This is an optimization exercise on Yosys and OpenROAD, whose aim is small area, not a production implementation.
Where RTL was checked, it was by simulation tests only, not by an equivalence proof against the original.
Not every run is shown, and edits may drop behaviour that the tests do not exercise.
For runs 5 to 7, 10 and 11, only the layout was checked, not whether the RTL still works.

==> design.v <==
`timescale 1ns / 1ps
module mul_3_stage_pipe_bf16(
        input [31:0] input_mul,           
        input input_mul_stb,  
        output reg s_input_mul_ack,        
        input clk,
        input rst,
        output reg [15:0] z,
        output s_output_z_stb       
        ,
        output [15:0] mul_men,
        output [7:0] a_mm,
        output [7:0] b_mm,
        output [9:0] z_ee
        );
  reg       [7:0] a_m, b_m, z_m;  
  reg       [9:0] a_e, b_e, z_e;  
  reg       z_s, a_s, b_s;
  reg       guard;
  wire      sticky;
  wire      new_sticky;
  reg       [6:0] sticky_judge;
  reg       z_finish;
  assign sticky = (sticky_judge != 0);
  assign new_sticky = (sticky_judge[5:0] != 0);
  assign mul_men = {z_m,guard,sticky_judge};
  assign a_mm = a_m;
  assign b_mm = b_m;
  assign z_ee = z_e;
  wire      stage1_valid;
  reg       stage2_valid;
  reg       stage3_valid;       
  assign stage1_valid = input_mul_stb;
  assign s_output_z_stb = stage3_valid; 
   always @(posedge clk)
        begin
          s_input_mul_ack <= 1;
          z_finish <= 0;
          if (input_mul_stb) begin
              a_m <= {1'b1,input_mul[(6+16):16]};
              b_m <= {1'b1,input_mul[6:0]};  
              a_e <= input_mul[(14+16):(7+16)] - 127;
              b_e <= input_mul[14:7] - 127;
              a_s <= input_mul[15+16];
              b_s <= input_mul[15];
              s_input_mul_ack <= 0;
        end
        if ((a_e == 128 && a_m[6:0] != 0) || (b_e == 128 && b_m[6:0] != 0)) begin
          z_s <= 1;
          z_e <= 255;
          z_m[6] <= 1;
          z_m[5:0] <= 0;
          z_finish <= 1;
        end else if (a_e == 128) begin
          z_s <= a_s ^ b_s;
          z_e <= 255;
          z_m[6:0] <= 0;
          z_finish <= 1;
          if (($signed(b_e) == -127) && (b_m[6:0] == 0)) begin
            z_s <= 1;
            z_e <= 255;
            z_m[6] <= 1;
            z_m[5:0] <= 0;
          end
          z_finish <= 1;
        end else if (b_e == 128) begin
          z_s <= a_s ^ b_s;
          z_e <= 255;
          z_m[6:0] <= 0;
          if (($signed(a_e) == -127) && (a_m[6:0] == 0)) begin
            z_s <= 1;
            z_e <= 255;
            z_m[6] <= 1;
            z_m[5:0] <= 0;
          end
          z_finish <= 1;
        end else if (($signed(a_e) == -127)) begin
          z_s <= a_s ^ b_s;
          z_e <= 0;
          z_m[6:0] <= 0;
          z_finish <= 1;
        end else if (($signed(b_e) == -127) ) begin
          z_s <= a_s ^ b_s;
          z_e <= 0;
          z_m[6:0] <= 0;
          z_finish <= 1;
        end else begin
          z_s <= a_s ^ b_s;
          z_e <= a_e + b_e + 1;         
          {z_m,guard,sticky_judge} <= a_m * b_m;
        end
      z [15] <= z_s;
      if(z_finish==0)begin    
        if ($signed(z_e) < -125) begin  
          z[14:0] <= 15'd0;
        end else if ($signed(z_e) > 126)begin
          z[14:0] <= 15'b111111110000000;
        end else if (z_m[7] == 0) begin  
          if (sticky_judge[6] & (new_sticky | guard)) begin  
            z[6:0] <= {z_m[5:0], guard} + 1;
              if ({z_m[5:0], guard} == 8'hff) begin
                z[14:7] <= z_e + 1 + 126;
              end else begin
                z[14:7] <= z_e + 126;
              end
          end else begin
          z[6:0] <= {z_m[5:0], guard};
          z[14:7] <= z_e + 126;
          end
        end else begin
          if (guard && (sticky | z_m[0])) begin  
          z[6:0] <= z_m + 1;     
             if (z_m == 8'hff) begin 
                z[14:7] <= z_e + 1 + 127; 
             end else begin
                z[14:7] <= z_e + 127; 
             end           
          end else begin
          z[6:0] <= z_m;  
          z[14:7] <= z_e + 127; 
          end
        end
      end
      else begin 
         z[6:0]  <= z_m[6:0];
         z[14:7] <= z_e;
      end
     if (rst == 1) begin
      s_input_mul_ack <= 1'b0;
      stage2_valid <= 1'b0;
      stage3_valid <= 1'b0;
     end else begin
        stage2_valid <= stage1_valid;
        stage3_valid <= stage2_valid;
     end
end
endmodule
`timescale 1ns / 1ps
module mul_tree_bf16_12(
        input clk,
        input rst,
        input [(4*32-1):0] mul_ins, 
        input mul_stb,
        input [1:0] mode,
        output reg [(4*16-1):0] outputs,
        output reg [3:0] final_output_stbs_1
    );
 reg [3:0] final_output_stbs;
wire [31:0] input_apply [6:0];
wire [6:0] org_output_stbs;
wire [15:0] org_outputs [6:0]; 
wire  mul_stbs [6:0];
reg mul_stbs_0_1_2_3;
reg mul_stbs_4_5;
reg mul_stbs_6;
assign mul_stbs[0] = mul_stbs_0_1_2_3;
assign mul_stbs[1] = mul_stbs_0_1_2_3;
assign mul_stbs[2] = mul_stbs_0_1_2_3;
assign mul_stbs[3] = mul_stbs_0_1_2_3;
assign mul_stbs[4] = mul_stbs_4_5;
assign mul_stbs[5] = mul_stbs_4_5;
assign mul_stbs[6] = mul_stbs_6;
always@(posedge clk)begin
    mul_stbs_0_1_2_3 <= mul_stb;
    mul_stbs_4_5 <= org_output_stbs[0];
    mul_stbs_6 <= org_output_stbs[4];
    final_output_stbs_1 <= final_output_stbs;
end
assign input_apply[0] = mul_ins[31:0];
assign input_apply[1] = mul_ins[(2*32-1):1*32];
assign input_apply[2] = mul_ins[(3*32-1):2*32];
assign input_apply[3] = mul_ins[(4*32-1):3*32];
assign input_apply[4][15:0] = org_outputs[0];
assign input_apply[4][31:16] = org_outputs[1];
assign input_apply[5][15:0] = org_outputs[2];
assign input_apply[5][31:16] = (mode==2'b10)?16'b0011111110000000:org_outputs[3];    
assign input_apply[6][15:0] = org_outputs[4];
assign input_apply[6][31:16] = org_outputs[5];
always @(*)   begin     
     if (mode==2'b00)begin  
         final_output_stbs = org_output_stbs[3:0];
         outputs = {org_outputs[3], org_outputs[2], org_outputs[1], org_outputs[0]};
     end else if (mode==2'b11) begin     
         final_output_stbs = {3'b00,org_output_stbs[6]};
         outputs = {48'd0, org_outputs[6]};
     end else if (mode==2'b01) begin     
         final_output_stbs = {2'b00,org_output_stbs[5:4]};
         outputs = {32'd0,org_outputs[5], org_outputs[4]};
     end else begin     
         final_output_stbs = {2'b00,org_output_stbs[3],org_output_stbs[6]};
         outputs = {32'd0, org_outputs[3],org_outputs[6]};
     end
end
genvar n;
generate 
    for(n=0;n<7;n=n+1)
    begin:dut
        mul_3_stage_pipe_bf16 u_mul_3_stage_pipe_bf16
(
        .input_mul(input_apply[n]),           
        .input_mul_stb(mul_stbs[n]),  
        .s_input_mul_ack(),         
        .clk(clk),
        .rst(rst),
        .z(org_outputs[n]),
        .s_output_z_stb(org_output_stbs[n])       
);
    end
endgenerate
endmodule
==> run.sh <==
#!/bin/bash
# synth_recipe.tcl (not shown) runs the flow's synth.tcl, then flattens the netlist and writes it again
# the make line also repeats each setting of config.mk as NAME=value (left out here)
make -C /OpenROAD-flow-scripts/flow DESIGN_CONFIG=/design/flow/config.mk WORK_HOME=/design/flow/orfs CLKGATE_MAP_FILE= SYNTH_SCRIPT=/design/flow/synth_recipe.tcl finish
==> config.mk <==
export PLATFORM = sky130hd
export DESIGN_NAME = mul_tree_bf16_12
export DESIGN_NICKNAME = mul_tree_bf16_12
export VERILOG_FILES = /design/flow/design.v
export SDC_FILE = /design/flow/constraint.sdc
export NUM_CORES = 4
export LEC_CHECK = 0
export CAP_MARGIN = 20
export CORE_MARGIN = 2
export CORE_UTILIZATION = 40
export SLEW_MARGIN = 20
==> constraint.sdc <==
create_clock -name core_clock -period 5.5 [get_ports {clk}]
set_input_delay 1.1000 -clock core_clock [delete_from_list [all_inputs] [get_ports {clk}]]
set_output_delay 1.1000 -clock core_clock [all_outputs]
set_load 0.01 [all_outputs]
==> run_1/cell_density.png <==
The die is cut into 32 by 32 equal tiles; white is low, dark blue is high, 0 to 100% covered.
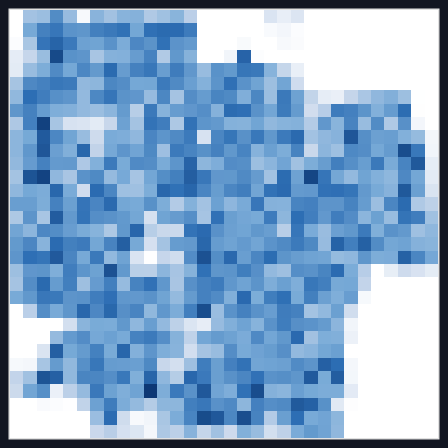
tiles over 75% full: 6.9%
mean over tiles: 43%
fullest tile: 97%
nearly empty tiles: 19%

==> run_1/detail.png <==
The bar under the picture is 5 µm long. Region (71, 71) to (91, 91) µm. Cells in grey, sequential cells in the stronger grey; small squares are vias.
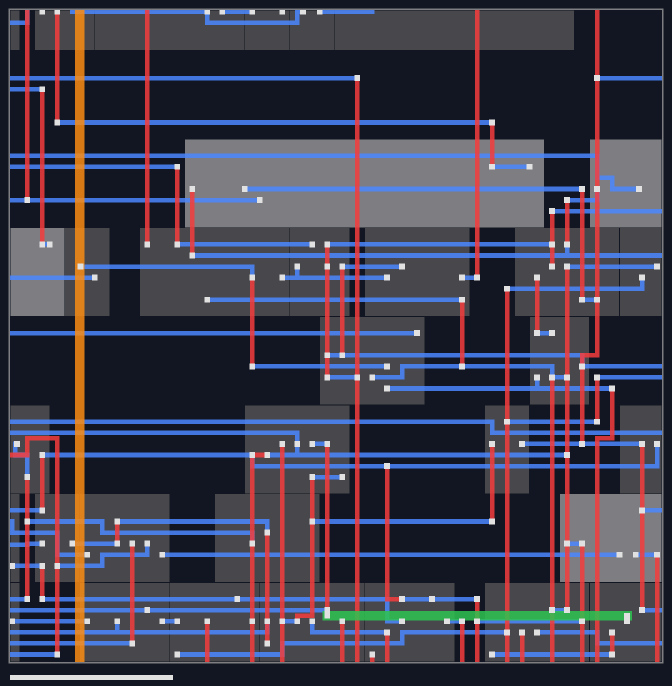
[blue] metal 1
[red] metal 2
[green] metal 3
[orange] metal 4
most frequent: xor2_1 (3), a21o_1 (3)
sequential cells in the window: 1
cells with their middle in the window: 20
netlist names of flops here include: dut.u_mul_3_stage_pipe_bf16.a_e (1)

==> run_1/layer_met3.png <==
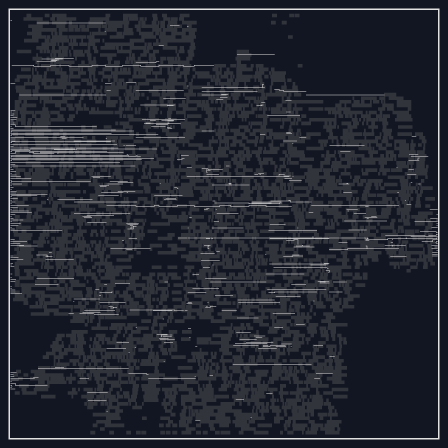
nets with wire on the layer: 325
wire length on this layer: 6,150 µm
share of all routed wire: 6.4%
longest straight run: 135 µm
main direction: horizontal
Total Wirelength: 95,900 µm
Via Count: 29,892
M3 GR Usage: 3.81%

==> run_1/wires.png <==
Two of the layers only.
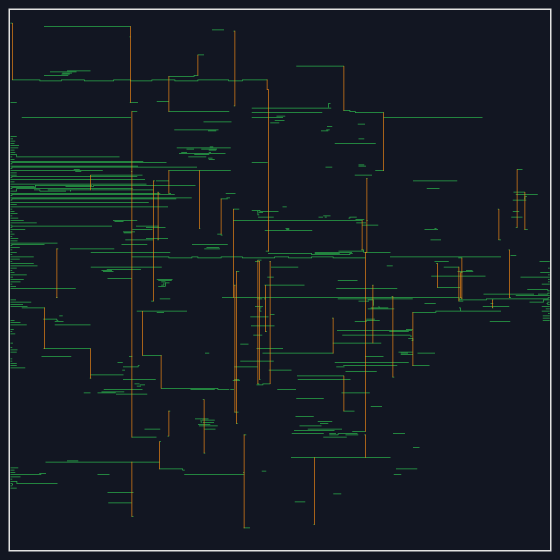
[orange] metal 4 | wire length: 2,000 µm
[green] metal 3 | wire length: 6,150 µm

==> flow_summary_export.csv, run 1 <==
group,metric,value,unit
detailed_routing,wl_met1,46200,µm
placement,dp_slack,0.790,ns
cts,tritoncts,"yes",
die,dieArea,105000,µm²
logic_synthesis,synthXorXnorAreaFrac,5.05,%
setup_path,crit_path_end,"dut[0].u_mul_3_stage_pipe_bf16.z_m[7]",
global_routing,grt_start_max_net_pins,104,
setup_path,crit_family,"adder cells",
setup_path,critPathCaptureType,"flop",
setup_path,rr_startpoint,"dut[0].u_mul_3_stage_pipe_bf16.b_m[6]",
die,die_w,324,µm
detailed_routing,postRouteAntennaNets,0,
cells_and_area,nets,5168,
logic_synthesis,synth_ff_type,"edfxtp_1",
sta,min_period,4.69,ns
cells_and_area,clock_area_share,5.07,%
cts,clockBufferDepth,3,
logic_synthesis,muxShareOfSynthArea,1.41,%
global_routing,grt_first_pass_wirelength,156000,µm
cts,clock_latency,0.63,ns
cells_and_area,fillers,9672,
cells_and_area,final_cell_mix,"inv_1 (530), ha_1 (371), nand2_1 (340), edfxtp_1 (301), and2_1 (267)",
cells_and_area,seq-cell-share,30.4,%
logic_synthesis,synthAdderAreaFrac,24.0,%
cells_and_area,non_clock_buffer_area_share,4.45,%
die,core_area,102000,µm²
placement,place_inst,5702,
cells_and_area,areaGrowthSynthToFinish,14.2,%
setup_path,cpMaxStageDelayCell,"edfxtp_1",
setup_path,worstSetupPathDepth,15,
cells_and_area,seq_cells,558,
cts,cts-root-buf,"clkbuf_16",
placement,dp_hpwl,76700,µm
status,status,"timing/DRC/antenna clean",
cts,clkTransAtPathRegs,0.06,ns
global_routing,overflow,0,
setup_path,rr_endpoint,"dut[0].u_mul_3_stage_pipe_bf16.z_m[7]",
setup_path,cp_num_buf_inv,4,
die,rows,117,
logic_synthesis,synth_edf_count,301,
detailed_routing,dr.max_layer_used,"met4",
cells_and_area,layout-drive-gt1-share,3.79,%
==> run 1 -> run 2 <==
==> design.v (replaced) <==
module mul_3_stage_pipe_bf16(
    input  [15:0] a,
    input  [15:0] b,
    output [15:0] z
);
  wire       sa = a[15], sb = b[15];
  wire [7:0] ea = a[14:7], eb = b[14:7];
  wire [6:0] fa = a[6:0], fb = b[6:0];
  wire       s  = sa ^ sb;
  wire a_max = &ea, b_max = &eb;
  wire a_zer = ~|ea, b_zer = ~|eb;
  wire a_fz  = ~|fa, b_fz  = ~|fb;
  wire nan   = (a_max & ~a_fz) | (b_max & ~b_fz) |
               (a_max & b_zer & b_fz) | (b_max & a_zer & a_fz);
  wire inf   = a_max | b_max;
  wire zer   = a_zer | b_zer;
  wire [15:0] p = {1'b1, fa} * {1'b1, fb};
  wire [8:0]  e = ea + eb;
  wire       h   = p[15];
  wire [6:0] n   = h ? p[14:8] : p[13:7];
  wire       g   = h ? p[7] : p[6];
  wire       st  = h ? (|p[6:0]) : (|p[5:0]);
  wire       rnd = g & (st | n[0]);
  wire [6:0] m   = n + rnd;
  wire       ovf = h & rnd & (&n);
  wire [7:0] ez  = e[7:0] + 8'd129 + h + ovf;    
  wire ulo = e < 9'd128;
  wire uhi = e > 9'd379;
  assign z = nan        ? 16'hffc0 :
             inf        ? {s, 8'hff, 7'd0} :
             zer | ulo  ? {s, 15'd0} :
             uhi        ? {s, 8'hff, 7'd0} :
                          {s, ez, m};
endmodule
module mul_tree_bf16_12(
        input clk,
        input rst,
        input [(4*32-1):0] mul_ins,
        input mul_stb,
        input [1:0] mode,
        output reg [(4*16-1):0] outputs,
        output reg [3:0] final_output_stbs_1
    );
  reg        s1, v1, v2, v3;
  reg [15:0] p0, p1, p2, p3;    
  reg [15:0] q0, q1;            
  reg [15:0] r0;                
  wire [15:0] p0_d, p1_d, p2_d, p3_d, q0_d, q1_d, r0_d;
  wire        m2 = (mode == 2'b10);
  wire [15:0] q1_a = m2 ? 16'h3f80 : p3;
  mul_3_stage_pipe_bf16 u_p0 (.a(mul_ins[31:16]),  .b(mul_ins[15:0]),   .z(p0_d));
  mul_3_stage_pipe_bf16 u_p1 (.a(mul_ins[63:48]),  .b(mul_ins[47:32]),  .z(p1_d));
  mul_3_stage_pipe_bf16 u_p2 (.a(mul_ins[95:80]),  .b(mul_ins[79:64]),  .z(p2_d));
  mul_3_stage_pipe_bf16 u_p3 (.a(mul_ins[127:112]),.b(mul_ins[111:96]), .z(p3_d));
  mul_3_stage_pipe_bf16 u_q0 (.a(p1),   .b(p0), .z(q0_d));
  mul_3_stage_pipe_bf16 u_q1 (.a(q1_a), .b(p2), .z(q1_d));
  mul_3_stage_pipe_bf16 u_r0 (.a(q0),   .b(q1), .z(r0_d));
  always @(posedge clk) begin
    p0 <= p0_d; p1 <= p1_d; p2 <= p2_d; p3 <= p3_d;
    q0 <= q0_d; q1 <= q1_d;
    r0 <= r0_d;
    if (rst) begin
      s1 <= 1'b0; v1 <= 1'b0; v2 <= 1'b0; v3 <= 1'b0;
    end else begin
      s1 <= mul_stb; v1 <= s1; v2 <= v1; v3 <= v2;
    end
  end
  always @(*) begin
    case (mode)
      2'b00: begin
        final_output_stbs_1 = {v1, v1, v1, v1};
        outputs = {p3, p2, p1, p0};
      end
      2'b01: begin
        final_output_stbs_1 = {2'b00, v2, v2};
        outputs = {p3, p2, q1, q0};
      end
      2'b10: begin
        final_output_stbs_1 = {2'b00, v1, v3};
        outputs = {p3, p2, p3, r0};
      end
      default: begin
        final_output_stbs_1 = {3'b000, v3};
        outputs = {p3, p2, p3, r0};
      end
    endcase
  end
endmodule
==> run 2 against run 1 <==
Effect of this change: now fails the layout checks on negative setup slack; register-to-register slack got worse by 1.3 ns; final cell count fell by 19%; wire length shrank 25%; first-iteration DRC count shrank 47%; worst hold slack improved by 0.13 ns; clock skew fell by 0.019 ns; critical path depth increased by 12; setup slack got worse by 1.6 ns; largest cell class unchanged.
==> flow_summary_export.csv, run 2 <==
group,metric,value,unit
cts,cts-root-buf,"clkbuf_16",
setup_path,crit_path_end,"p2[13]",
setup_path,crit_family,"adder cells",
cts,clockBufferDepth,2,
cells_and_area,layout-drive-gt1-share,31.1,%
global_routing,grt_first_pass_wirelength,117000,µm
logic_synthesis,synthXorXnorAreaFrac,6.80,%
cts,clkTransAtPathRegs,0.05,ns
sta,fin_ws,-0.819,ns
setup_path,rr_startpoint,"q1[3]",
detailed_routing,wl_met1,33700,µm
placement,dp_hpwl,59000,µm
setup_path,critPathCaptureType,"flop",
cells_and_area,non_clock_buffer_area_share,19.8,%
cells_and_area,seq_cells,116,
cells_and_area,final_cell_mix,"buf_4 (560), inv_1 (474), ha_1 (269), nand2_1 (238), fa_1 (237)",
logic_synthesis,synth_edf_count,0,
cts,tritoncts,"yes",
placement,place_inst,4619,
detailed_routing,postRouteAntennaNets,0,
status,status,"finished with violations",
die,dieArea,64400,µm²
status,so_faults,"negative setup slack",
sta,min_period,6.32,ns
cells_and_area,nets,4624,
detailed_routing,vias,23661,
global_routing,grtUsageMet3,3.31,%
logic_synthesis,muxShareOfSynthArea,2.11,%
setup_path,cp_num_buf_inv,5,
detailed_routing,dr.max_layer_used,"met4",
setup_path,rr_endpoint,"r0[13]",
sta,setup_viol,67,
logic_synthesis,synthAdderAreaFrac,37.8,%
cells_and_area,seq-cell-share,6.61,%
cells_and_area,clock_area_share,1.54,%
placement,dp_slack,-1.85,ns
die,die_w,254,µm
==> run_2/layout.png <==
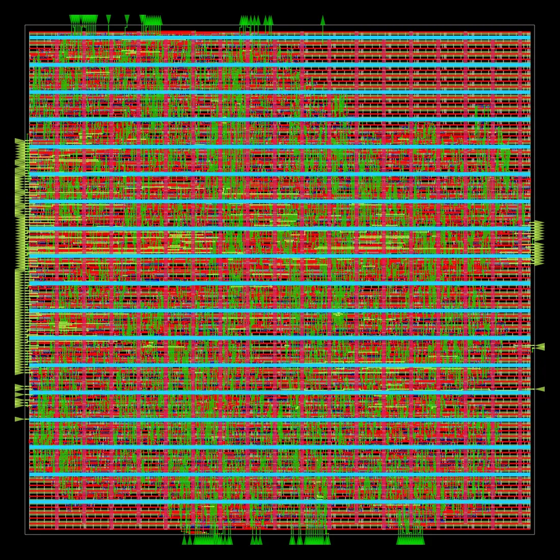
Row Count: 91
design area: 36,000 µm²
I/O pin total: 201

==> run_2/cell_density.png <==
The die is cut into 25 by 25 equal tiles; white is low, dark blue is high, 0 to 100% covered.
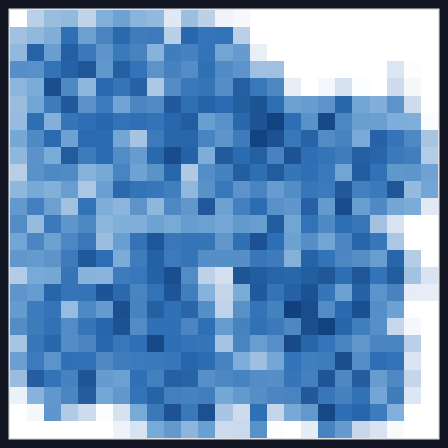
fullest tile: 94%
emptiest ninth of the die: north-east
mean over tiles: 54%
tiles over 75% full: 19%
fin util: 58.3%
Initial Util: 40.4%
Core ar.: 61,700 µm²

==> run_2/wires.png <==
Two of the layers only.
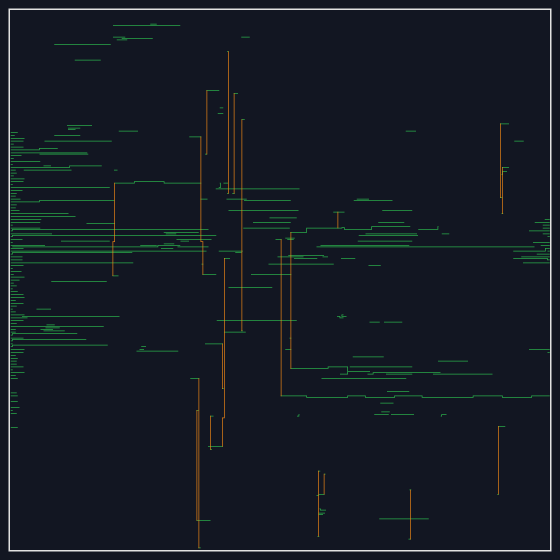
Avg WL per Cell: 15.1 µm
total track usage: 22.4%

==> run_2/detail.png <==
The bar under the picture is 5 µm long. Region (53, 53) to (73, 73) µm. Cells in grey, sequential cells in the stronger grey; small squares are vias.
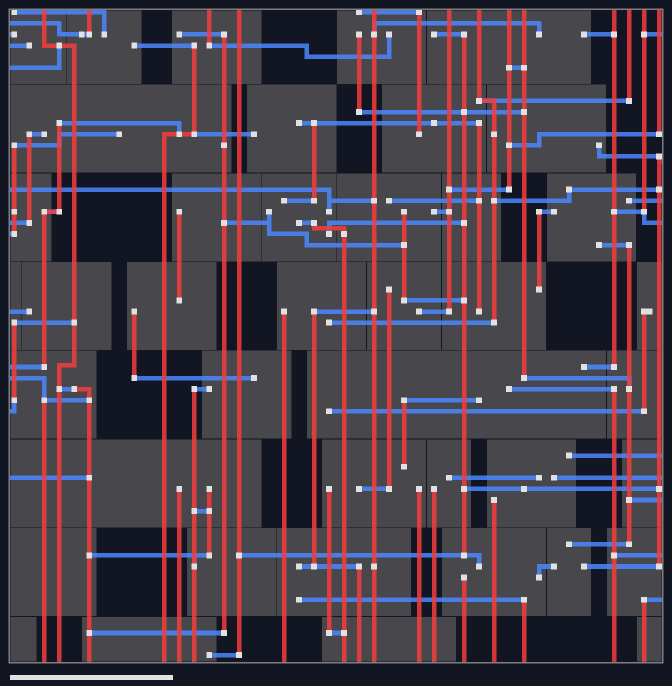
[red] metal 2
[blue] metal 1
most frequent: buf_4 (8)
cells with their middle in the window: 33
sequential cells in the window: 0

--- run 3 (changed files replaced; the others as in run 2) ---
==> design.v <==
module bf16_mul_front(
    input  [15:0] a,
    input  [15:0] b,
    output [21:0] w
);
  wire       sa = a[15], sb = b[15];
  wire [7:0] ea = a[14:7], eb = b[14:7];
  wire [6:0] fa = a[6:0], fb = b[6:0];
  wire a_max = &ea, b_max = &eb;
  wire a_zer = ~|ea, b_zer = ~|eb;
  wire a_fz  = ~|fa, b_fz  = ~|fb;
  wire nan   = (a_max & ~a_fz) | (b_max & ~b_fz) |
               (a_max & b_zer & b_fz) | (b_max & a_zer & a_fz);
  wire inf   = a_max | b_max;
  wire zer   = a_zer | b_zer;
  wire [8:0] e   = ea + eb;
  wire       ulo = ~e[8] & ~e[7];                  
  wire       uhi = e[8] & (e[7:0] > 8'd123);       
  wire [1:0] cls = nan              ? 2'd3 :
                   inf              ? 2'd2 :
                   zer | ulo        ? 2'd1 :
                   uhi              ? 2'd2 : 2'd0;
  wire [7:0] e0  = e[7:0] + 8'd129;
  wire t1 = (fa[0]&fb[6]) ^ (fa[1]&fb[5]);
  wire t2 = (fa[0]&fb[6]) & (fa[1]&fb[5]);
  wire t3 = fa[0] ^ fb[0] ^ (fa[1]&fb[6]);
  wire t4 = (fa[0] & fb[0]) | (fa[0] & (fa[1]&fb[6])) | (fb[0] & (fa[1]&fb[6]));
  wire t5 = (fa[2]&fb[5]) ^ (fa[3]&fb[4]);
  wire t6 = (fa[2]&fb[5]) & (fa[3]&fb[4]);
  wire t7 = fa[1] ^ fb[1] ^ (fa[2]&fb[6]);
  wire t8 = (fa[1] & fb[1]) | (fa[1] & (fa[2]&fb[6])) | (fb[1] & (fa[2]&fb[6]));
  wire t9 = (fa[3]&fb[5]) ^ (fa[4]&fb[4]);
  wire t10 = (fa[3]&fb[5]) & (fa[4]&fb[4]);
  wire t11 = fa[2] ^ fb[2] ^ (fa[3]&fb[6]);
  wire t12 = (fa[2] & fb[2]) | (fa[2] & (fa[3]&fb[6])) | (fb[2] & (fa[3]&fb[6]));
  wire t13 = (fa[0]&fb[4]) ^ (fa[1]&fb[3]);
  wire t14 = (fa[0]&fb[4]) & (fa[1]&fb[3]);
  wire t15 = (fa[0]&fb[5]) ^ (fa[1]&fb[4]) ^ (fa[2]&fb[3]);
  wire t16 = ((fa[0]&fb[5]) & (fa[1]&fb[4])) | ((fa[0]&fb[5]) & (fa[2]&fb[3])) | ((fa[1]&fb[4]) & (fa[2]&fb[3]));
  wire t17 = (fa[3]&fb[2]) ^ (fa[4]&fb[1]);
  wire t18 = (fa[3]&fb[2]) & (fa[4]&fb[1]);
  wire t19 = (fa[2]&fb[4]) ^ (fa[3]&fb[3]) ^ (fa[4]&fb[2]);
  wire t20 = ((fa[2]&fb[4]) & (fa[3]&fb[3])) | ((fa[2]&fb[4]) & (fa[4]&fb[2])) | ((fa[3]&fb[3]) & (fa[4]&fb[2]));
  wire t21 = (fa[5]&fb[1]) ^ (fa[6]&fb[0]) ^ t1;
  wire t22 = ((fa[5]&fb[1]) & (fa[6]&fb[0])) | ((fa[5]&fb[1]) & t1) | ((fa[6]&fb[0]) & t1);
  wire t23 = (fa[4]&fb[3]) ^ (fa[5]&fb[2]) ^ (fa[6]&fb[1]);
  wire t24 = ((fa[4]&fb[3]) & (fa[5]&fb[2])) | ((fa[4]&fb[3]) & (fa[6]&fb[1])) | ((fa[5]&fb[2]) & (fa[6]&fb[1]));
  wire t25 = t3 ^ t5 ^ t2;
  wire t26 = (t3 & t5) | (t3 & t2) | (t5 & t2);
  wire t27 = (fa[5]&fb[3]) ^ (fa[6]&fb[2]) ^ t7;
  wire t28 = ((fa[5]&fb[3]) & (fa[6]&fb[2])) | ((fa[5]&fb[3]) & t7) | ((fa[6]&fb[2]) & t7);
  wire t29 = t9 ^ t4 ^ t6;
  wire t30 = (t9 & t4) | (t9 & t6) | (t4 & t6);
  wire t31 = (fa[4]&fb[5]) ^ (fa[5]&fb[4]) ^ (fa[6]&fb[3]);
  wire t32 = ((fa[4]&fb[5]) & (fa[5]&fb[4])) | ((fa[4]&fb[5]) & (fa[6]&fb[3])) | ((fa[5]&fb[4]) & (fa[6]&fb[3]));
  wire t33 = t11 ^ t8 ^ t10;
  wire t34 = (t11 & t8) | (t11 & t10) | (t8 & t10);
  wire t35 = fa[3] ^ fb[3] ^ (fa[4]&fb[6]);
  wire t36 = (fa[3] & fb[3]) | (fa[3] & (fa[4]&fb[6])) | (fb[3] & (fa[4]&fb[6]));
  wire t37 = (fa[5]&fb[5]) ^ (fa[6]&fb[4]) ^ t12;
  wire t38 = ((fa[5]&fb[5]) & (fa[6]&fb[4])) | ((fa[5]&fb[5]) & t12) | ((fa[6]&fb[4]) & t12);
  wire t39 = fa[4] ^ fb[4] ^ (fa[5]&fb[6]);
  wire t40 = (fa[4] & fb[4]) | (fa[4] & (fa[5]&fb[6])) | (fb[4] & (fa[5]&fb[6]));
  wire t41 = (fa[0]&fb[3]) ^ (fa[1]&fb[2]);
  wire t42 = (fa[0]&fb[3]) & (fa[1]&fb[2]);
  wire t43 = (fa[2]&fb[2]) ^ (fa[3]&fb[1]) ^ (fa[4]&fb[0]);
  wire t44 = ((fa[2]&fb[2]) & (fa[3]&fb[1])) | ((fa[2]&fb[2]) & (fa[4]&fb[0])) | ((fa[3]&fb[1]) & (fa[4]&fb[0]));
  wire t45 = (fa[5]&fb[0]) ^ t15 ^ t17;
  wire t46 = ((fa[5]&fb[0]) & t15) | ((fa[5]&fb[0]) & t17) | (t15 & t17);
  wire t47 = t19 ^ t21 ^ t16;
  wire t48 = (t19 & t21) | (t19 & t16) | (t21 & t16);
  wire t49 = t23 ^ t25 ^ t20;
  wire t50 = (t23 & t25) | (t23 & t20) | (t25 & t20);
  wire t51 = t27 ^ t29 ^ t24;
  wire t52 = (t27 & t29) | (t27 & t24) | (t29 & t24);
  wire t53 = t31 ^ t33 ^ t28;
  wire t54 = (t31 & t33) | (t31 & t28) | (t33 & t28);
  wire t55 = t35 ^ t37 ^ t32;
  wire t56 = (t35 & t37) | (t35 & t32) | (t37 & t32);
  wire t57 = (fa[6]&fb[5]) ^ t39 ^ t36;
  wire t58 = ((fa[6]&fb[5]) & t39) | ((fa[6]&fb[5]) & t36) | (t39 & t36);
  wire t59 = fa[5] ^ fb[5] ^ (fa[6]&fb[6]);
  wire t60 = (fa[5] & fb[5]) | (fa[5] & (fa[6]&fb[6])) | (fb[5] & (fa[6]&fb[6]));
  wire t61 = (fa[0]&fb[2]) ^ (fa[1]&fb[1]);
  wire t62 = (fa[0]&fb[2]) & (fa[1]&fb[1]);
  wire t63 = (fa[2]&fb[1]) ^ (fa[3]&fb[0]) ^ t41;
  wire t64 = ((fa[2]&fb[1]) & (fa[3]&fb[0])) | ((fa[2]&fb[1]) & t41) | ((fa[3]&fb[0]) & t41);
  wire t65 = t13 ^ t43 ^ t42;
  wire t66 = (t13 & t43) | (t13 & t42) | (t43 & t42);
  wire t67 = t14 ^ t45 ^ t44;
  wire t68 = (t14 & t45) | (t14 & t44) | (t45 & t44);
  wire t69 = t18 ^ t47 ^ t46;
  wire t70 = (t18 & t47) | (t18 & t46) | (t47 & t46);
  wire t71 = t22 ^ t49 ^ t48;
  wire t72 = (t22 & t49) | (t22 & t48) | (t49 & t48);
  wire t73 = t26 ^ t51 ^ t50;
  wire t74 = (t26 & t51) | (t26 & t50) | (t51 & t50);
  wire t75 = t30 ^ t53 ^ t52;
  wire t76 = (t30 & t53) | (t30 & t52) | (t53 & t52);
  wire t77 = t34 ^ t55 ^ t54;
  wire t78 = (t34 & t55) | (t34 & t54) | (t55 & t54);
  wire t79 = t38 ^ t57 ^ t56;
  wire t80 = (t38 & t57) | (t38 & t56) | (t57 & t56);
  wire t81 = t40 ^ t59 ^ t58;
  wire t82 = (t40 & t59) | (t40 & t58) | (t59 & t58);
  wire t83 = fa[6] ^ fb[6] ^ t60;
  wire t84 = (fa[6] & fb[6]) | (fa[6] & t60) | (fb[6] & t60);
  wire [15:0] pr0 = {1'b0, 1'b1, t83, t81, t79, t77, t75, t73, t71, t69, t67, t65, t63, (fa[2]&fb[0]), (fa[0]&fb[1]), (fa[0]&fb[0])};
  wire [15:0] pr1 = {1'b0, t84, t82, t80, t78, t76, t74, t72, t70, t68, t66, t64, t62, t61, (fa[1]&fb[0]), 1'b0};
  wire [9:0] u;
  wire [15:0] p = pr0 + pr1;
  assign u = p[15:6];
  wire st = (fa[0]&fb[0]) | (fa[0]&fb[1]) | (fa[0]&fb[2]) | (fa[0]&fb[3]) | (fa[0]&fb[4]) | (fa[0]&fb[5]) | (fa[1]&fb[0]) | (fa[1]&fb[1]) | (fa[1]&fb[2]) | (fa[1]&fb[3]) | (fa[1]&fb[4]) | (fa[2]&fb[0]) | (fa[2]&fb[1]) | (fa[2]&fb[2]) | (fa[2]&fb[3]) | (fa[3]&fb[0]) | (fa[3]&fb[1]) | (fa[3]&fb[2]) | (fa[4]&fb[0]) | (fa[4]&fb[1]) | (fa[5]&fb[0]);
  assign w = {sa ^ sb, cls, e0, u, st};
endmodule
module bf16_mul_back(
    input  [21:0] w,
    output [15:0] z
);
  wire       s   = w[21];
  wire [1:0] cls = w[20:19];
  wire [7:0] e0  = w[18:11];
  wire [9:0] u   = w[10:1];           
  wire       st  = w[0];
  wire       h    = u[9];
  wire [6:0] n0   = u[7:1];           
  wire [6:0] n1   = u[8:2];           
  wire       rnd0 = u[0] & (st | n0[0]);
  wire       rnd1 = u[1] & (st | u[0] | n1[0]);
  wire [6:0] m0   = n0 + rnd0;
  wire [6:0] m1   = n1 + rnd1;
  wire       ovf  = h & rnd1 & (&n1);
  wire [6:0] m    = h ? m1 : m0;
  wire [7:0] ez   = e0 + h + ovf;
  assign z = cls == 2'd3 ? 16'hffc0 :
             cls == 2'd2 ? {s, 8'hff, 7'd0} :
             cls == 2'd1 ? {s, 15'd0} :
                           {s, ez, m};
endmodule
module mul_tree_bf16_12(
        input clk,
        input rst,
        input [(4*32-1):0] mul_ins,
        input mul_stb,
        input [1:0] mode,
        output reg [(4*16-1):0] outputs,
        output reg [3:0] final_output_stbs_1
    );
  reg        s1, v1, v2, v3;    
  reg        m2;                
  reg [21:0] w0, w1, w2, w3;    
  reg [21:0] x0, x1;            
  reg [21:0] y0;                
  wire [21:0] w0_d, w1_d, w2_d, w3_d, x0_d, x1_d, y0_d;
  wire [15:0] p0, p1, p2, p3, q0, q1, r0;
  wire [15:0] q1_a = m2 ? 16'h3f80 : p3;
  bf16_mul_front f_p0 (.a(mul_ins[31:16]),   .b(mul_ins[15:0]),   .w(w0_d));
  bf16_mul_front f_p1 (.a(mul_ins[63:48]),   .b(mul_ins[47:32]),  .w(w1_d));
  bf16_mul_front f_p2 (.a(mul_ins[95:80]),   .b(mul_ins[79:64]),  .w(w2_d));
  bf16_mul_front f_p3 (.a(mul_ins[127:112]), .b(mul_ins[111:96]), .w(w3_d));
  bf16_mul_back  b_p0 (.w(w0), .z(p0));
  bf16_mul_back  b_p1 (.w(w1), .z(p1));
  bf16_mul_back  b_p2 (.w(w2), .z(p2));
  bf16_mul_back  b_p3 (.w(w3), .z(p3));
  bf16_mul_front f_q0 (.a(p1),   .b(p0), .w(x0_d));
  bf16_mul_front f_q1 (.a(q1_a), .b(p2), .w(x1_d));
  bf16_mul_back  b_q0 (.w(x0), .z(q0));
  bf16_mul_back  b_q1 (.w(x1), .z(q1));
  bf16_mul_front f_r0 (.a(q0), .b(q1), .w(y0_d));
  bf16_mul_back  b_r0 (.w(y0), .z(r0));
  always @(posedge clk) begin
    w0 <= w0_d; w1 <= w1_d; w2 <= w2_d; w3 <= w3_d;
    x0 <= x0_d; x1 <= x1_d;
    y0 <= y0_d;
    m2 <= (mode == 2'b10);
    if (rst) begin
      s1 <= 1'b0; v1 <= 1'b0; v2 <= 1'b0; v3 <= 1'b0;
    end else begin
      s1 <= mul_stb; v1 <= s1; v2 <= v1; v3 <= v2;
    end
  end
  always @(*) begin
    case (mode)
      2'b00: begin
        final_output_stbs_1 = {v1, v1, v1, v1};
        outputs = {p3, p2, p1, p0};
      end
      2'b01: begin
        final_output_stbs_1 = {2'b00, v2, v2};
        outputs = {p3, p2, q1, q0};
      end
      2'b10: begin
        final_output_stbs_1 = {2'b00, v1, v3};
        outputs = {p3, p2, p3, r0};
      end
      default: begin
        final_output_stbs_1 = {3'b000, v3};
        outputs = {p3, p2, p3, r0};
      end
    endcase
  end
endmodule
==> run_3/cell_density.png <==
The die is cut into 25 by 25 equal tiles; white is low, dark blue is high, 0 to 100% covered.
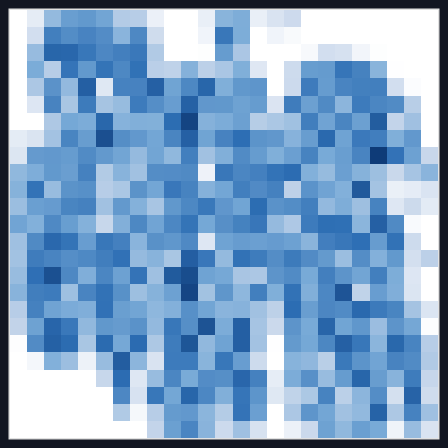
tiles over 75% full: 7.4%
nearly empty tiles: 14%
mean over tiles: 45%
fullest tile: 96%

==> run_3/detail.png <==
The bar under the picture is 5 µm long. Region (52, 52) to (72, 72) µm. Cells in grey, sequential cells in the stronger grey; small squares are vias.
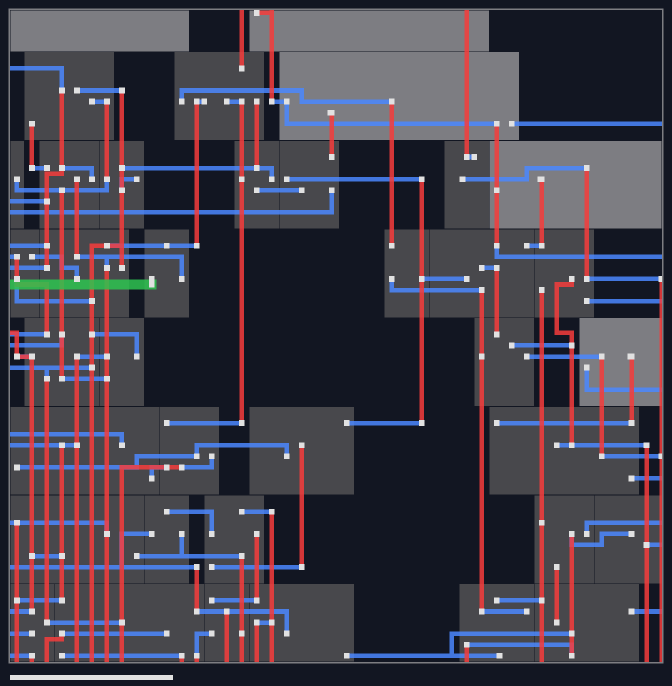

==> run 3 against run 2 <==
Effect of this change: the run now finishes clean; first-iteration DRC count increased by 28%; sequential share of layout area increased by 4.5 points; setup slack improved by 1.0 ns; flip-flop and latch count increased by 43; worst hold slack improved by 0.016 ns; register-to-register slack improved by 0.71 ns.
==> flow_summary_export.csv, run 3 <==
group,metric,value,unit
cts,tritoncts,"yes",
logic_synthesis,muxShareOfSynthArea,1.61,%
placement,dp_hpwl,56800,µm
sta,fin_ws,0.197,ns
cts,clkTransAtPathRegs,0.07,ns
logic_synthesis,synthXorXnorAreaFrac,7.65,%
setup_path,cpMaxStageDelayCell,"fa_1",
setup_path,crit_family,"adder cells",
cts,cts-root-buf,"clkbuf_16",
global_routing,grt_start_max_net_pins,46,
die,design.portCount,201,
cts,clock_latency,0.46,ns
setup_path,critPathCaptureType,"flop",
global_routing,overflow,0,
detailed_routing,wl_met1,28900,µm
placement,place_inst,3970,
cells_and_area,final_cell_mix,"inv_1 (366), nor2_1 (264), ha_1 (261), fa_1 (259), nand2_1 (213)",
die,die_w,250,µm
cells_and_area,final_util,48.0,%
status,status,"timing/DRC/antenna clean",
cells_and_area,seq-cell-share,11.1,%
die,core_area,60000,µm²
global_routing,grt_use_total,21.8,%
cells_and_area,post-route-cell-area,28800,µm²
setup_path,worstSetupPathDepth,22,
placement,dp_slack,-0.150,ns
setup_path,rr_endpoint,"y0[10]",
cells_and_area,areaGrowthSynthToFinish,19.3,%
logic_synthesis,synth_ff_type,"dfxtp_1",
setup_path,crit_path_end,"y0[10]",
die,dieArea,62300,µm²
detailed_routing,dr.max_layer_used,"met4",
die,initial_core_util,40.2,%
cells_and_area,seq_cells,159,
sta,setup_viol,0,
==> run_3/layer_met3.png <==
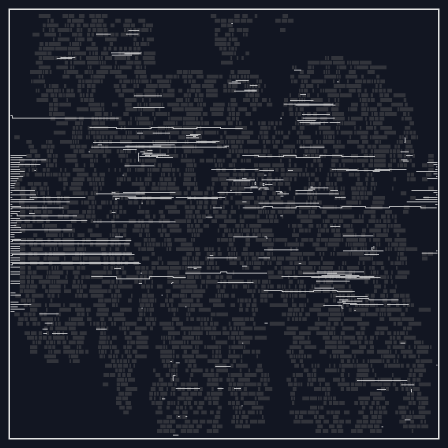
Via Count: 21,009
M3 GR Usage: 3.89%
Total Wirelength: 66,800 µm

==> run_3/layout.png <==
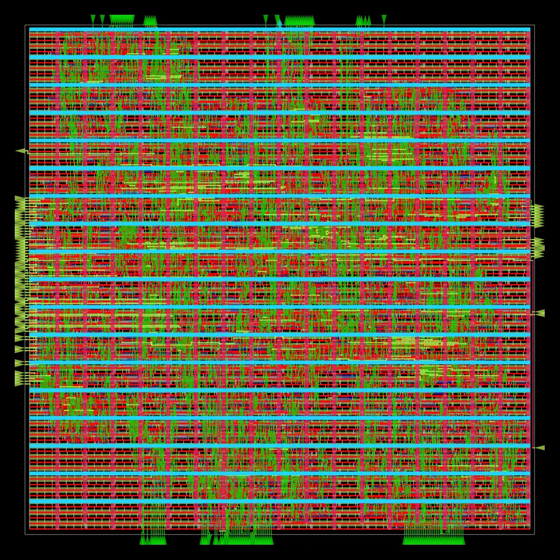
final non-filler cell total: 4,004
Row Count: 90

==> run_3/wires.png <==
Two of the layers only.
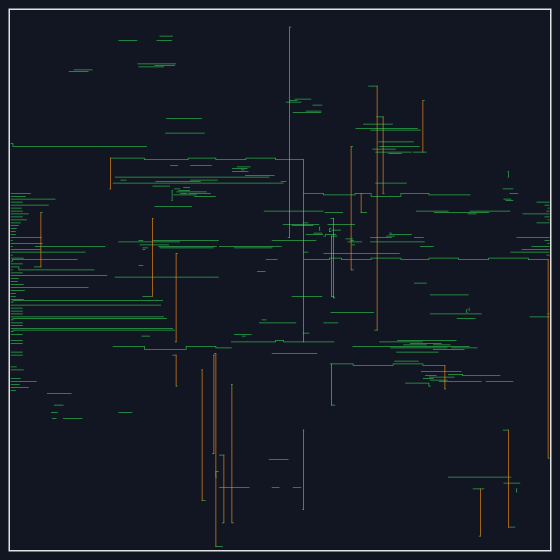

==> run 3 -> run 4 <==
--- a/config.mk
+++ b/config.mk
@@ -7,5 +7,5 @@
 export LEC_CHECK = 0
 export CAP_MARGIN = 20
 export CORE_MARGIN = 2
-export CORE_UTILIZATION = 40
+export CORE_UTILIZATION = 65
 export SLEW_MARGIN = 20
==> run_4/wires.png <==
Two of the layers only.
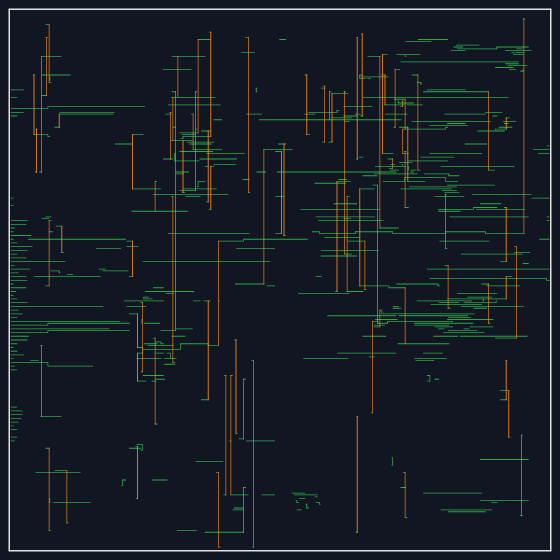
total track usage: 34.0%
Avg WL per Cell: 17.6 µm
Via Count: 21,669
Total Wirelength: 64,800 µm

==> run_4/layer_met3.png <==
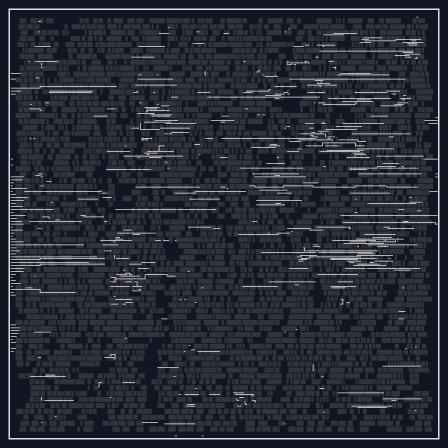
share of all routed wire: 5.3%
main direction: horizontal
nets with wire on the layer: 330
M3 GR Usage: 4.64%

==> run_4/detail.png <==
The bar under the picture is 5 µm long. Region (39, 39) to (59, 59) µm. Cells in grey, sequential cells in the stronger grey; small squares are vias.
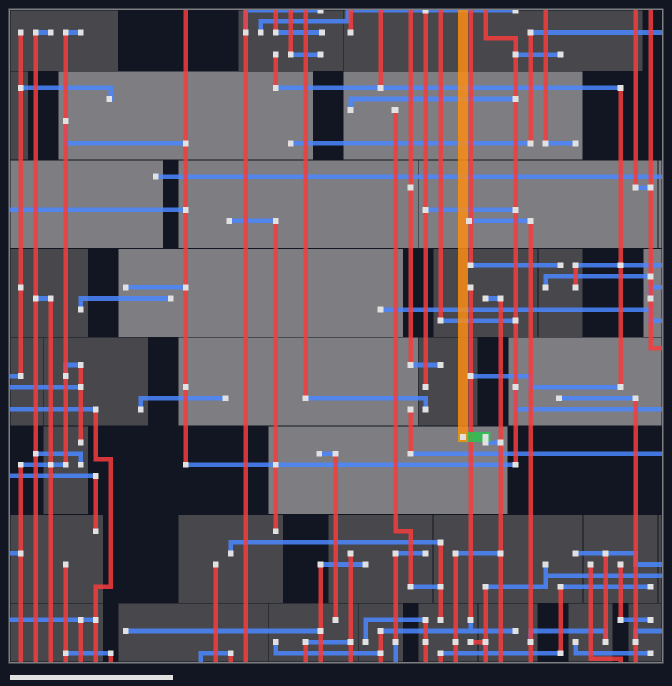
[red] metal 2
[orange] metal 4
[green] metal 3
[blue] metal 1
sequential cells in the window: 9
most frequent: dfxtp_1 (7), ha_1 (4)
cells with their middle in the window: 31
netlist names of flops here include: w2 (9)

==> run_4/cell_density.png <==
The die is cut into 20 by 20 equal tiles; white is low, dark blue is high, 0 to 100% covered.
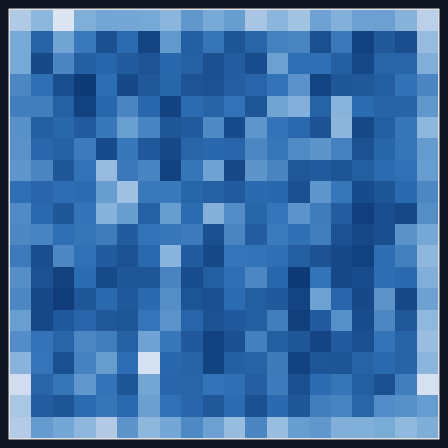
Core ar.: 36,600 µm²
fin util: 77.1%
Initial Util: 66.0%

==> run 4 against run 3 <==
Effect of this change: sequential share of layout area rose by 0.24 points; via count rose by 3.1%; non-clock buffer count decreased by 17; critical endpoint is now y0[9]; global-route usage is 12 points higher; register-to-register slack lost 0.03 ns.
==> flow_summary_export.csv, run 4 <==
group,metric,value,unit
setup_path,crit_path_end,"y0[9]",
cts,postCtsSetupBuffers,1,
logic_synthesis,muxShareOfSynthArea,1.61,%
cells_and_area,seq-cell-share,11.3,%
setup_path,critPathCaptureType,"flop",
die,dieArea,38700,µm²
placement,place_inst,3638,
hold_path,min_from,"s1",
logic_synthesis,synthXorXnorAreaFrac,7.65,%
cells_and_area,seq_cells,159,
global_routing,overflow,0,
cts,cts-root-buf,"clkbuf_16",
setup_path,crit_family,"adder cells",
cells_and_area,nets,3851,
die,dieHeight,197,µm
detailed_routing,wl_met1,26000,µm
cells_and_area,layout-drive-gt1-share,8.14,%
cells_and_area,clock_area_share,2.04,%
placement,dp_slack,-0.217,ns
cells_and_area,stdcell_count,3674,
cts,clkTransAtPathRegs,0.07,ns
cells_and_area,post-route-cell-area,28200,µm²
cts,clockBufferDepth,2,
die,rows,70,
placement,dp_hpwl,54200,µm
global_routing,grt_first_pass_wirelength,107000,µm
logic_synthesis,synth_ff_type,"dfxtp_1",
cells_and_area,areaGrowthSynthToFinish,16.9,%
die,die_w,197,µm
die,design.portCount,201,
logic_synthesis,synth_edf_count,0,
sta,fin_ws,0.164,ns
global_routing,grt_start_max_net_pins,33,
status,status,"timing/DRC/antenna clean",
setup_path,rr_startpoint,"x1[1]",
setup_path,rr_endpoint,"y0[9]",
cells_and_area,non_clock_buffer_area_share,10.7,%
detailed_routing,postRouteAntennaNets,0,
cts,cts_made_buffers,17,
cts,tritoncts,"yes",
setup_path,cp_num_buf_inv,4,
sta,setup_viol,0,
placement,place_area,27500,µm²
cts,clock_latency,0.44,ns
logic_synthesis,yosys-top-cells-count,"inv_1 (367), ha_1 (266), nor2_1 (265)",
setup_path,worstSetupPathDepth,23,
==> run 4 -> run 5 <==
--- a/design.v
+++ b/design.v
@@ -13,14 +13,14 @@
                (a_max & b_zer & b_fz) | (b_max & a_zer & a_fz);
   wire inf   = a_max | b_max;
   wire zer   = a_zer | b_zer;
-  wire [8:0] e   = ea + eb;
-  wire       ulo = ~e[8] & ~e[7];                  
-  wire       uhi = e[8] & (e[7:0] > 8'd123);       
+  wire [8:0] S   = ea + eb + 9'd1;
+  wire       ulo = ~S[8] & (~S[7] | ~|S[6:0]);     
+  wire       uhi = S[8] & (S[7:0] > 8'd124);       
   wire [1:0] cls = nan              ? 2'd3 :
                    inf              ? 2'd2 :
                    zer | ulo        ? 2'd1 :
                    uhi              ? 2'd2 : 2'd0;
-  wire [7:0] e0  = e[7:0] + 8'd129;
+  wire [7:0] e0  = {~S[7], S[6:0]};
   wire t1 = (fa[0]&fb[6]) ^ (fa[1]&fb[5]);
   wire t2 = (fa[0]&fb[6]) & (fa[1]&fb[5]);
   wire t3 = fa[0] ^ fb[0] ^ (fa[1]&fb[6]);
==> run_5/detail.png <==
The bar under the picture is 5 µm long. Region (39, 39) to (59, 59) µm. Cells in grey, sequential cells in the stronger grey; small squares are vias.
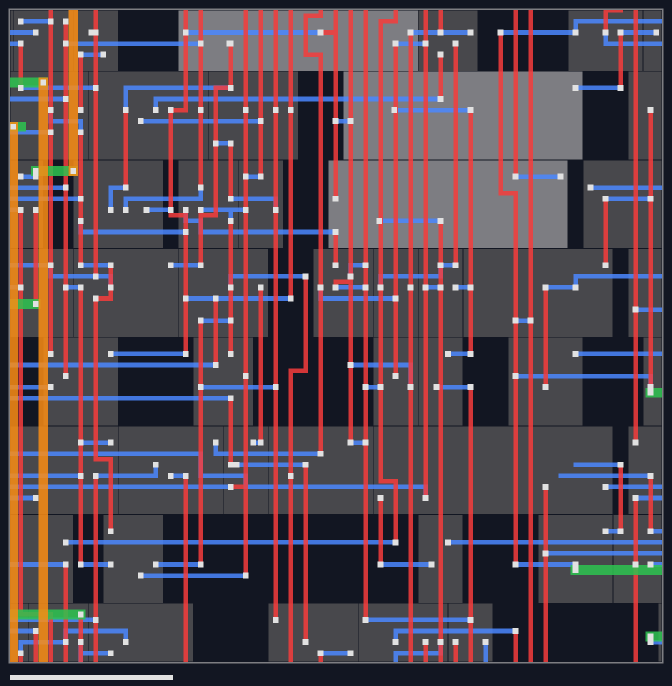

==> run_5/wires.png <==
Two of the layers only.
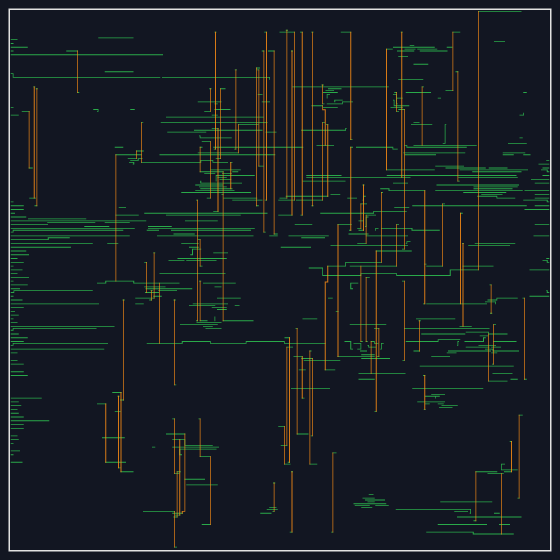
[green] metal 3 | wire length: 3,990 µm
[orange] metal 4 | wire length: 2,780 µm

==> run_5/layout.png <==
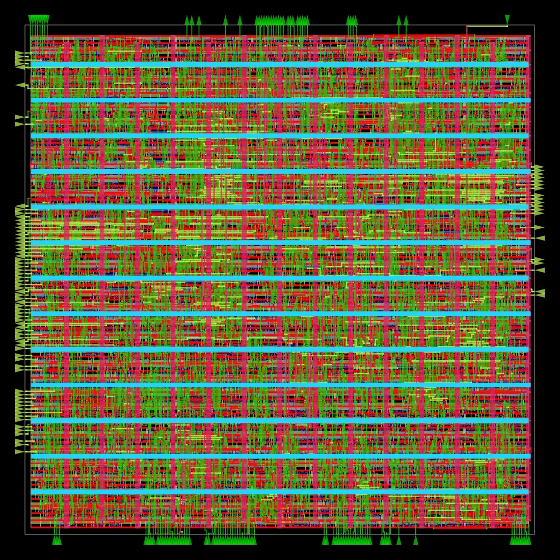
DIE AREA: 37,900 µm²
Die X: 195 µm
Die Ht: 195 µm
Total Wirelength: 63,500 µm

==> run_5/cell_density.png <==
The die is cut into 19 by 19 equal tiles; white is low, dark blue is high, 0 to 100% covered.
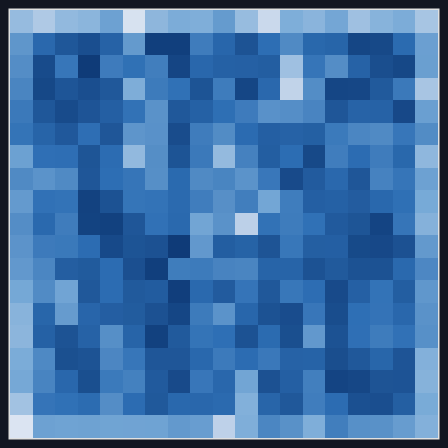
tiles over 75% full: 48%
fullest tile: 95%
mean over tiles: 71%
fin util: 77.4%
Core ar.: 35,700 µm²

==> run 5 against run 4 <==
Effect of this change: still clean on timing, DRC and antenna; synthesized cell count decreased by 1.3%; die area shrank 2.1%; wire length shrank 2.0%; first-iteration DRC count grew 0.31%; largest cell class unchanged.
==> flow_summary_export.csv, run 5 <==
group,metric,value,unit
status,status,"timing/DRC/antenna clean",
logic_synthesis,muxShareOfSynthArea,1.40,%
setup_path,rr_endpoint,"x1[9]",
die,design.portCount,201,
placement,dp_hpwl,53400,µm
cells_and_area,areaGrowthSynthToFinish,16.8,%
logic_synthesis,yosys-top-cells-count,"inv_1 (397), nor2_1 (284), fa_1 (259), ha_1 (259), nand2_1 (191)",
die,initial_core_util,66.3,%
cells_and_area,stdcell_count,3615,
sta,fin_ws,0.187,ns
hold_path,min_from,"v2",
global_routing,grt_use_total,34.2,%
sta,min_period,5.31,ns
cts,clock_latency,0.46,ns
placement,place_inst,3577,
detailed_routing,wl_per_cell,17.6,µm
setup_path,cp_num_buf_inv,1,
cells_and_area,seq-cell-share,11.6,%
cts,clkTransAtPathRegs,0.07,ns
detailed_routing,postRouteAntennaNets,0,
cells_and_area,nets,3792,
cells_and_area,fillers,2595,
logic_synthesis,synthAdderAreaFrac,35.7,%
cts,clockBufferDepth,2,
detailed_routing,dr.max_layer_used,"met4",
sta,setup_viol,0,
detailed_routing,vias,21578,
setup_path,critPathCaptureType,"flop",
setup_path,worstSetupPathDepth,20,
setup_path,cpMaxStageDelayCell,"fa_1",
==> run 5 -> run 6 <==
--- a/config.mk
+++ b/config.mk
@@ -8,4 +8,5 @@
 export CAP_MARGIN = 20
 export CORE_MARGIN = 2
 export CORE_UTILIZATION = 65
+export GPL_TIMING_DRIVEN = 0
 export SLEW_MARGIN = 20
==> run_6/cell_density.png <==
The die is cut into 19 by 19 equal tiles; white is low, dark blue is high, 0 to 100% covered.
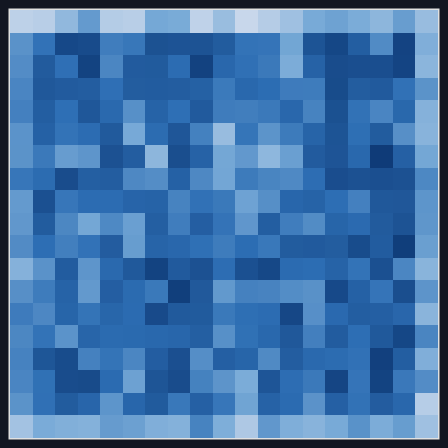
mean over tiles: 71%
fullest tile: 96%
tiles over 75% full: 48%
fin util: 76.6%
Initial Util: 66.3%

==> run_6/layout.png <==
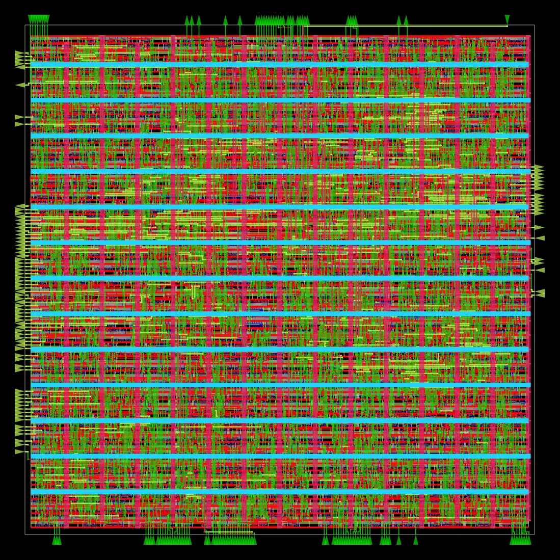
Total Wirelength: 63,200 µm
Row Count: 69

==> run_6/wires.png <==
Two of the layers only.
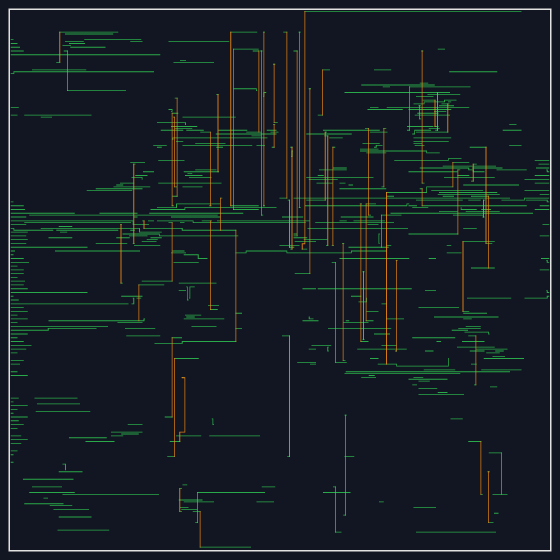
Avg WL per Cell: 17.7 µm
Via Count: 21,378
total track usage: 33.5%

==> run_6/layer_met3.png <==
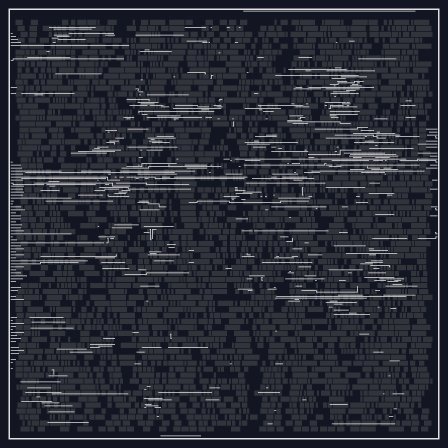
share of all routed wire: 7.2%
wire length on this layer: 4,520 µm
longest straight run: 78.0 µm
main direction: horizontal
nets with wire on the layer: 389
M3 GR Usage: 5.74%

==> run 6 against run 5 <==
Effect of this change: still clean; design area decreased by 0.95%; synthesized area unchanged; first-iteration DRC count rose by 13%; wire length decreased by 0.49%; critical path type unchanged; highest routed layer unchanged.
==> flow_summary_export.csv, run 6 <==
group,metric,value,unit
die,die_w,195,µm
setup_path,crit_path_end,"x1[9]",
sta,fin_ws,0.0801,ns
cts,clock_latency,0.43,ns
setup_path,cpMaxStageDelayCell,"fa_1",
status,status,"timing/DRC/antenna clean",
detailed_routing,dr.max_layer_used,"met4",
setup_path,rr_endpoint,"x1[9]",
sta,setup_viol,0,
detailed_routing,wl_met1,25000,µm
cts,cts-root-buf,"clkbuf_16",
die,dieArea,37900,µm²
logic_synthesis,muxShareOfSynthArea,1.40,%
hold_path,min_from,"v2",
cts,cts_made_buffers,17,
cells_and_area,post-route-cell-area,27300,µm²
sta,min_period,5.42,ns
die,core_area,35700,µm²
cells_and_area,areaGrowthSynthToFinish,15.7,%
cts,tritoncts,"yes",
setup_path,rr_startpoint,"w2[2]",
setup_path,worstSetupPathDepth,18,
global_routing,overflow,0,
cells_and_area,stdcell_count,3561,
placement,place_inst,3517,
cells_and_area,seq-cell-share,11.7,%
cells_and_area,nets,3739,
cts,clockBufferDepth,2,
logic_synthesis,synthXorXnorAreaFrac,5.86,%
setup_path,crit_family,"adder cells",
cells_and_area,final_cell_mix,"inv_1 (390), nor2_1 (278), fa_1 (257), ha_1 (248), clkdlybuf4s50_1 (198)",
cts,clkTransAtPathRegs,0.06,ns
cells_and_area,layout-drive-gt1-share,5.90,%
global_routing,grt_first_pass_wirelength,104000,µm
die,dieHeight,195,µm
die,design.portCount,201,
cts,postCtsSetupBuffers,2,
==> run 6 -> run 7 <==
--- a/design.v
+++ b/design.v
@@ -1,7 +1,7 @@
 module bf16_mul_front(
     input  [15:0] a,
     input  [15:0] b,
-    output [21:0] w
+    output [19:0] w
 );
   wire       sa = a[15], sb = b[15];
   wire [7:0] ea = a[14:7], eb = b[14:7];
@@ -111,27 +111,28 @@
   wire [15:0] p = pr0 + pr1;
   assign u = p[15:6];
   wire st = (fa[0]&fb[0]) | (fa[0]&fb[1]) | (fa[0]&fb[2]) | (fa[0]&fb[3]) | (fa[0]&fb[4]) | (fa[0]&fb[5]) | (fa[1]&fb[0]) | (fa[1]&fb[1]) | (fa[1]&fb[2]) | (fa[1]&fb[3]) | (fa[1]&fb[4]) | (fa[2]&fb[0]) | (fa[2]&fb[1]) | (fa[2]&fb[2]) | (fa[2]&fb[3]) | (fa[3]&fb[0]) | (fa[3]&fb[1]) | (fa[3]&fb[2]) | (fa[4]&fb[0]) | (fa[4]&fb[1]) | (fa[5]&fb[0]);
-  assign w = {sa ^ sb, cls, e0, u, st};
-endmodule
-module bf16_mul_back(
-    input  [21:0] w,
-    output [15:0] z
-);
-  wire       s   = w[21];
-  wire [1:0] cls = w[20:19];
-  wire [7:0] e0  = w[18:11];
-  wire [9:0] u   = w[10:1];           
-  wire       st  = w[0];
   wire       h    = u[9];
   wire [6:0] n0   = u[7:1];           
   wire [6:0] n1   = u[8:2];           
   wire       rnd0 = u[0] & (st | n0[0]);
   wire       rnd1 = u[1] & (st | u[0] | n1[0]);
-  wire [6:0] m0   = n0 + rnd0;
-  wire [6:0] m1   = n1 + rnd1;
-  wire       ovf  = h & rnd1 & (&n1);
-  wire [6:0] m    = h ? m1 : m0;
-  wire [7:0] ez   = e0 + h + ovf;
+  wire [6:0] n    = h ? n1 : n0;
+  wire       rnd  = h ? rnd1 : rnd0;
+  assign w = {sa ^ sb, cls, e0, h, rnd, n};
+endmodule
+module bf16_mul_back(
+    input  [19:0] w,
+    output [15:0] z
+);
+  wire       s   = w[19];
+  wire [1:0] cls = w[18:17];
+  wire [7:0] e0  = w[16:9];
+  wire       h   = w[8];
+  wire       rnd = w[7];
+  wire [6:0] n   = w[6:0];
+  wire [6:0] m   = n + rnd;
+  wire       ovf = h & rnd & (&n);
+  wire [7:0] ez  = e0 + h + ovf;
   assign z = cls == 2'd3 ? 16'hffc0 :
              cls == 2'd2 ? {s, 8'hff, 7'd0} :
              cls == 2'd1 ? {s, 15'd0} :
@@ -148,10 +149,10 @@
     );
   reg        s1, v1, v2, v3;    
   reg        m2;                
-  reg [21:0] w0, w1, w2, w3;    
-  reg [21:0] x0, x1;            
-  reg [21:0] y0;                
-  wire [21:0] w0_d, w1_d, w2_d, w3_d, x0_d, x1_d, y0_d;
+  reg [19:0] w0, w1, w2, w3;    
+  reg [19:0] x0, x1;            
+  reg [19:0] y0;                
+  wire [19:0] w0_d, w1_d, w2_d, w3_d, x0_d, x1_d, y0_d;
   wire [15:0] p0, p1, p2, p3, q0, q1, r0;
   wire [15:0] q1_a = m2 ? 16'h3f80 : p3;
   bf16_mul_front f_p0 (.a(mul_ins[31:16]),   .b(mul_ins[15:0]),   .w(w0_d));
--- a/config.mk
+++ b/config.mk
@@ -8,5 +8,4 @@
 export CAP_MARGIN = 20
 export CORE_MARGIN = 2
 export CORE_UTILIZATION = 65
-export GPL_TIMING_DRIVEN = 0
 export SLEW_MARGIN = 20
==> run_7/wires.png <==
Two of the layers only.
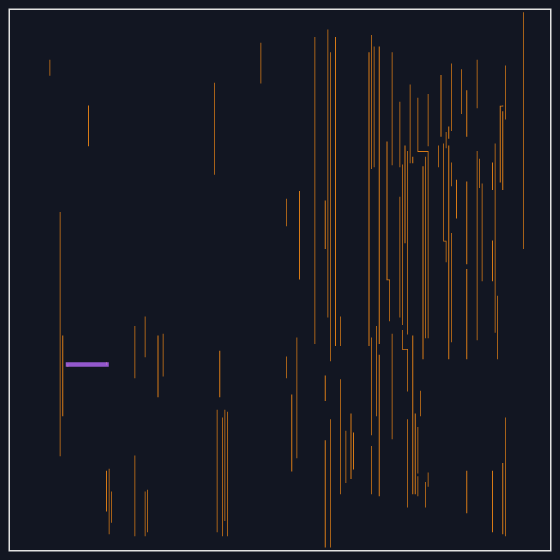
[orange] metal 4 | wire length: 3,410 µm
[purple] metal 5 | wire length: 13.8 µm
Via Count: 21,780
Avg WL per Cell: 17.7 µm
total track usage: 35.3%
Total Wirelength: 65,500 µm

==> run_7/layout.png <==
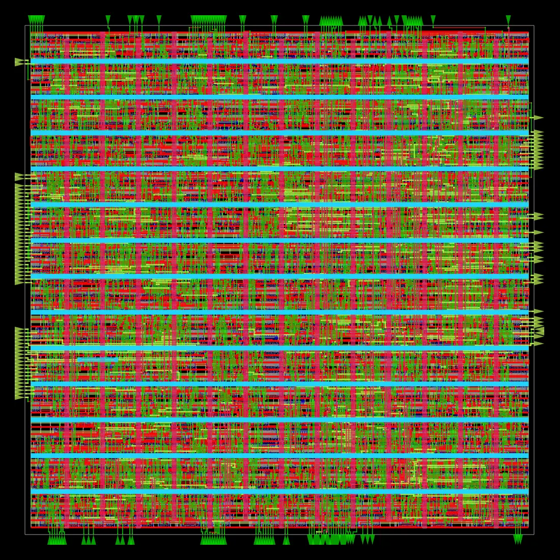
fin util: 79.0%
final non-filler cell total: 3,696

==> run_7/detail.png <==
The bar under the picture is 5 µm long. Region (38, 38) to (58, 58) µm. Cells in grey, sequential cells in the stronger grey; small squares are vias.
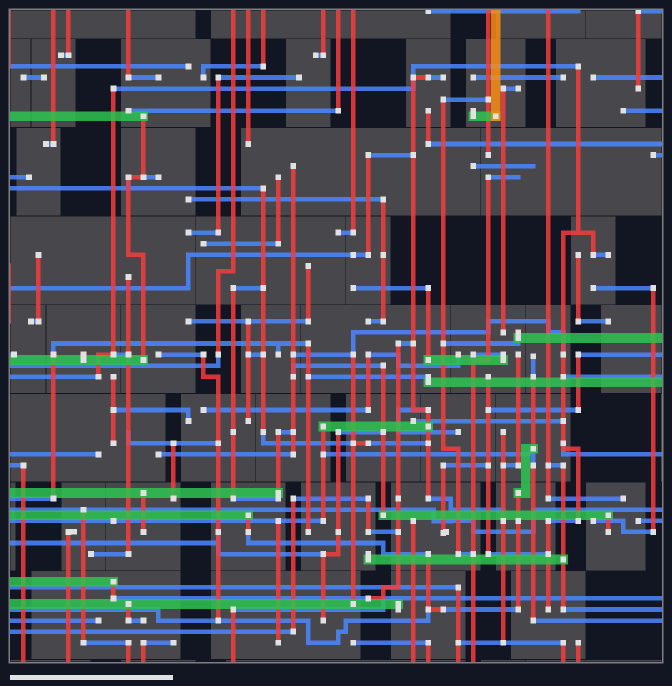

==> run_7/layer_met3.png <==
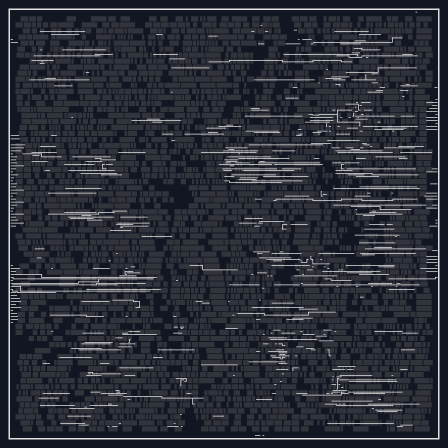
main direction: horizontal
nets with wire on the layer: 383
longest straight run: 58.4 µm
M3 GR Usage: 5.72%

==> run 7 against run 6 <==
Effect of this change: non-clock buffer count up 140; design area up 2.3%; sequential share of layout area down 1.3 points; setup slack worse by 0.036 ns; via count up 1.9%; global-route usage up 1.8 points; clock-buffer cell count down 3; clock skew up 0.0047 ns; final cell count up 3.8%; critical endpoint is now w1[4].
==> flow_summary_export.csv, run 7 <==
group,metric,value,unit
status,status,"timing/DRC/antenna clean",
logic_synthesis,synth_edf_count,0,
setup_path,rr_endpoint,"x0[2]",
cts,tritoncts,"yes",
cts,clockBufferDepth,2,
detailed_routing,postRouteAntennaNets,0,
setup_path,cp_num_buf_inv,4,
die,design.portCount,201,
placement,dp_hpwl,54500,µm
logic_synthesis,synth_ff_type,"dfxtp_1",
setup_path,rr_startpoint,"w0[0]",
detailed_routing,wl_met1,26800,µm
cells_and_area,post-route-cell-area,28000,µm²
placement,place_area,27100,µm²
die,dieHeight,193,µm
cts,cts_made_buffers,17,
cells_and_area,layout-drive-gt1-share,10.6,%
die,rows,69,
cells_and_area,clock_area_share,2.27,%
setup_path,crit_path_end,"w1[4]",
sta,setup_viol,0,
cells_and_area,seq_cells,145,
==> run 7 -> run 8 <==
--- a/design.v
+++ b/design.v
@@ -1,7 +1,7 @@
 module bf16_mul_front(
     input  [15:0] a,
     input  [15:0] b,
-    output [19:0] w
+    output [17:0] w
 );
   wire       sa = a[15], sb = b[15];
   wire [7:0] ea = a[14:7], eb = b[14:7];
@@ -16,10 +16,8 @@
   wire [8:0] S   = ea + eb + 9'd1;
   wire       ulo = ~S[8] & (~S[7] | ~|S[6:0]);     
   wire       uhi = S[8] & (S[7:0] > 8'd124);       
-  wire [1:0] cls = nan              ? 2'd3 :
-                   inf              ? 2'd2 :
-                   zer | ulo        ? 2'd1 :
-                   uhi              ? 2'd2 : 2'd0;
+  wire       nrm = ~nan & ~inf & ~zer & ~ulo & ~uhi;    
+  wire       big = ~nan & (inf | (~zer & uhi));         
   wire [7:0] e0  = {~S[7], S[6:0]};
   wire t1 = (fa[0]&fb[6]) ^ (fa[1]&fb[5]);
   wire t2 = (fa[0]&fb[6]) & (fa[1]&fb[5]);
@@ -118,14 +116,15 @@
   wire       rnd1 = u[1] & (st | u[0] | n1[0]);
   wire [6:0] n    = h ? n1 : n0;
   wire       rnd  = h ? rnd1 : rnd0;
-  assign w = {sa ^ sb, cls, e0, h, rnd, n};
+  wire [7:0] e0f = nrm ? e0 : {8{nan | big}};
+  wire [6:0] nf  = nrm ? n  : {nan, 6'd0};
+  assign w = {(sa ^ sb) | nan, e0f, h & nrm, rnd & nrm, nf};
 endmodule
 module bf16_mul_back(
-    input  [19:0] w,
+    input  [17:0] w,
     output [15:0] z
 );
-  wire       s   = w[19];
-  wire [1:0] cls = w[18:17];
+  wire       s   = w[17];
   wire [7:0] e0  = w[16:9];
   wire       h   = w[8];
   wire       rnd = w[7];
@@ -133,10 +132,7 @@
   wire [6:0] m   = n + rnd;
   wire       ovf = h & rnd & (&n);
   wire [7:0] ez  = e0 + h + ovf;
-  assign z = cls == 2'd3 ? 16'hffc0 :
-             cls == 2'd2 ? {s, 8'hff, 7'd0} :
-             cls == 2'd1 ? {s, 15'd0} :
-                           {s, ez, m};
+  assign z = {s, ez, m};
 endmodule
 module mul_tree_bf16_12(
         input clk,
@@ -149,10 +145,10 @@
     );
   reg        s1, v1, v2, v3;    
   reg        m2;                
-  reg [19:0] w0, w1, w2, w3;    
-  reg [19:0] x0, x1;            
-  reg [19:0] y0;                
-  wire [19:0] w0_d, w1_d, w2_d, w3_d, x0_d, x1_d, y0_d;
+  reg [17:0] w0, w1, w2, w3;    
+  reg [17:0] x0, x1;            
+  reg [17:0] y0;                
+  wire [17:0] w0_d, w1_d, w2_d, w3_d, x0_d, x1_d, y0_d;
   wire [15:0] p0, p1, p2, p3, q0, q1, r0;
   wire [15:0] q1_a = m2 ? 16'h3f80 : p3;
   bf16_mul_front f_p0 (.a(mul_ins[31:16]),   .b(mul_ins[15:0]),   .w(w0_d));
==> run_8/layout.png <==
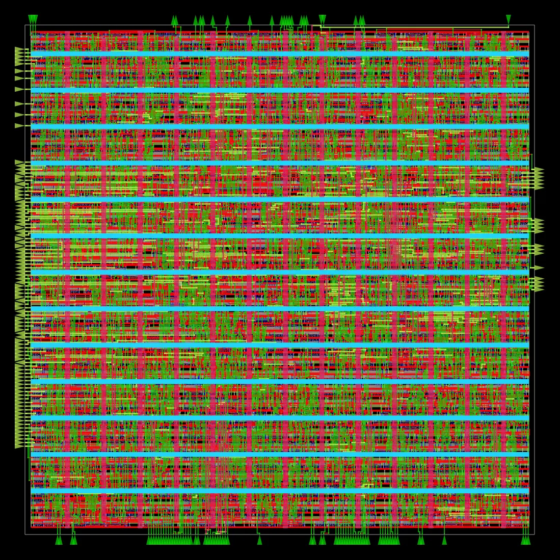
fin util: 79.7%
final non-filler cell total: 3,544
Die X: 190 µm

==> run_8/cell_density.png <==
The die is cut into 19 by 19 equal tiles; white is low, dark blue is high, 0 to 100% covered.
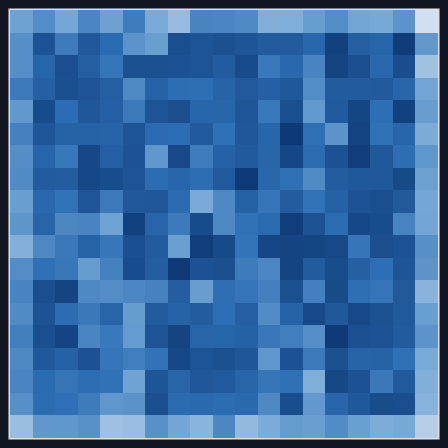
fullest tile: 96%
tiles over 75% full: 56%
mean over tiles: 74%
Initial Util: 65.6%
Core ar.: 34,400 µm²

==> run_8/wires.png <==
Two of the layers only.
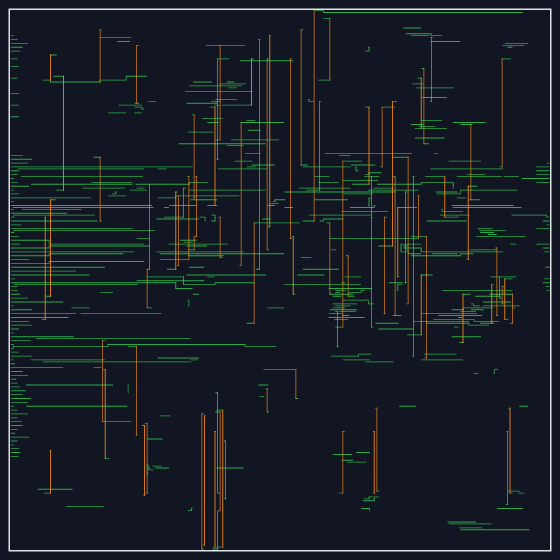
[green] metal 3 | wire length: 4,150 µm
[orange] metal 4 | wire length: 2,520 µm
Via Count: 21,033
Total Wirelength: 61,800 µm
Avg WL per Cell: 17.4 µm
total track usage: 34.3%

==> run_8/layer_met3.png <==
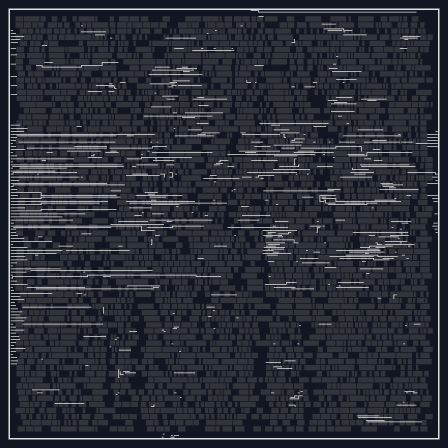
nets with wire on the layer: 373
wire length on this layer: 4,150 µm
M3 GR Usage: 5.82%

==> run 8 against run 7 <==
Effect of this change: first-iteration DRC count shrank 24%; sequential share of layout area shrank 0.80 points; non-clock buffer count grew 9; design area shrank 2.0%; clock skew shrank 0.0011 ns; critical path type unchanged; fmax grew 1.1%; flip-flop and latch count shrank 14.
==> flow_summary_export.csv, run 8 <==
group,metric,value,unit
sta,min_period,5.40,ns
global_routing,grt_first_pass_wirelength,101000,µm
cells_and_area,nets,3722,
logic_synthesis,synthXorXnorAreaFrac,5.66,%
cells_and_area,non_clock_buffer_area_share,13.2,%
cts,tritoncts,"yes",
setup_path,rr_startpoint,"w0[0]",
status,status,"timing/DRC/antenna clean",
die,design.portCount,201,
cells_and_area,post-route-cell-area,27400,µm²
cts,clkTransAtPathRegs,0.06,ns
cts,cts_made_buffers,17,
placement,place_inst,3503,
logic_synthesis,synth_ff_type,"dfxtp_1",
cts,clock_latency,0.43,ns
detailed_routing,dr.max_layer_used,"met4",
setup_path,rr_endpoint,"x0[1]",
cells_and_area,clock_area_share,2.06,%
setup_path,cp_num_buf_inv,4,
cells_and_area,seq-cell-share,9.58,%
detailed_routing,wl_met1,24500,µm
hold_path,min_from,"s1",
die,dieArea,36200,µm²
==> run 8 -> run 9 <==
==> flow/run.sh (new file) <==
#!/bin/bash
# Layout flow: the standard layout (standard.sh) with a smaller buffer
# cell on the ports (every port is still buffered) and a clock tree built
# from clkbuf_4/clkbuf_8 without dummy loads.  standard.sh's output goes to
# standard.log; ORFS's per-step logs stay under orfs/logs/.
set -euo pipefail
export BUFFER_PORTS_ARGS="-buffer_cell sky130_fd_sc_hd__buf_2"
export CTS_ARGS="-sink_clustering_enable -repair_clock_nets -buf_list {sky130_fd_sc_hd__clkbuf_4 sky130_fd_sc_hd__clkbuf_8} -dont_use_dummy_load"
bash standard.sh > standard.log 2>&1
==> standard.sh (new file) <==
#!/bin/bash
# synth_recipe.tcl (not shown) runs the flow's synth.tcl, then flattens the netlist and writes it again
# the make line also repeats each setting of config.mk as NAME=value (left out here)
make -C /OpenROAD-flow-scripts/flow DESIGN_CONFIG=/design/flow/config.mk WORK_HOME=/design/flow/orfs CLKGATE_MAP_FILE= SYNTH_SCRIPT=/design/flow/synth_recipe.tcl "${@:-finish}"
removed: run.sh
==> run_9/layer_met3.png <==
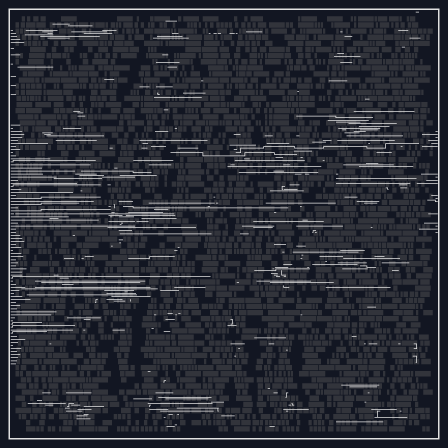
longest straight run: 87.9 µm
main direction: horizontal
nets with wire on the layer: 320

==> run_9/wires.png <==
Two of the layers only.
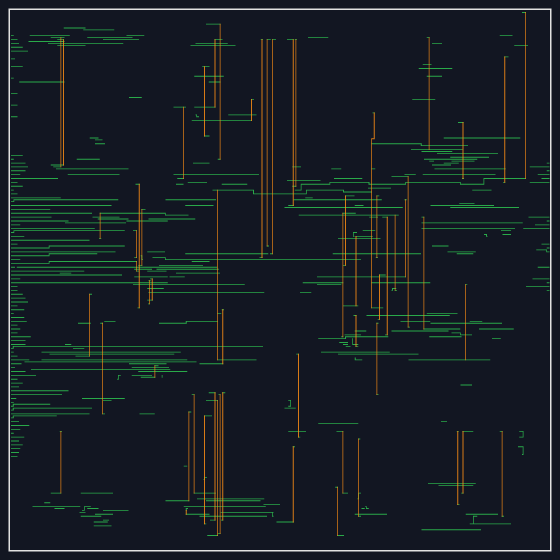
[orange] metal 4 | wire length: 1,920 µm
[green] metal 3 | wire length: 3,860 µm

==> run 9 against run 8 <==
Effect of this change: design area down 8.0%; die area unchanged; register-to-register slack is essentially flat; synthesized area did not move; clock skew increased by 0.0067 ns; critical path depth up 2; setup slack improved by 0.041 ns; sequential share of layout area up 0.82 points; non-clock buffer count down 99; critical endpoint is now x1[4].
==> flow_summary_export.csv, run 9 <==
group,metric,value,unit
die,dieHeight,190,µm
die,initial_core_util,65.6,%
logic_synthesis,synth_edf_count,0,
hold_path,min_from,"s1",
cells_and_area,final_cell_mix,"inv_1 (315), fa_1 (259), ha_1 (250), nor2_1 (206), nand2_1 (201)",
cts,postCtsSetupBuffers,0,
logic_synthesis,synthAdderAreaFrac,37.4,%
global_routing,grt_first_pass_wirelength,97000,µm
logic_synthesis,synth_ff_type,"dfxtp_1",
cells_and_area,seq-cell-share,10.4,%
cts,cts-root-buf,"clkbuf_8",
cells_and_area,layout-drive-gt1-share,13.6,%
placement,place_area,24700,µm²
die,die_w,190,µm
setup_path,cpMaxStageDelayCell,"fa_1",
cts,cts_made_buffers,17,
cells_and_area,post-route-cell-area,25200,µm²
cells_and_area,fillers,2780,
status,status,"timing/DRC/antenna clean",
sta,min_period,5.36,ns
setup_path,rr_startpoint,"w3[0]",
cts,clockBufferDepth,2,
die,design.portCount,201,
sta,setup_viol,0,
cells_and_area,areaGrowthSynthToFinish,11.8,%
detailed_routing,wl_per_cell,17.1,µm
logic_synthesis,synthXorXnorAreaFrac,5.66,%
die,core_area,34400,µm²
cells_and_area,nets,3623,
cts,clock_latency,0.47,ns
global_routing,overflow,0,
setup_path,cp_num_buf_inv,2,
setup_path,worstSetupPathDepth,19,
die,rows,68,
cells_and_area,seq_cells,131,
placement,dp_slack,0.00755,ns
setup_path,crit_path_end,"x1[4]",
cells_and_area,non_clock_buffer_area_share,7.42,%
global_routing,grt_start_max_net_pins,38,
sta,fin_ws,0.143,ns
placement,place_inst,3400,
global_routing,grtUsageMet3,5.70,%
cts,tritoncts,"yes",
detailed_routing,vias,20170,
global_routing,grt_use_total,33.1,%
setup_path,rr_endpoint,"x1[4]",
setup_path,critPathCaptureType,"flop",
setup_path,crit_family,"adder cells",
==> run_9/layout.png <==
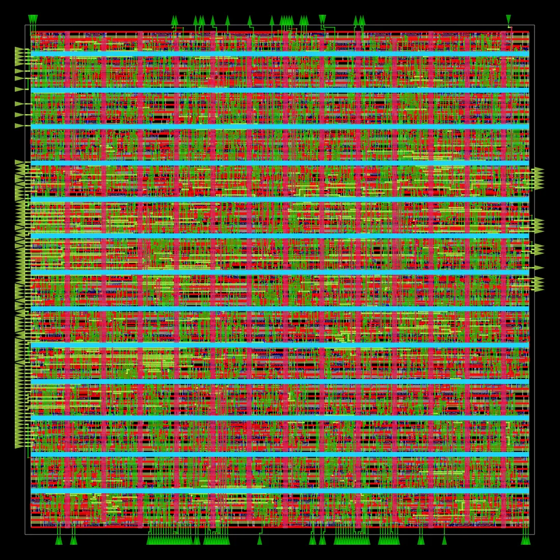
Total Wirelength: 58,600 µm
DIE AREA: 36,200 µm²

==> run_9/cell_density.png <==
The die is cut into 19 by 19 equal tiles; white is low, dark blue is high, 0 to 100% covered.
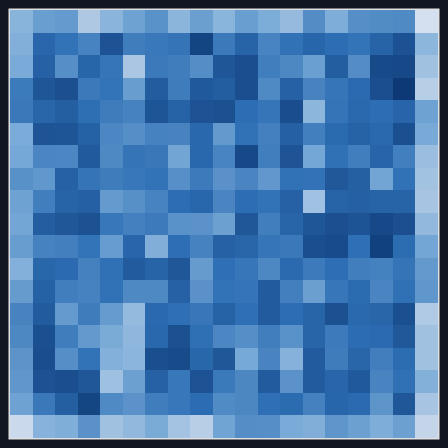
fin util: 73.3%

==> run 9 -> run 10 <==
--- a/design.v
+++ b/design.v
@@ -13,7 +13,15 @@
                (a_max & b_zer & b_fz) | (b_max & a_zer & a_fz);
   wire inf   = a_max | b_max;
   wire zer   = a_zer | b_zer;
-  wire [8:0] S   = ea + eb + 9'd1;
+  wire [8:0] S;
+  wire [8:0] ec;
+  assign ec[0] = 1'b1;
+  genvar j;
+  generate for (j = 0; j < 8; j = j + 1) begin : eadd
+    assign S[j]    = ea[j] ^ eb[j] ^ ec[j];
+    assign ec[j+1] = (ea[j] & eb[j]) | (ea[j] & ec[j]) | (eb[j] & ec[j]);
+  end endgenerate
+  assign S[8] = ec[8];
   wire       ulo = ~S[8] & (~S[7] | ~|S[6:0]);     
   wire       uhi = S[8] & (S[7:0] > 8'd124);       
   wire       nrm = ~nan & ~inf & ~zer & ~ulo & ~uhi;    
@@ -105,9 +113,144 @@
   wire t84 = (fa[6] & fb[6]) | (fa[6] & t60) | (fb[6] & t60);
   wire [15:0] pr0 = {1'b0, 1'b1, t83, t81, t79, t77, t75, t73, t71, t69, t67, t65, t63, (fa[2]&fb[0]), (fa[0]&fb[1]), (fa[0]&fb[0])};
   wire [15:0] pr1 = {1'b0, t84, t82, t80, t78, t76, t74, t72, t70, t68, t66, t64, t62, t61, (fa[1]&fb[0]), 1'b0};
-  wire [9:0] u;
+  wire [9:0] u;                       
   wire [15:0] p = pr0 + pr1;
   assign u = p[15:6];
+  wire st = (fa[0]&fb[0]) | (fa[0]&fb[1]) | (fa[0]&fb[2]) | (fa[0]&fb[3]) | (fa[0]&fb[4]) | (fa[0]&fb[5]) | (fa[1]&fb[0]) | (fa[1]&fb[1]) | (fa[1]&fb[2]) | (fa[1]&fb[3]) | (fa[1]&fb[4]) | (fa[2]&fb[0]) | (fa[2]&fb[1]) | (fa[2]&fb[2]) | (fa[2]&fb[3]) | (fa[3]&fb[0]) | (fa[3]&fb[1]) | (fa[3]&fb[2]) | (fa[4]&fb[0]) | (fa[4]&fb[1]) | (fa[5]&fb[0]);
+  wire       h    = u[9];
+  wire [6:0] n0   = u[7:1];           
+  wire [6:0] n1   = u[8:2];           
+  wire       rnd0 = u[0] & (st | n0[0]);
+  wire       rnd1 = u[1] & (st | u[0] | n1[0]);
+  wire [6:0] n    = h ? n1 : n0;
+  wire       rnd  = h ? rnd1 : rnd0;
+  wire [7:0] e0f = nrm ? e0 : {8{nan | big}};
+  wire [6:0] nf  = nrm ? n  : {nan, 6'd0};
+  assign w = {(sa ^ sb) | nan, e0f, h & nrm, rnd & nrm, nf};
+endmodule
+module bf16_mul_front_lc(
+    input  [15:0] a,
+    input  [15:0] b,
+    output [17:0] w
+);
+  wire       sa = a[15], sb = b[15];
+  wire [7:0] ea = a[14:7], eb = b[14:7];
+  wire [6:0] fa = a[6:0], fb = b[6:0];
+  wire a_max = &ea, b_max = &eb;
+  wire a_zer = ~|ea, b_zer = ~|eb;
+  wire a_fz  = ~|fa, b_fz  = ~|fb;
+  wire nan   = (a_max & ~a_fz) | (b_max & ~b_fz) |
+               (a_max & b_zer & b_fz) | (b_max & a_zer & a_fz);
+  wire inf   = a_max | b_max;
+  wire zer   = a_zer | b_zer;
+  wire [8:0] S;
+  wire [8:0] ec;
+  assign ec[0] = 1'b1;
+  genvar j;
+  generate for (j = 0; j < 8; j = j + 1) begin : eadd
+    assign S[j]    = ea[j] ^ eb[j] ^ ec[j];
+    assign ec[j+1] = (ea[j] & eb[j]) | (ea[j] & ec[j]) | (eb[j] & ec[j]);
+  end endgenerate
+  assign S[8] = ec[8];
+  wire       ulo = ~S[8] & (~S[7] | ~|S[6:0]);     
+  wire       uhi = S[8] & (S[7:0] > 8'd124);       
+  wire       nrm = ~nan & ~inf & ~zer & ~ulo & ~uhi;    
+  wire       big = ~nan & (inf | (~zer & uhi));         
+  wire [7:0] e0  = {~S[7], S[6:0]};
+  wire t1 = (fa[0]&fb[6]) ^ (fa[1]&fb[5]);
+  wire t2 = (fa[0]&fb[6]) & (fa[1]&fb[5]);
+  wire t3 = fa[0] ^ fb[0] ^ (fa[1]&fb[6]);
+  wire t4 = (fa[0] & fb[0]) | (fa[0] & (fa[1]&fb[6])) | (fb[0] & (fa[1]&fb[6]));
+  wire t5 = (fa[2]&fb[5]) ^ (fa[3]&fb[4]);
+  wire t6 = (fa[2]&fb[5]) & (fa[3]&fb[4]);
+  wire t7 = fa[1] ^ fb[1] ^ (fa[2]&fb[6]);
+  wire t8 = (fa[1] & fb[1]) | (fa[1] & (fa[2]&fb[6])) | (fb[1] & (fa[2]&fb[6]));
+  wire t9 = (fa[3]&fb[5]) ^ (fa[4]&fb[4]);
+  wire t10 = (fa[3]&fb[5]) & (fa[4]&fb[4]);
+  wire t11 = fa[2] ^ fb[2] ^ (fa[3]&fb[6]);
+  wire t12 = (fa[2] & fb[2]) | (fa[2] & (fa[3]&fb[6])) | (fb[2] & (fa[3]&fb[6]));
+  wire t13 = (fa[0]&fb[4]) ^ (fa[1]&fb[3]);
+  wire t14 = (fa[0]&fb[4]) & (fa[1]&fb[3]);
+  wire t15 = (fa[0]&fb[5]) ^ (fa[1]&fb[4]) ^ (fa[2]&fb[3]);
+  wire t16 = ((fa[0]&fb[5]) & (fa[1]&fb[4])) | ((fa[0]&fb[5]) & (fa[2]&fb[3])) | ((fa[1]&fb[4]) & (fa[2]&fb[3]));
+  wire t17 = (fa[3]&fb[2]) ^ (fa[4]&fb[1]);
+  wire t18 = (fa[3]&fb[2]) & (fa[4]&fb[1]);
+  wire t19 = (fa[2]&fb[4]) ^ (fa[3]&fb[3]) ^ (fa[4]&fb[2]);
+  wire t20 = ((fa[2]&fb[4]) & (fa[3]&fb[3])) | ((fa[2]&fb[4]) & (fa[4]&fb[2])) | ((fa[3]&fb[3]) & (fa[4]&fb[2]));
+  wire t21 = (fa[5]&fb[1]) ^ (fa[6]&fb[0]) ^ t1;
+  wire t22 = ((fa[5]&fb[1]) & (fa[6]&fb[0])) | ((fa[5]&fb[1]) & t1) | ((fa[6]&fb[0]) & t1);
+  wire t23 = (fa[4]&fb[3]) ^ (fa[5]&fb[2]) ^ (fa[6]&fb[1]);
+  wire t24 = ((fa[4]&fb[3]) & (fa[5]&fb[2])) | ((fa[4]&fb[3]) & (fa[6]&fb[1])) | ((fa[5]&fb[2]) & (fa[6]&fb[1]));
+  wire t25 = t3 ^ t5 ^ t2;
+  wire t26 = (t3 & t5) | (t3 & t2) | (t5 & t2);
+  wire t27 = (fa[5]&fb[3]) ^ (fa[6]&fb[2]) ^ t7;
+  wire t28 = ((fa[5]&fb[3]) & (fa[6]&fb[2])) | ((fa[5]&fb[3]) & t7) | ((fa[6]&fb[2]) & t7);
+  wire t29 = t9 ^ t4 ^ t6;
+  wire t30 = (t9 & t4) | (t9 & t6) | (t4 & t6);
+  wire t31 = (fa[4]&fb[5]) ^ (fa[5]&fb[4]) ^ (fa[6]&fb[3]);
+  wire t32 = ((fa[4]&fb[5]) & (fa[5]&fb[4])) | ((fa[4]&fb[5]) & (fa[6]&fb[3])) | ((fa[5]&fb[4]) & (fa[6]&fb[3]));
+  wire t33 = t11 ^ t8 ^ t10;
+  wire t34 = (t11 & t8) | (t11 & t10) | (t8 & t10);
+  wire t35 = fa[3] ^ fb[3] ^ (fa[4]&fb[6]);
+  wire t36 = (fa[3] & fb[3]) | (fa[3] & (fa[4]&fb[6])) | (fb[3] & (fa[4]&fb[6]));
+  wire t37 = (fa[5]&fb[5]) ^ (fa[6]&fb[4]) ^ t12;
+  wire t38 = ((fa[5]&fb[5]) & (fa[6]&fb[4])) | ((fa[5]&fb[5]) & t12) | ((fa[6]&fb[4]) & t12);
+  wire t39 = fa[4] ^ fb[4] ^ (fa[5]&fb[6]);
+  wire t40 = (fa[4] & fb[4]) | (fa[4] & (fa[5]&fb[6])) | (fb[4] & (fa[5]&fb[6]));
+  wire t41 = (fa[0]&fb[3]) ^ (fa[1]&fb[2]);
+  wire t42 = (fa[0]&fb[3]) & (fa[1]&fb[2]);
+  wire t43 = (fa[2]&fb[2]) ^ (fa[3]&fb[1]) ^ (fa[4]&fb[0]);
+  wire t44 = ((fa[2]&fb[2]) & (fa[3]&fb[1])) | ((fa[2]&fb[2]) & (fa[4]&fb[0])) | ((fa[3]&fb[1]) & (fa[4]&fb[0]));
+  wire t45 = (fa[5]&fb[0]) ^ t15 ^ t17;
+  wire t46 = ((fa[5]&fb[0]) & t15) | ((fa[5]&fb[0]) & t17) | (t15 & t17);
+  wire t47 = t19 ^ t21 ^ t16;
+  wire t48 = (t19 & t21) | (t19 & t16) | (t21 & t16);
+  wire t49 = t23 ^ t25 ^ t20;
+  wire t50 = (t23 & t25) | (t23 & t20) | (t25 & t20);
+  wire t51 = t27 ^ t29 ^ t24;
+  wire t52 = (t27 & t29) | (t27 & t24) | (t29 & t24);
+  wire t53 = t31 ^ t33 ^ t28;
+  wire t54 = (t31 & t33) | (t31 & t28) | (t33 & t28);
+  wire t55 = t35 ^ t37 ^ t32;
+  wire t56 = (t35 & t37) | (t35 & t32) | (t37 & t32);
+  wire t57 = (fa[6]&fb[5]) ^ t39 ^ t36;
+  wire t58 = ((fa[6]&fb[5]) & t39) | ((fa[6]&fb[5]) & t36) | (t39 & t36);
+  wire t59 = fa[5] ^ fb[5] ^ (fa[6]&fb[6]);
+  wire t60 = (fa[5] & fb[5]) | (fa[5] & (fa[6]&fb[6])) | (fb[5] & (fa[6]&fb[6]));
+  wire t61 = (fa[0]&fb[2]) ^ (fa[1]&fb[1]);
+  wire t62 = (fa[0]&fb[2]) & (fa[1]&fb[1]);
+  wire t63 = (fa[2]&fb[1]) ^ (fa[3]&fb[0]) ^ t41;
+  wire t64 = ((fa[2]&fb[1]) & (fa[3]&fb[0])) | ((fa[2]&fb[1]) & t41) | ((fa[3]&fb[0]) & t41);
+  wire t65 = t13 ^ t43 ^ t42;
+  wire t66 = (t13 & t43) | (t13 & t42) | (t43 & t42);
+  wire t67 = t14 ^ t45 ^ t44;
+  wire t68 = (t14 & t45) | (t14 & t44) | (t45 & t44);
+  wire t69 = t18 ^ t47 ^ t46;
+  wire t70 = (t18 & t47) | (t18 & t46) | (t47 & t46);
+  wire t71 = t22 ^ t49 ^ t48;
+  wire t72 = (t22 & t49) | (t22 & t48) | (t49 & t48);
+  wire t73 = t26 ^ t51 ^ t50;
+  wire t74 = (t26 & t51) | (t26 & t50) | (t51 & t50);
+  wire t75 = t30 ^ t53 ^ t52;
+  wire t76 = (t30 & t53) | (t30 & t52) | (t53 & t52);
+  wire t77 = t34 ^ t55 ^ t54;
+  wire t78 = (t34 & t55) | (t34 & t54) | (t55 & t54);
+  wire t79 = t38 ^ t57 ^ t56;
+  wire t80 = (t38 & t57) | (t38 & t56) | (t57 & t56);
+  wire t81 = t40 ^ t59 ^ t58;
+  wire t82 = (t40 & t59) | (t40 & t58) | (t59 & t58);
+  wire t83 = fa[6] ^ fb[6] ^ t60;
+  wire t84 = (fa[6] & fb[6]) | (fa[6] & t60) | (fb[6] & t60);
+  wire [15:0] pr0 = {1'b0, 1'b1, t83, t81, t79, t77, t75, t73, t71, t69, t67, t65, t63, (fa[2]&fb[0]), (fa[0]&fb[1]), (fa[0]&fb[0])};
+  wire [15:0] pr1 = {1'b0, t84, t82, t80, t78, t76, t74, t72, t70, t68, t66, t64, t62, t61, (fa[1]&fb[0]), 1'b0};
+  wire [9:0] u;                       
+  wire [6:0] lc;
+  assign lc[0] = 1'b0;
+  genvar k;
+  generate for (k = 0; k < 6; k = k + 1) begin : lca
+    assign lc[k+1] = (pr0[k] & pr1[k]) | (pr0[k] & lc[k]) | (pr1[k] & lc[k]);
+  end endgenerate
+  assign u = pr0[15:6] + pr1[15:6] + lc[6];
   wire st = (fa[0]&fb[0]) | (fa[0]&fb[1]) | (fa[0]&fb[2]) | (fa[0]&fb[3]) | (fa[0]&fb[4]) | (fa[0]&fb[5]) | (fa[1]&fb[0]) | (fa[1]&fb[1]) | (fa[1]&fb[2]) | (fa[1]&fb[3]) | (fa[1]&fb[4]) | (fa[2]&fb[0]) | (fa[2]&fb[1]) | (fa[2]&fb[2]) | (fa[2]&fb[3]) | (fa[3]&fb[0]) | (fa[3]&fb[1]) | (fa[3]&fb[2]) | (fa[4]&fb[0]) | (fa[4]&fb[1]) | (fa[5]&fb[0]);
   wire       h    = u[9];
   wire [6:0] n0   = u[7:1];           
@@ -151,10 +294,10 @@
   wire [17:0] w0_d, w1_d, w2_d, w3_d, x0_d, x1_d, y0_d;
   wire [15:0] p0, p1, p2, p3, q0, q1, r0;
   wire [15:0] q1_a = m2 ? 16'h3f80 : p3;
-  bf16_mul_front f_p0 (.a(mul_ins[31:16]),   .b(mul_ins[15:0]),   .w(w0_d));
-  bf16_mul_front f_p1 (.a(mul_ins[63:48]),   .b(mul_ins[47:32]),  .w(w1_d));
-  bf16_mul_front f_p2 (.a(mul_ins[95:80]),   .b(mul_ins[79:64]),  .w(w2_d));
-  bf16_mul_front f_p3 (.a(mul_ins[127:112]), .b(mul_ins[111:96]), .w(w3_d));
+  bf16_mul_front_lc f_p0 (.a(mul_ins[31:16]),   .b(mul_ins[15:0]),   .w(w0_d));
+  bf16_mul_front_lc f_p1 (.a(mul_ins[63:48]),   .b(mul_ins[47:32]),  .w(w1_d));
+  bf16_mul_front_lc f_p2 (.a(mul_ins[95:80]),   .b(mul_ins[79:64]),  .w(w2_d));
+  bf16_mul_front_lc f_p3 (.a(mul_ins[127:112]), .b(mul_ins[111:96]), .w(w3_d));
   bf16_mul_back  b_p0 (.w(w0), .z(p0));
   bf16_mul_back  b_p1 (.w(w1), .z(p1));
   bf16_mul_back  b_p2 (.w(w2), .z(p2));
==> run_10/layout.png <==
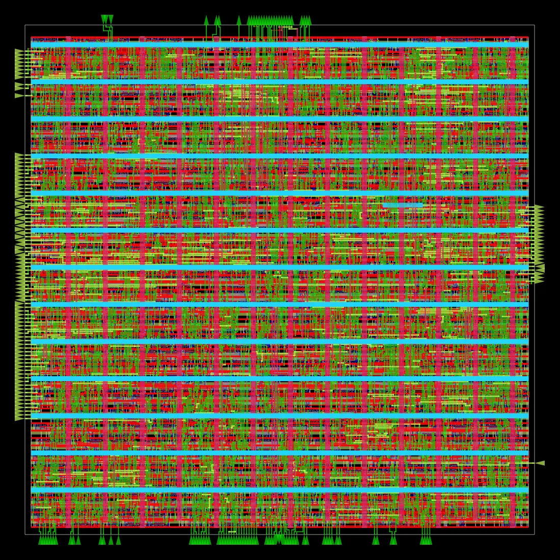
Die Ht: 187 µm
final non-filler cell total: 3,419
Total Wirelength: 58,100 µm

==> run_10/detail.png <==
The bar under the picture is 5 µm long. Region (37, 37) to (57, 57) µm. Cells in grey, sequential cells in the stronger grey; small squares are vias.
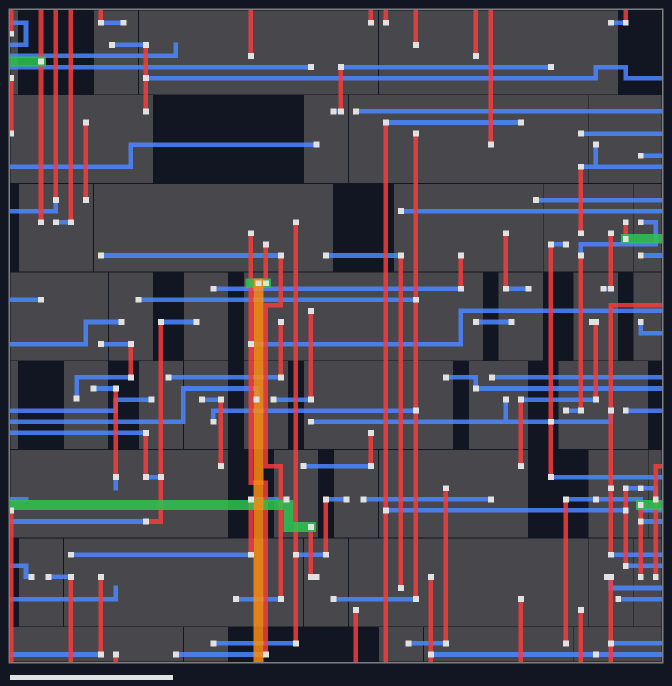

==> run_10/layer_met3.png <==
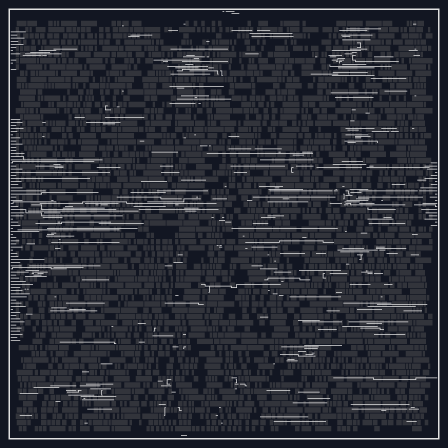
wire length on this layer: 3,860 µm
main direction: horizontal
nets with wire on the layer: 363

==> run_10/wires.png <==
Two of the layers only.
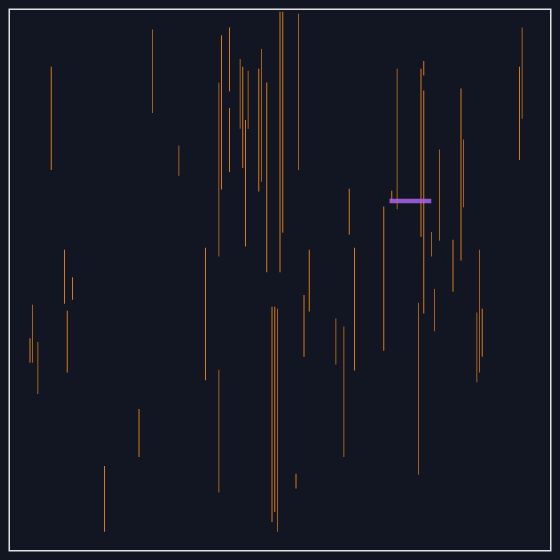
[purple] metal 5 | wire length: 12.9 µm
[orange] metal 4 | wire length: 1,930 µm

==> run 10 against run 9 <==
Effect of this change: sequential share of layout area about the same; wire length decreased by 0.89%; global-route usage is essentially flat; still clean; flip-flop and latch count unchanged; setup slack lost 0.010 ns; final cell count decreased by 0.20%; largest cell class unchanged; design area increased by 0.36%; fmax shrank 0.19%.
==> flow_summary_export.csv, run 10 <==
group,metric,value,unit
global_routing,grt_start_max_net_pins,43,
detailed_routing,dr.max_layer_used,"met5",
detailed_routing,vias,19697,
cts,clkTransAtPathRegs,0.08,ns
sta,setup_viol,0,
cts,cts-root-buf,"clkbuf_8",
global_routing,grt_use_total,33.1,%
setup_path,cpMaxStageDelayCell,"fa_1",
cells_and_area,final_util,77.4,%
die,design.portCount,201,
setup_path,rr_startpoint,"x1[7]",
logic_synthesis,synthXorXnorAreaFrac,4.68,%
cells_and_area,final_cell_mix,"inv_1 (444), fa_1 (290), buf_2 (201), buf_4 (195), nor2_1 (188)",
detailed_routing,wl_met1,24500,µm
setup_path,critPathCaptureType,"flop",
setup_path,crit_family,"adder cells",
cells_and_area,fillers,2484,
cells_and_area,post-route-cell-area,25300,µm²
hold_path,min_from,"s1",
cells_and_area,areaGrowthSynthToFinish,16.6,%
cells_and_area,seq_cells,131,
global_routing,overflow,0,
placement,dp_hpwl,48300,µm
logic_synthesis,synthAdderAreaFrac,39.6,%
global_routing,grtUsageMet3,3.93,%
die,die_w,187,µm
die,dieArea,34900,µm²
cts,postCtsSetupBuffers,0,
cts,clockBufferDepth,2,
setup_path,rr_endpoint,"y0[3]",
sta,slew-limit-headroom,44.0,%
placement,place_area,24500,µm²
die,core_area,32700,µm²
detailed_routing,wl_per_cell,17.0,µm
logic_synthesis,yosys-top-cells-count,"inv_1 (447), fa_1 (309), nor2_1 (192)",
cells_and_area,nets,3610,
detailed_routing,postRouteAntennaNets,0,
logic_synthesis,synth_edf_count,0,
status,status,"timing/DRC/antenna clean",
logic_synthesis,yosysTopAreaCell,"fa_1",
setup_path,crit_path_end,"y0[3]",
die,initial_core_util,66.4,%
sta,min_period,5.37,ns
global_routing,grt_first_pass_wirelength,95400,µm
placement,place_inst,3389,
die,rows,66,
logic_synthesis,muxShareOfSynthArea,1.27,%
cells_and_area,clock_area_share,0.925,%
cells_and_area,seq-cell-share,10.4,%
placement,dp_slack,-0.136,ns
==> run 10 -> run 11 <==
--- a/design.v
+++ b/design.v
@@ -302,11 +302,11 @@
   bf16_mul_back  b_p1 (.w(w1), .z(p1));
   bf16_mul_back  b_p2 (.w(w2), .z(p2));
   bf16_mul_back  b_p3 (.w(w3), .z(p3));
-  bf16_mul_front f_q0 (.a(p1),   .b(p0), .w(x0_d));
-  bf16_mul_front f_q1 (.a(q1_a), .b(p2), .w(x1_d));
+  bf16_mul_front_lc f_q0 (.a(p1),   .b(p0), .w(x0_d));
+  bf16_mul_front_lc f_q1 (.a(q1_a), .b(p2), .w(x1_d));
   bf16_mul_back  b_q0 (.w(x0), .z(q0));
   bf16_mul_back  b_q1 (.w(x1), .z(q1));
-  bf16_mul_front f_r0 (.a(q0), .b(q1), .w(y0_d));
+  bf16_mul_front_lc f_r0 (.a(q0), .b(q1), .w(y0_d));
   bf16_mul_back  b_r0 (.w(y0), .z(r0));
   always @(posedge clk) begin
     w0 <= w0_d; w1 <= w1_d; w2 <= w2_d; w3 <= w3_d;
==> run 11 against run 10 <==
Effect of this change: still clean on timing, DRC and antenna; utilization fell by 1.5 points; fmax rose by 0.67%; die area rose by 0.24%; via count fell by 1.7%; critical endpoint is now x1[6]; largest cell class unchanged.
==> flow_summary_export.csv, run 11 <==
group,metric,value,unit
cts,clockBufferDepth,2,
logic_synthesis,synthAdderAreaFrac,39.4,%
logic_synthesis,synth_ff_type,"dfxtp_1",
cells_and_area,post-route-cell-area,25300,µm²
detailed_routing,postRouteAntennaNets,0,
status,status,"timing/DRC/antenna clean",
global_routing,grt_start_max_net_pins,38,
cts,tritoncts,"yes",
cells_and_area,fillers,2568,
logic_synthesis,yosys-top-cells-count,"inv_1 (484), fa_1 (315), nor2_1 (196)",
sta,setup_viol,0,
cts,clkTransAtPathRegs,0.07,ns
die,dieHeight,187,µm
setup_path,worstSetupPathDepth,21,
setup_path,rr_startpoint,"w3[0]",
die,design.portCount,201,
cells_and_area,non_clock_buffer_area_share,10.1,%
logic_synthesis,synth_edf_count,0,
cts,clock_latency,0.47,ns
sta,min_period,5.33,ns
cts,cts_made_buffers,17,
global_routing,grtUsageMet3,4.65,%
sta,slew-limit-headroom,22.5,%
cells_and_area,stdcell_count,3399,
setup_path,crit_path_end,"x1[6]",
setup_path,cpMaxStageDelayCell,"fa_1",
die,initial_core_util,65.4,%
cells_and_area,clock_area_share,0.926,%
placement,place_area,24500,µm²
placement,dp_slack,-0.241,ns
detailed_routing,wl_met1,23500,µm
logic_synthesis,muxShareOfSynthArea,2.79,%
cells_and_area,nets,3576,
==> run_11/layer_met3.png <==
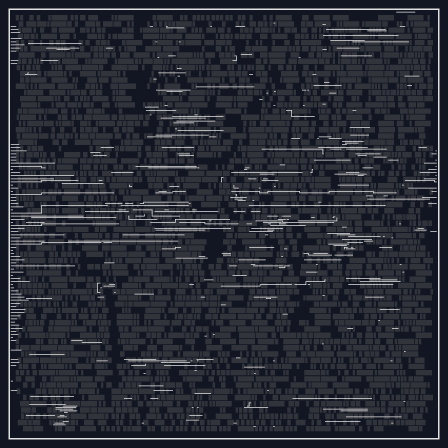
nets with wire on the layer: 294
wire length on this layer: 3,070 µm
longest straight run: 59.6 µm

==> run_11/wires.png <==
Two of the layers only.
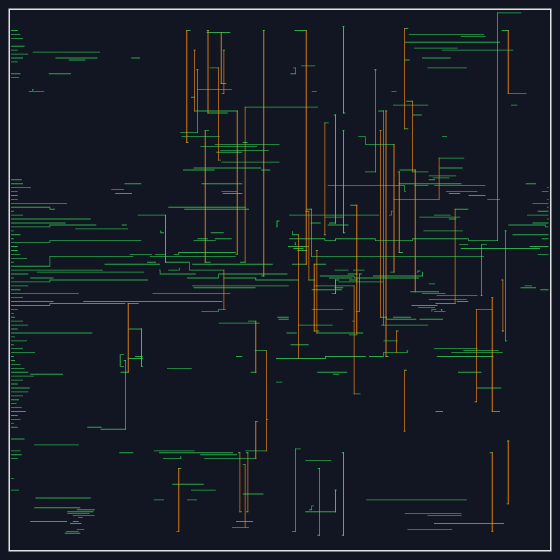
[green] metal 3 | wire length: 3,070 µm
[orange] metal 4 | wire length: 2,000 µm
Avg WL per Cell: 16.8 µm
Total Wirelength: 57,100 µm
Via Count: 19,356
total track usage: 33.3%

==> run_11/cell_density.png <==
The die is cut into 19 by 19 equal tiles; white is low, dark blue is high, 0 to 100% covered.
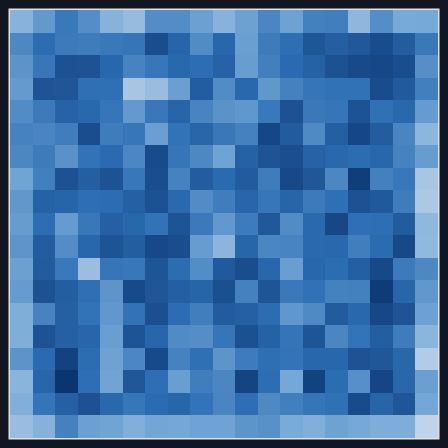
tiles over 75% full: 44%
mean over tiles: 71%
fullest tile: 98%

==> run_11/layout.png <==
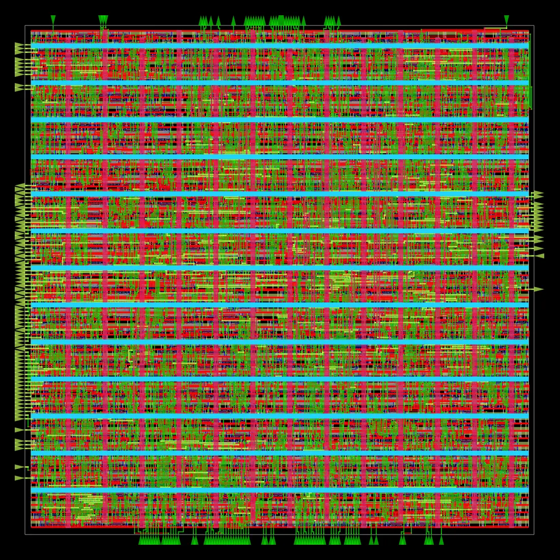
fin util: 75.9%
Row Count: 67

==> run 11 -> run 12 <==
--- a/design.v
+++ b/design.v
@@ -13,15 +13,7 @@
                (a_max & b_zer & b_fz) | (b_max & a_zer & a_fz);
   wire inf   = a_max | b_max;
   wire zer   = a_zer | b_zer;
-  wire [8:0] S;
-  wire [8:0] ec;
-  assign ec[0] = 1'b1;
-  genvar j;
-  generate for (j = 0; j < 8; j = j + 1) begin : eadd
-    assign S[j]    = ea[j] ^ eb[j] ^ ec[j];
-    assign ec[j+1] = (ea[j] & eb[j]) | (ea[j] & ec[j]) | (eb[j] & ec[j]);
-  end endgenerate
-  assign S[8] = ec[8];
+  wire [8:0] S = ea + eb + 9'd1;
   wire       ulo = ~S[8] & (~S[7] | ~|S[6:0]);     
   wire       uhi = S[8] & (S[7:0] > 8'd124);       
   wire       nrm = ~nan & ~inf & ~zer & ~ulo & ~uhi;    
@@ -114,8 +106,13 @@
   wire [15:0] pr0 = {1'b0, 1'b1, t83, t81, t79, t77, t75, t73, t71, t69, t67, t65, t63, (fa[2]&fb[0]), (fa[0]&fb[1]), (fa[0]&fb[0])};
   wire [15:0] pr1 = {1'b0, t84, t82, t80, t78, t76, t74, t72, t70, t68, t66, t64, t62, t61, (fa[1]&fb[0]), 1'b0};
   wire [9:0] u;                       
-  wire [15:0] p = pr0 + pr1;
-  assign u = p[15:6];
+  wire [6:0] lc;
+  assign lc[0] = 1'b0;
+  genvar k;
+  generate for (k = 0; k < 6; k = k + 1) begin : lca
+    assign lc[k+1] = (pr0[k] & pr1[k]) | (pr0[k] & lc[k]) | (pr1[k] & lc[k]);
+  end endgenerate
+  assign u = pr0[15:6] + pr1[15:6] + lc[6];
   wire st = (fa[0]&fb[0]) | (fa[0]&fb[1]) | (fa[0]&fb[2]) | (fa[0]&fb[3]) | (fa[0]&fb[4]) | (fa[0]&fb[5]) | (fa[1]&fb[0]) | (fa[1]&fb[1]) | (fa[1]&fb[2]) | (fa[1]&fb[3]) | (fa[1]&fb[4]) | (fa[2]&fb[0]) | (fa[2]&fb[1]) | (fa[2]&fb[2]) | (fa[2]&fb[3]) | (fa[3]&fb[0]) | (fa[3]&fb[1]) | (fa[3]&fb[2]) | (fa[4]&fb[0]) | (fa[4]&fb[1]) | (fa[5]&fb[0]);
   wire       h    = u[9];
   wire [6:0] n0   = u[7:1];           
@@ -128,7 +125,7 @@
   wire [6:0] nf  = nrm ? n  : {nan, 6'd0};
   assign w = {(sa ^ sb) | nan, e0f, h & nrm, rnd & nrm, nf};
 endmodule
-module bf16_mul_front_lc(
+module bf16_mul_front_in(
     input  [15:0] a,
     input  [15:0] b,
     output [17:0] w
@@ -272,7 +269,13 @@
   wire       h   = w[8];
   wire       rnd = w[7];
   wire [6:0] n   = w[6:0];
-  wire [6:0] m   = n + rnd;
+  wire [6:0] mc;
+  assign mc[0] = rnd;
+  genvar k;
+  generate for (k = 1; k < 7; k = k + 1) begin : inc
+    assign mc[k] = rnd & (&n[k-1:0]);
+  end endgenerate
+  wire [6:0] m   = n ^ mc;
   wire       ovf = h & rnd & (&n);
   wire [7:0] ez  = e0 + h + ovf;
   assign z = {s, ez, m};
@@ -294,19 +297,19 @@
   wire [17:0] w0_d, w1_d, w2_d, w3_d, x0_d, x1_d, y0_d;
   wire [15:0] p0, p1, p2, p3, q0, q1, r0;
   wire [15:0] q1_a = m2 ? 16'h3f80 : p3;
-  bf16_mul_front_lc f_p0 (.a(mul_ins[31:16]),   .b(mul_ins[15:0]),   .w(w0_d));
-  bf16_mul_front_lc f_p1 (.a(mul_ins[63:48]),   .b(mul_ins[47:32]),  .w(w1_d));
-  bf16_mul_front_lc f_p2 (.a(mul_ins[95:80]),   .b(mul_ins[79:64]),  .w(w2_d));
-  bf16_mul_front_lc f_p3 (.a(mul_ins[127:112]), .b(mul_ins[111:96]), .w(w3_d));
+  bf16_mul_front_in f_p0 (.a(mul_ins[31:16]),   .b(mul_ins[15:0]),   .w(w0_d));
+  bf16_mul_front_in f_p1 (.a(mul_ins[63:48]),   .b(mul_ins[47:32]),  .w(w1_d));
+  bf16_mul_front_in f_p2 (.a(mul_ins[95:80]),   .b(mul_ins[79:64]),  .w(w2_d));
+  bf16_mul_front_in f_p3 (.a(mul_ins[127:112]), .b(mul_ins[111:96]), .w(w3_d));
   bf16_mul_back  b_p0 (.w(w0), .z(p0));
   bf16_mul_back  b_p1 (.w(w1), .z(p1));
   bf16_mul_back  b_p2 (.w(w2), .z(p2));
   bf16_mul_back  b_p3 (.w(w3), .z(p3));
-  bf16_mul_front_lc f_q0 (.a(p1),   .b(p0), .w(x0_d));
-  bf16_mul_front_lc f_q1 (.a(q1_a), .b(p2), .w(x1_d));
+  bf16_mul_front f_q0 (.a(p1),   .b(p0), .w(x0_d));
+  bf16_mul_front f_q1 (.a(q1_a), .b(p2), .w(x1_d));
   bf16_mul_back  b_q0 (.w(x0), .z(q0));
   bf16_mul_back  b_q1 (.w(x1), .z(q1));
-  bf16_mul_front_lc f_r0 (.a(q0), .b(q1), .w(y0_d));
+  bf16_mul_front f_r0 (.a(q0), .b(q1), .w(y0_d));
   bf16_mul_back  b_r0 (.w(y0), .z(r0));
   always @(posedge clk) begin
     w0 <= w0_d; w1 <= w1_d; w2 <= w2_d; w3 <= w3_d;
==> flow/run.sh (replaced) <==
#!/bin/bash
# Layout flow: the standard layout (standard.sh) with a smaller buffer
# cell on the ports (every port is still buffered) and a clock tree built
# from clkbuf_4/clkbuf_8 without dummy loads. Timing-driven global
# placement steers placement but does not keep its buffering.  standard.sh's output goes to
# standard.log; ORFS's per-step logs stay under orfs/logs/.
set -euo pipefail
export BUFFER_PORTS_ARGS="-buffer_cell sky130_fd_sc_hd__buf_2"
export GPL_KEEP_OVERFLOW=0
export CTS_ARGS="-sink_clustering_enable -repair_clock_nets -buf_list {sky130_fd_sc_hd__clkbuf_4 sky130_fd_sc_hd__clkbuf_8} -dont_use_dummy_load"
bash standard.sh > standard.log 2>&1
==> run_12/layout.png <==
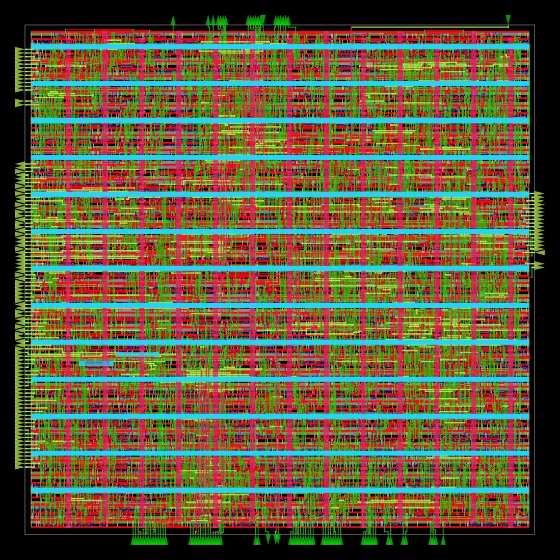
design area: 24,300 µm²
Total Wirelength: 56,000 µm
final non-filler cell total: 3,318
Die X: 187 µm

==> run_12/wires.png <==
Two of the layers only.
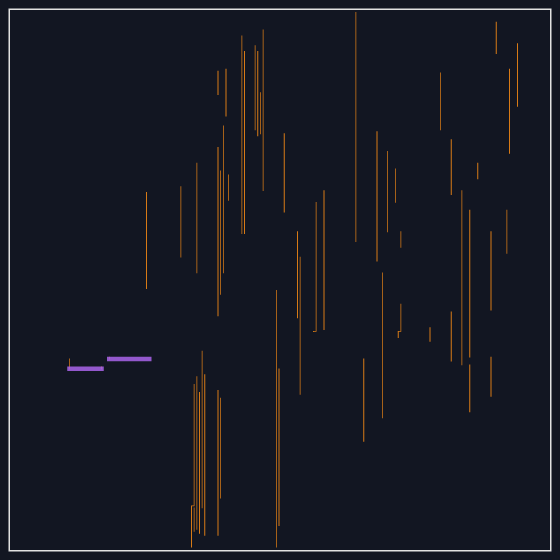
Via Count: 19,016
Avg WL per Cell: 16.9 µm
total track usage: 32.1%

==> run 12 against run 11 <==
Effect of this change: still clean; synthesized area rose by 0.55%; clock skew fell by 0.013 ns; design area fell by 3.9%; register-to-register slack got worse by 0.04 ns; critical path type unchanged; critical endpoint is now y0[6]; highest routed layer is now met5.
==> flow_summary_export.csv, run 12 <==
group,metric,value,unit
status,status,"timing/DRC/antenna clean",
hold_path,min_from,"v1",
cells_and_area,nets,3489,
placement,dp_hpwl,46100,µm
global_routing,overflow,0,
cts,clkTransAtPathRegs,0.08,ns
logic_synthesis,synth_edf_count,0,
die,core_area,33400,µm²
detailed_routing,postRouteAntennaNets,0,
die,design.portCount,201,
logic_synthesis,synth_ff_type,"dfxtp_1",
setup_path,crit_family,"adder cells",
global_routing,grt_start_max_net_pins,60,
cts,postCtsSetupBuffers,3,
die,dieArea,35100,µm²
logic_synthesis,synthAdderAreaFrac,38.2,%
logic_synthesis,yosys-top-cells-count,"inv_1 (503), fa_1 (297), nor2_1 (233)",
die,initial_core_util,65.6,%
setup_path,worstSetupPathDepth,20,
cells_and_area,final_util,72.7,%
cells_and_area,fillers,2731,
setup_path,critPathCaptureType,"flop",
==> run_12/layer_met3.png <==
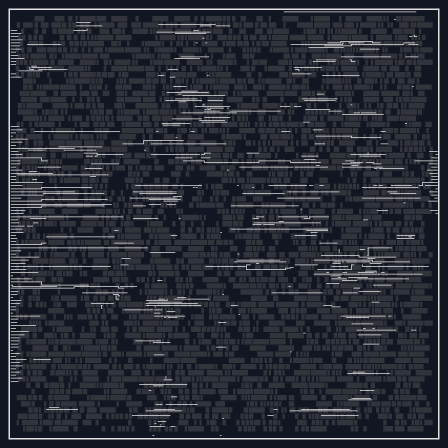
M3 GR Usage: 5.01%

==> run_12/detail.png <==
The bar under the picture is 5 µm long. Region (37, 37) to (57, 57) µm. Cells in grey, sequential cells in the stronger grey; small squares are vias.
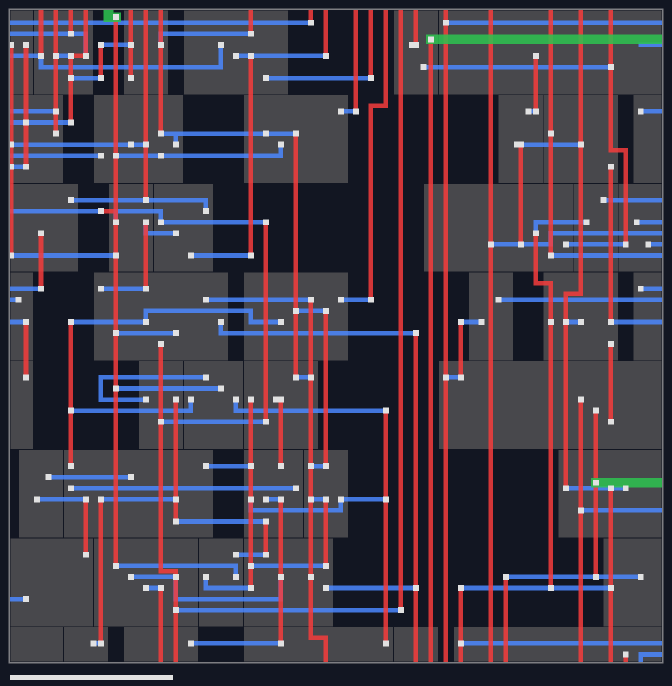
[green] metal 3
[red] metal 2
[blue] metal 1
most frequent: inv_1 (7)
cells with their middle in the window: 33
sequential cells in the window: 0

==> run_12/cell_density.png <==
The die is cut into 19 by 19 equal tiles; white is low, dark blue is high, 0 to 100% covered.
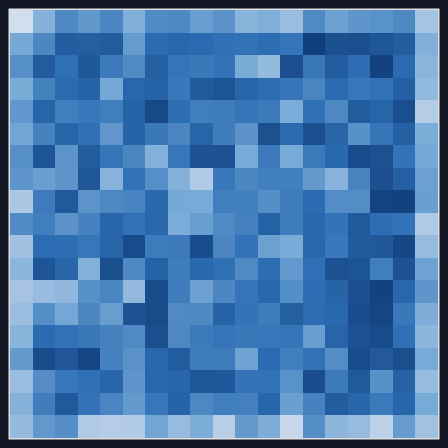

==> run 12 -> run 13 <==
==> flow/run.sh (replaced) <==
#!/bin/bash
# Layout flow: the standard layout (standard.sh) with a smaller buffer
# cell on the ports (every port is still buffered) and a clock tree built
# from clkbuf_4/clkbuf_8 without dummy loads.  standard.sh's output goes to
# standard.log; ORFS's per-step logs stay under orfs/logs/.
set -euo pipefail
export BUFFER_PORTS_ARGS="-buffer_cell sky130_fd_sc_hd__buf_2"
export CTS_ARGS="-sink_clustering_enable -repair_clock_nets -buf_list {sky130_fd_sc_hd__clkbuf_4 sky130_fd_sc_hd__clkbuf_8} -dont_use_dummy_load"
bash standard.sh > standard.log 2>&1
--- a/config.mk
+++ b/config.mk
@@ -7,5 +7,5 @@
 export LEC_CHECK = 0
 export CAP_MARGIN = 20
 export CORE_MARGIN = 2
-export CORE_UTILIZATION = 65
+export CORE_UTILIZATION = 75
 export SLEW_MARGIN = 20
==> run_13/cell_density.png <==
The die is cut into 17 by 17 equal tiles; white is low, dark blue is high, 0 to 100% covered.
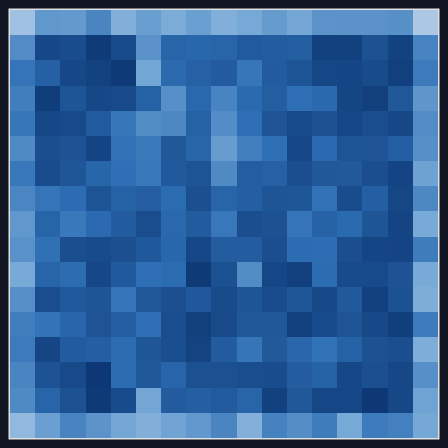
mean over tiles: 78%
fullest tile: 97%
tiles over 75% full: 66%
Core ar.: 28,700 µm²
Initial Util: 76.2%
fin util: 84.3%

==> run_13/layer_met3.png <==
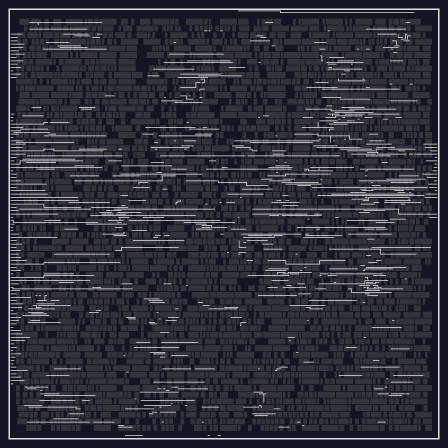
M3 GR Usage: 7.38%
Total Wirelength: 58,000 µm

==> run_13/layout.png <==
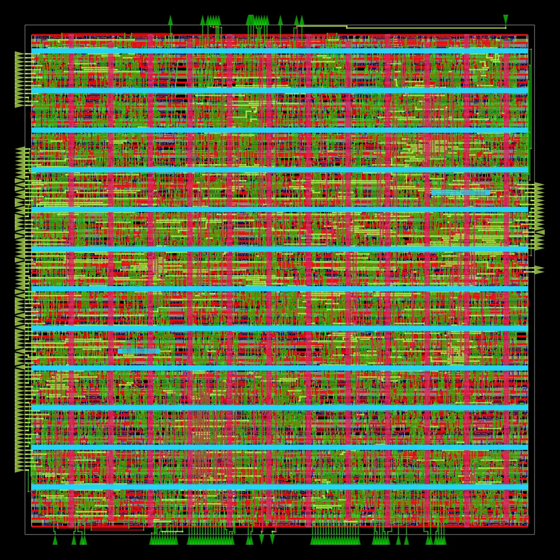
Die X: 175 µm
Die Ht: 175 µm
DIE AREA: 30,600 µm²
design area: 24,200 µm²

==> run_13/detail.png <==
The bar under the picture is 5 µm long. Region (34, 34) to (54, 54) µm. Cells in grey, sequential cells in the stronger grey; small squares are vias.
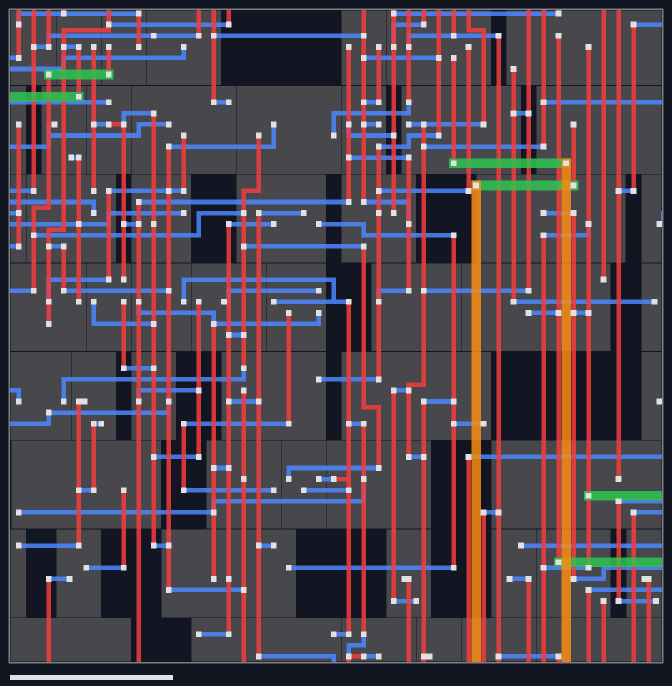

==> run 13 against run 12 <==
Effect of this change: first-iteration DRC count rose by 38%; fmax fell by 0.27%; highest routed layer unchanged; wire length rose by 3.7%; setup slack got worse by 0.015 ns; critical endpoint unchanged; clock skew rose by 0.0016 ns; largest cell class unchanged; clock-buffer cell count did not move; final cell count fell by 0.12%; still clean; via count rose by 4.6%.
==> flow_summary_export.csv, run 13 <==
group,metric,value,unit
cells_and_area,non_clock_buffer_area_share,6.83,%
cells_and_area,clock_area_share,0.967,%
sta,slew-limit-headroom,20.0,%
sta,fin_ws,0.116,ns
logic_synthesis,synthXorXnorAreaFrac,5.36,%
die,rows,62,
logic_synthesis,yosysTopAreaCell,"fa_1",
cts,cts_made_buffers,17,
placement,place_area,23800,µm²
cells_and_area,seq_cells,131,
placement,place_inst,3290,
cts,tritoncts,"yes",
logic_synthesis,synthAdderAreaFrac,38.2,%
cells_and_area,final_cell_mix,"inv_1 (501), fa_1 (293), nor2_1 (231), buf_2 (200), ha_1 (189)",
status,status,"timing/DRC/antenna clean",
cts,postCtsSetupBuffers,1,
global_routing,grt_start_max_net_pins,59,
global_routing,grt_first_pass_wirelength,95800,µm
logic_synthesis,synth_ff_type,"dfxtp_1",
setup_path,worstSetupPathDepth,20,
placement,dp_slack,-0.157,ns
setup_path,critPathCaptureType,"flop",
setup_path,rr_startpoint,"x1[1]",
global_routing,grt_use_total,38.5,%
sta,setup_viol,0,
cts,clkTransAtPathRegs,0.08,ns
cells_and_area,stdcell_count,3314,
cts,clockBufferDepth,2,
detailed_routing,postRouteAntennaNets,0,
cells_and_area,fillers,1825,
cells_and_area,areaGrowthSynthToFinish,10.6,%
cts,clock_latency,0.46,ns
detailed_routing,wl_per_cell,17.5,µm
logic_synthesis,yosys-top-cells-count,"inv_1 (503), fa_1 (297), nor2_1 (233)",
cts,cts-root-buf,"clkbuf_8",
cells_and_area,nets,3550,
hold_path,min_from,"s1",

## afterwards: timing with drivers on the ports
No port has a modelled driver above. Below, the same layouts with a new extraction and two added sets of constraints.
Step 1 sets driving cells, clkbuf_16 on the clock port and buf_2 on the other inputs (assumed; they add their load-dependent delay and slew).
Step 2 also shifts input and output timing later by t, the mid clock arrival at the registers, as if the neighbouring blocks saw the same clock.
Slacks: ideal / step 1 / step 2; pairs: ideal / step 1.
run | shift t [ns] | setup slack, ns | slew at the worst register clock pin (ns) | worst slew at a driven data input, ns | cell pins on the clock port's net
run 1 | 0.688 | 0.809 / 0.809 / 0.809 | 0.06 / 0.06 | 0.19 | 1
run 2 | 0.492 | -0.819 / -0.802 / -1.295 | 0.06 / 0.06 | 0.10 | 1
run 3 | 0.508 | 0.197 / 0.197 / -0.072 | 0.07 / 0.07 | 0.05 | 1
run 4 | 0.494 | 0.164 / 0.138 / -0.207 | 0.07 / 0.07 | 0.05 | 1
run 5 | 0.506 | 0.187 / 0.183 / -0.016 | 0.08 / 0.08 | 0.05 | 1
run 6 | 0.474 | 0.080 / 0.080 / -0.186 | 0.07 / 0.07 | 0.05 | 1
run 7 | 0.514 | 0.044 / 0.076 / -0.438 | 0.07 / 0.07 | 0.10 | 1
run 8 | 0.473 | 0.102 / 0.129 / -0.344 | 0.06 / 0.06 | 0.10 | 1
run 9 | 0.502 | 0.143 / 0.143 / -0.020 | 0.08 / 0.08 | 0.09 | 1
run 10 | 0.484 | 0.132 / 0.132 / -0.232 | 0.09 / 0.09 | 0.05 | 1
run 11 | 0.500 | 0.168 / 0.168 / -0.185 | 0.09 / 0.09 | 0.07 | 1
run 12 | 0.502 | 0.130 / 0.130 / -0.177 | 0.08 / 0.08 | 0.08 | 1
run 13 | 0.487 | 0.116 / 0.116 / -0.101 | 0.08 / 0.08 | 0.07 | 1
Met with ideal ports but missed after step 2: setup timing in 11 of these runs. The setup slack of run 7, which loses most, moves by +0.032 ns with the drivers and by -0.482 ns with both steps.
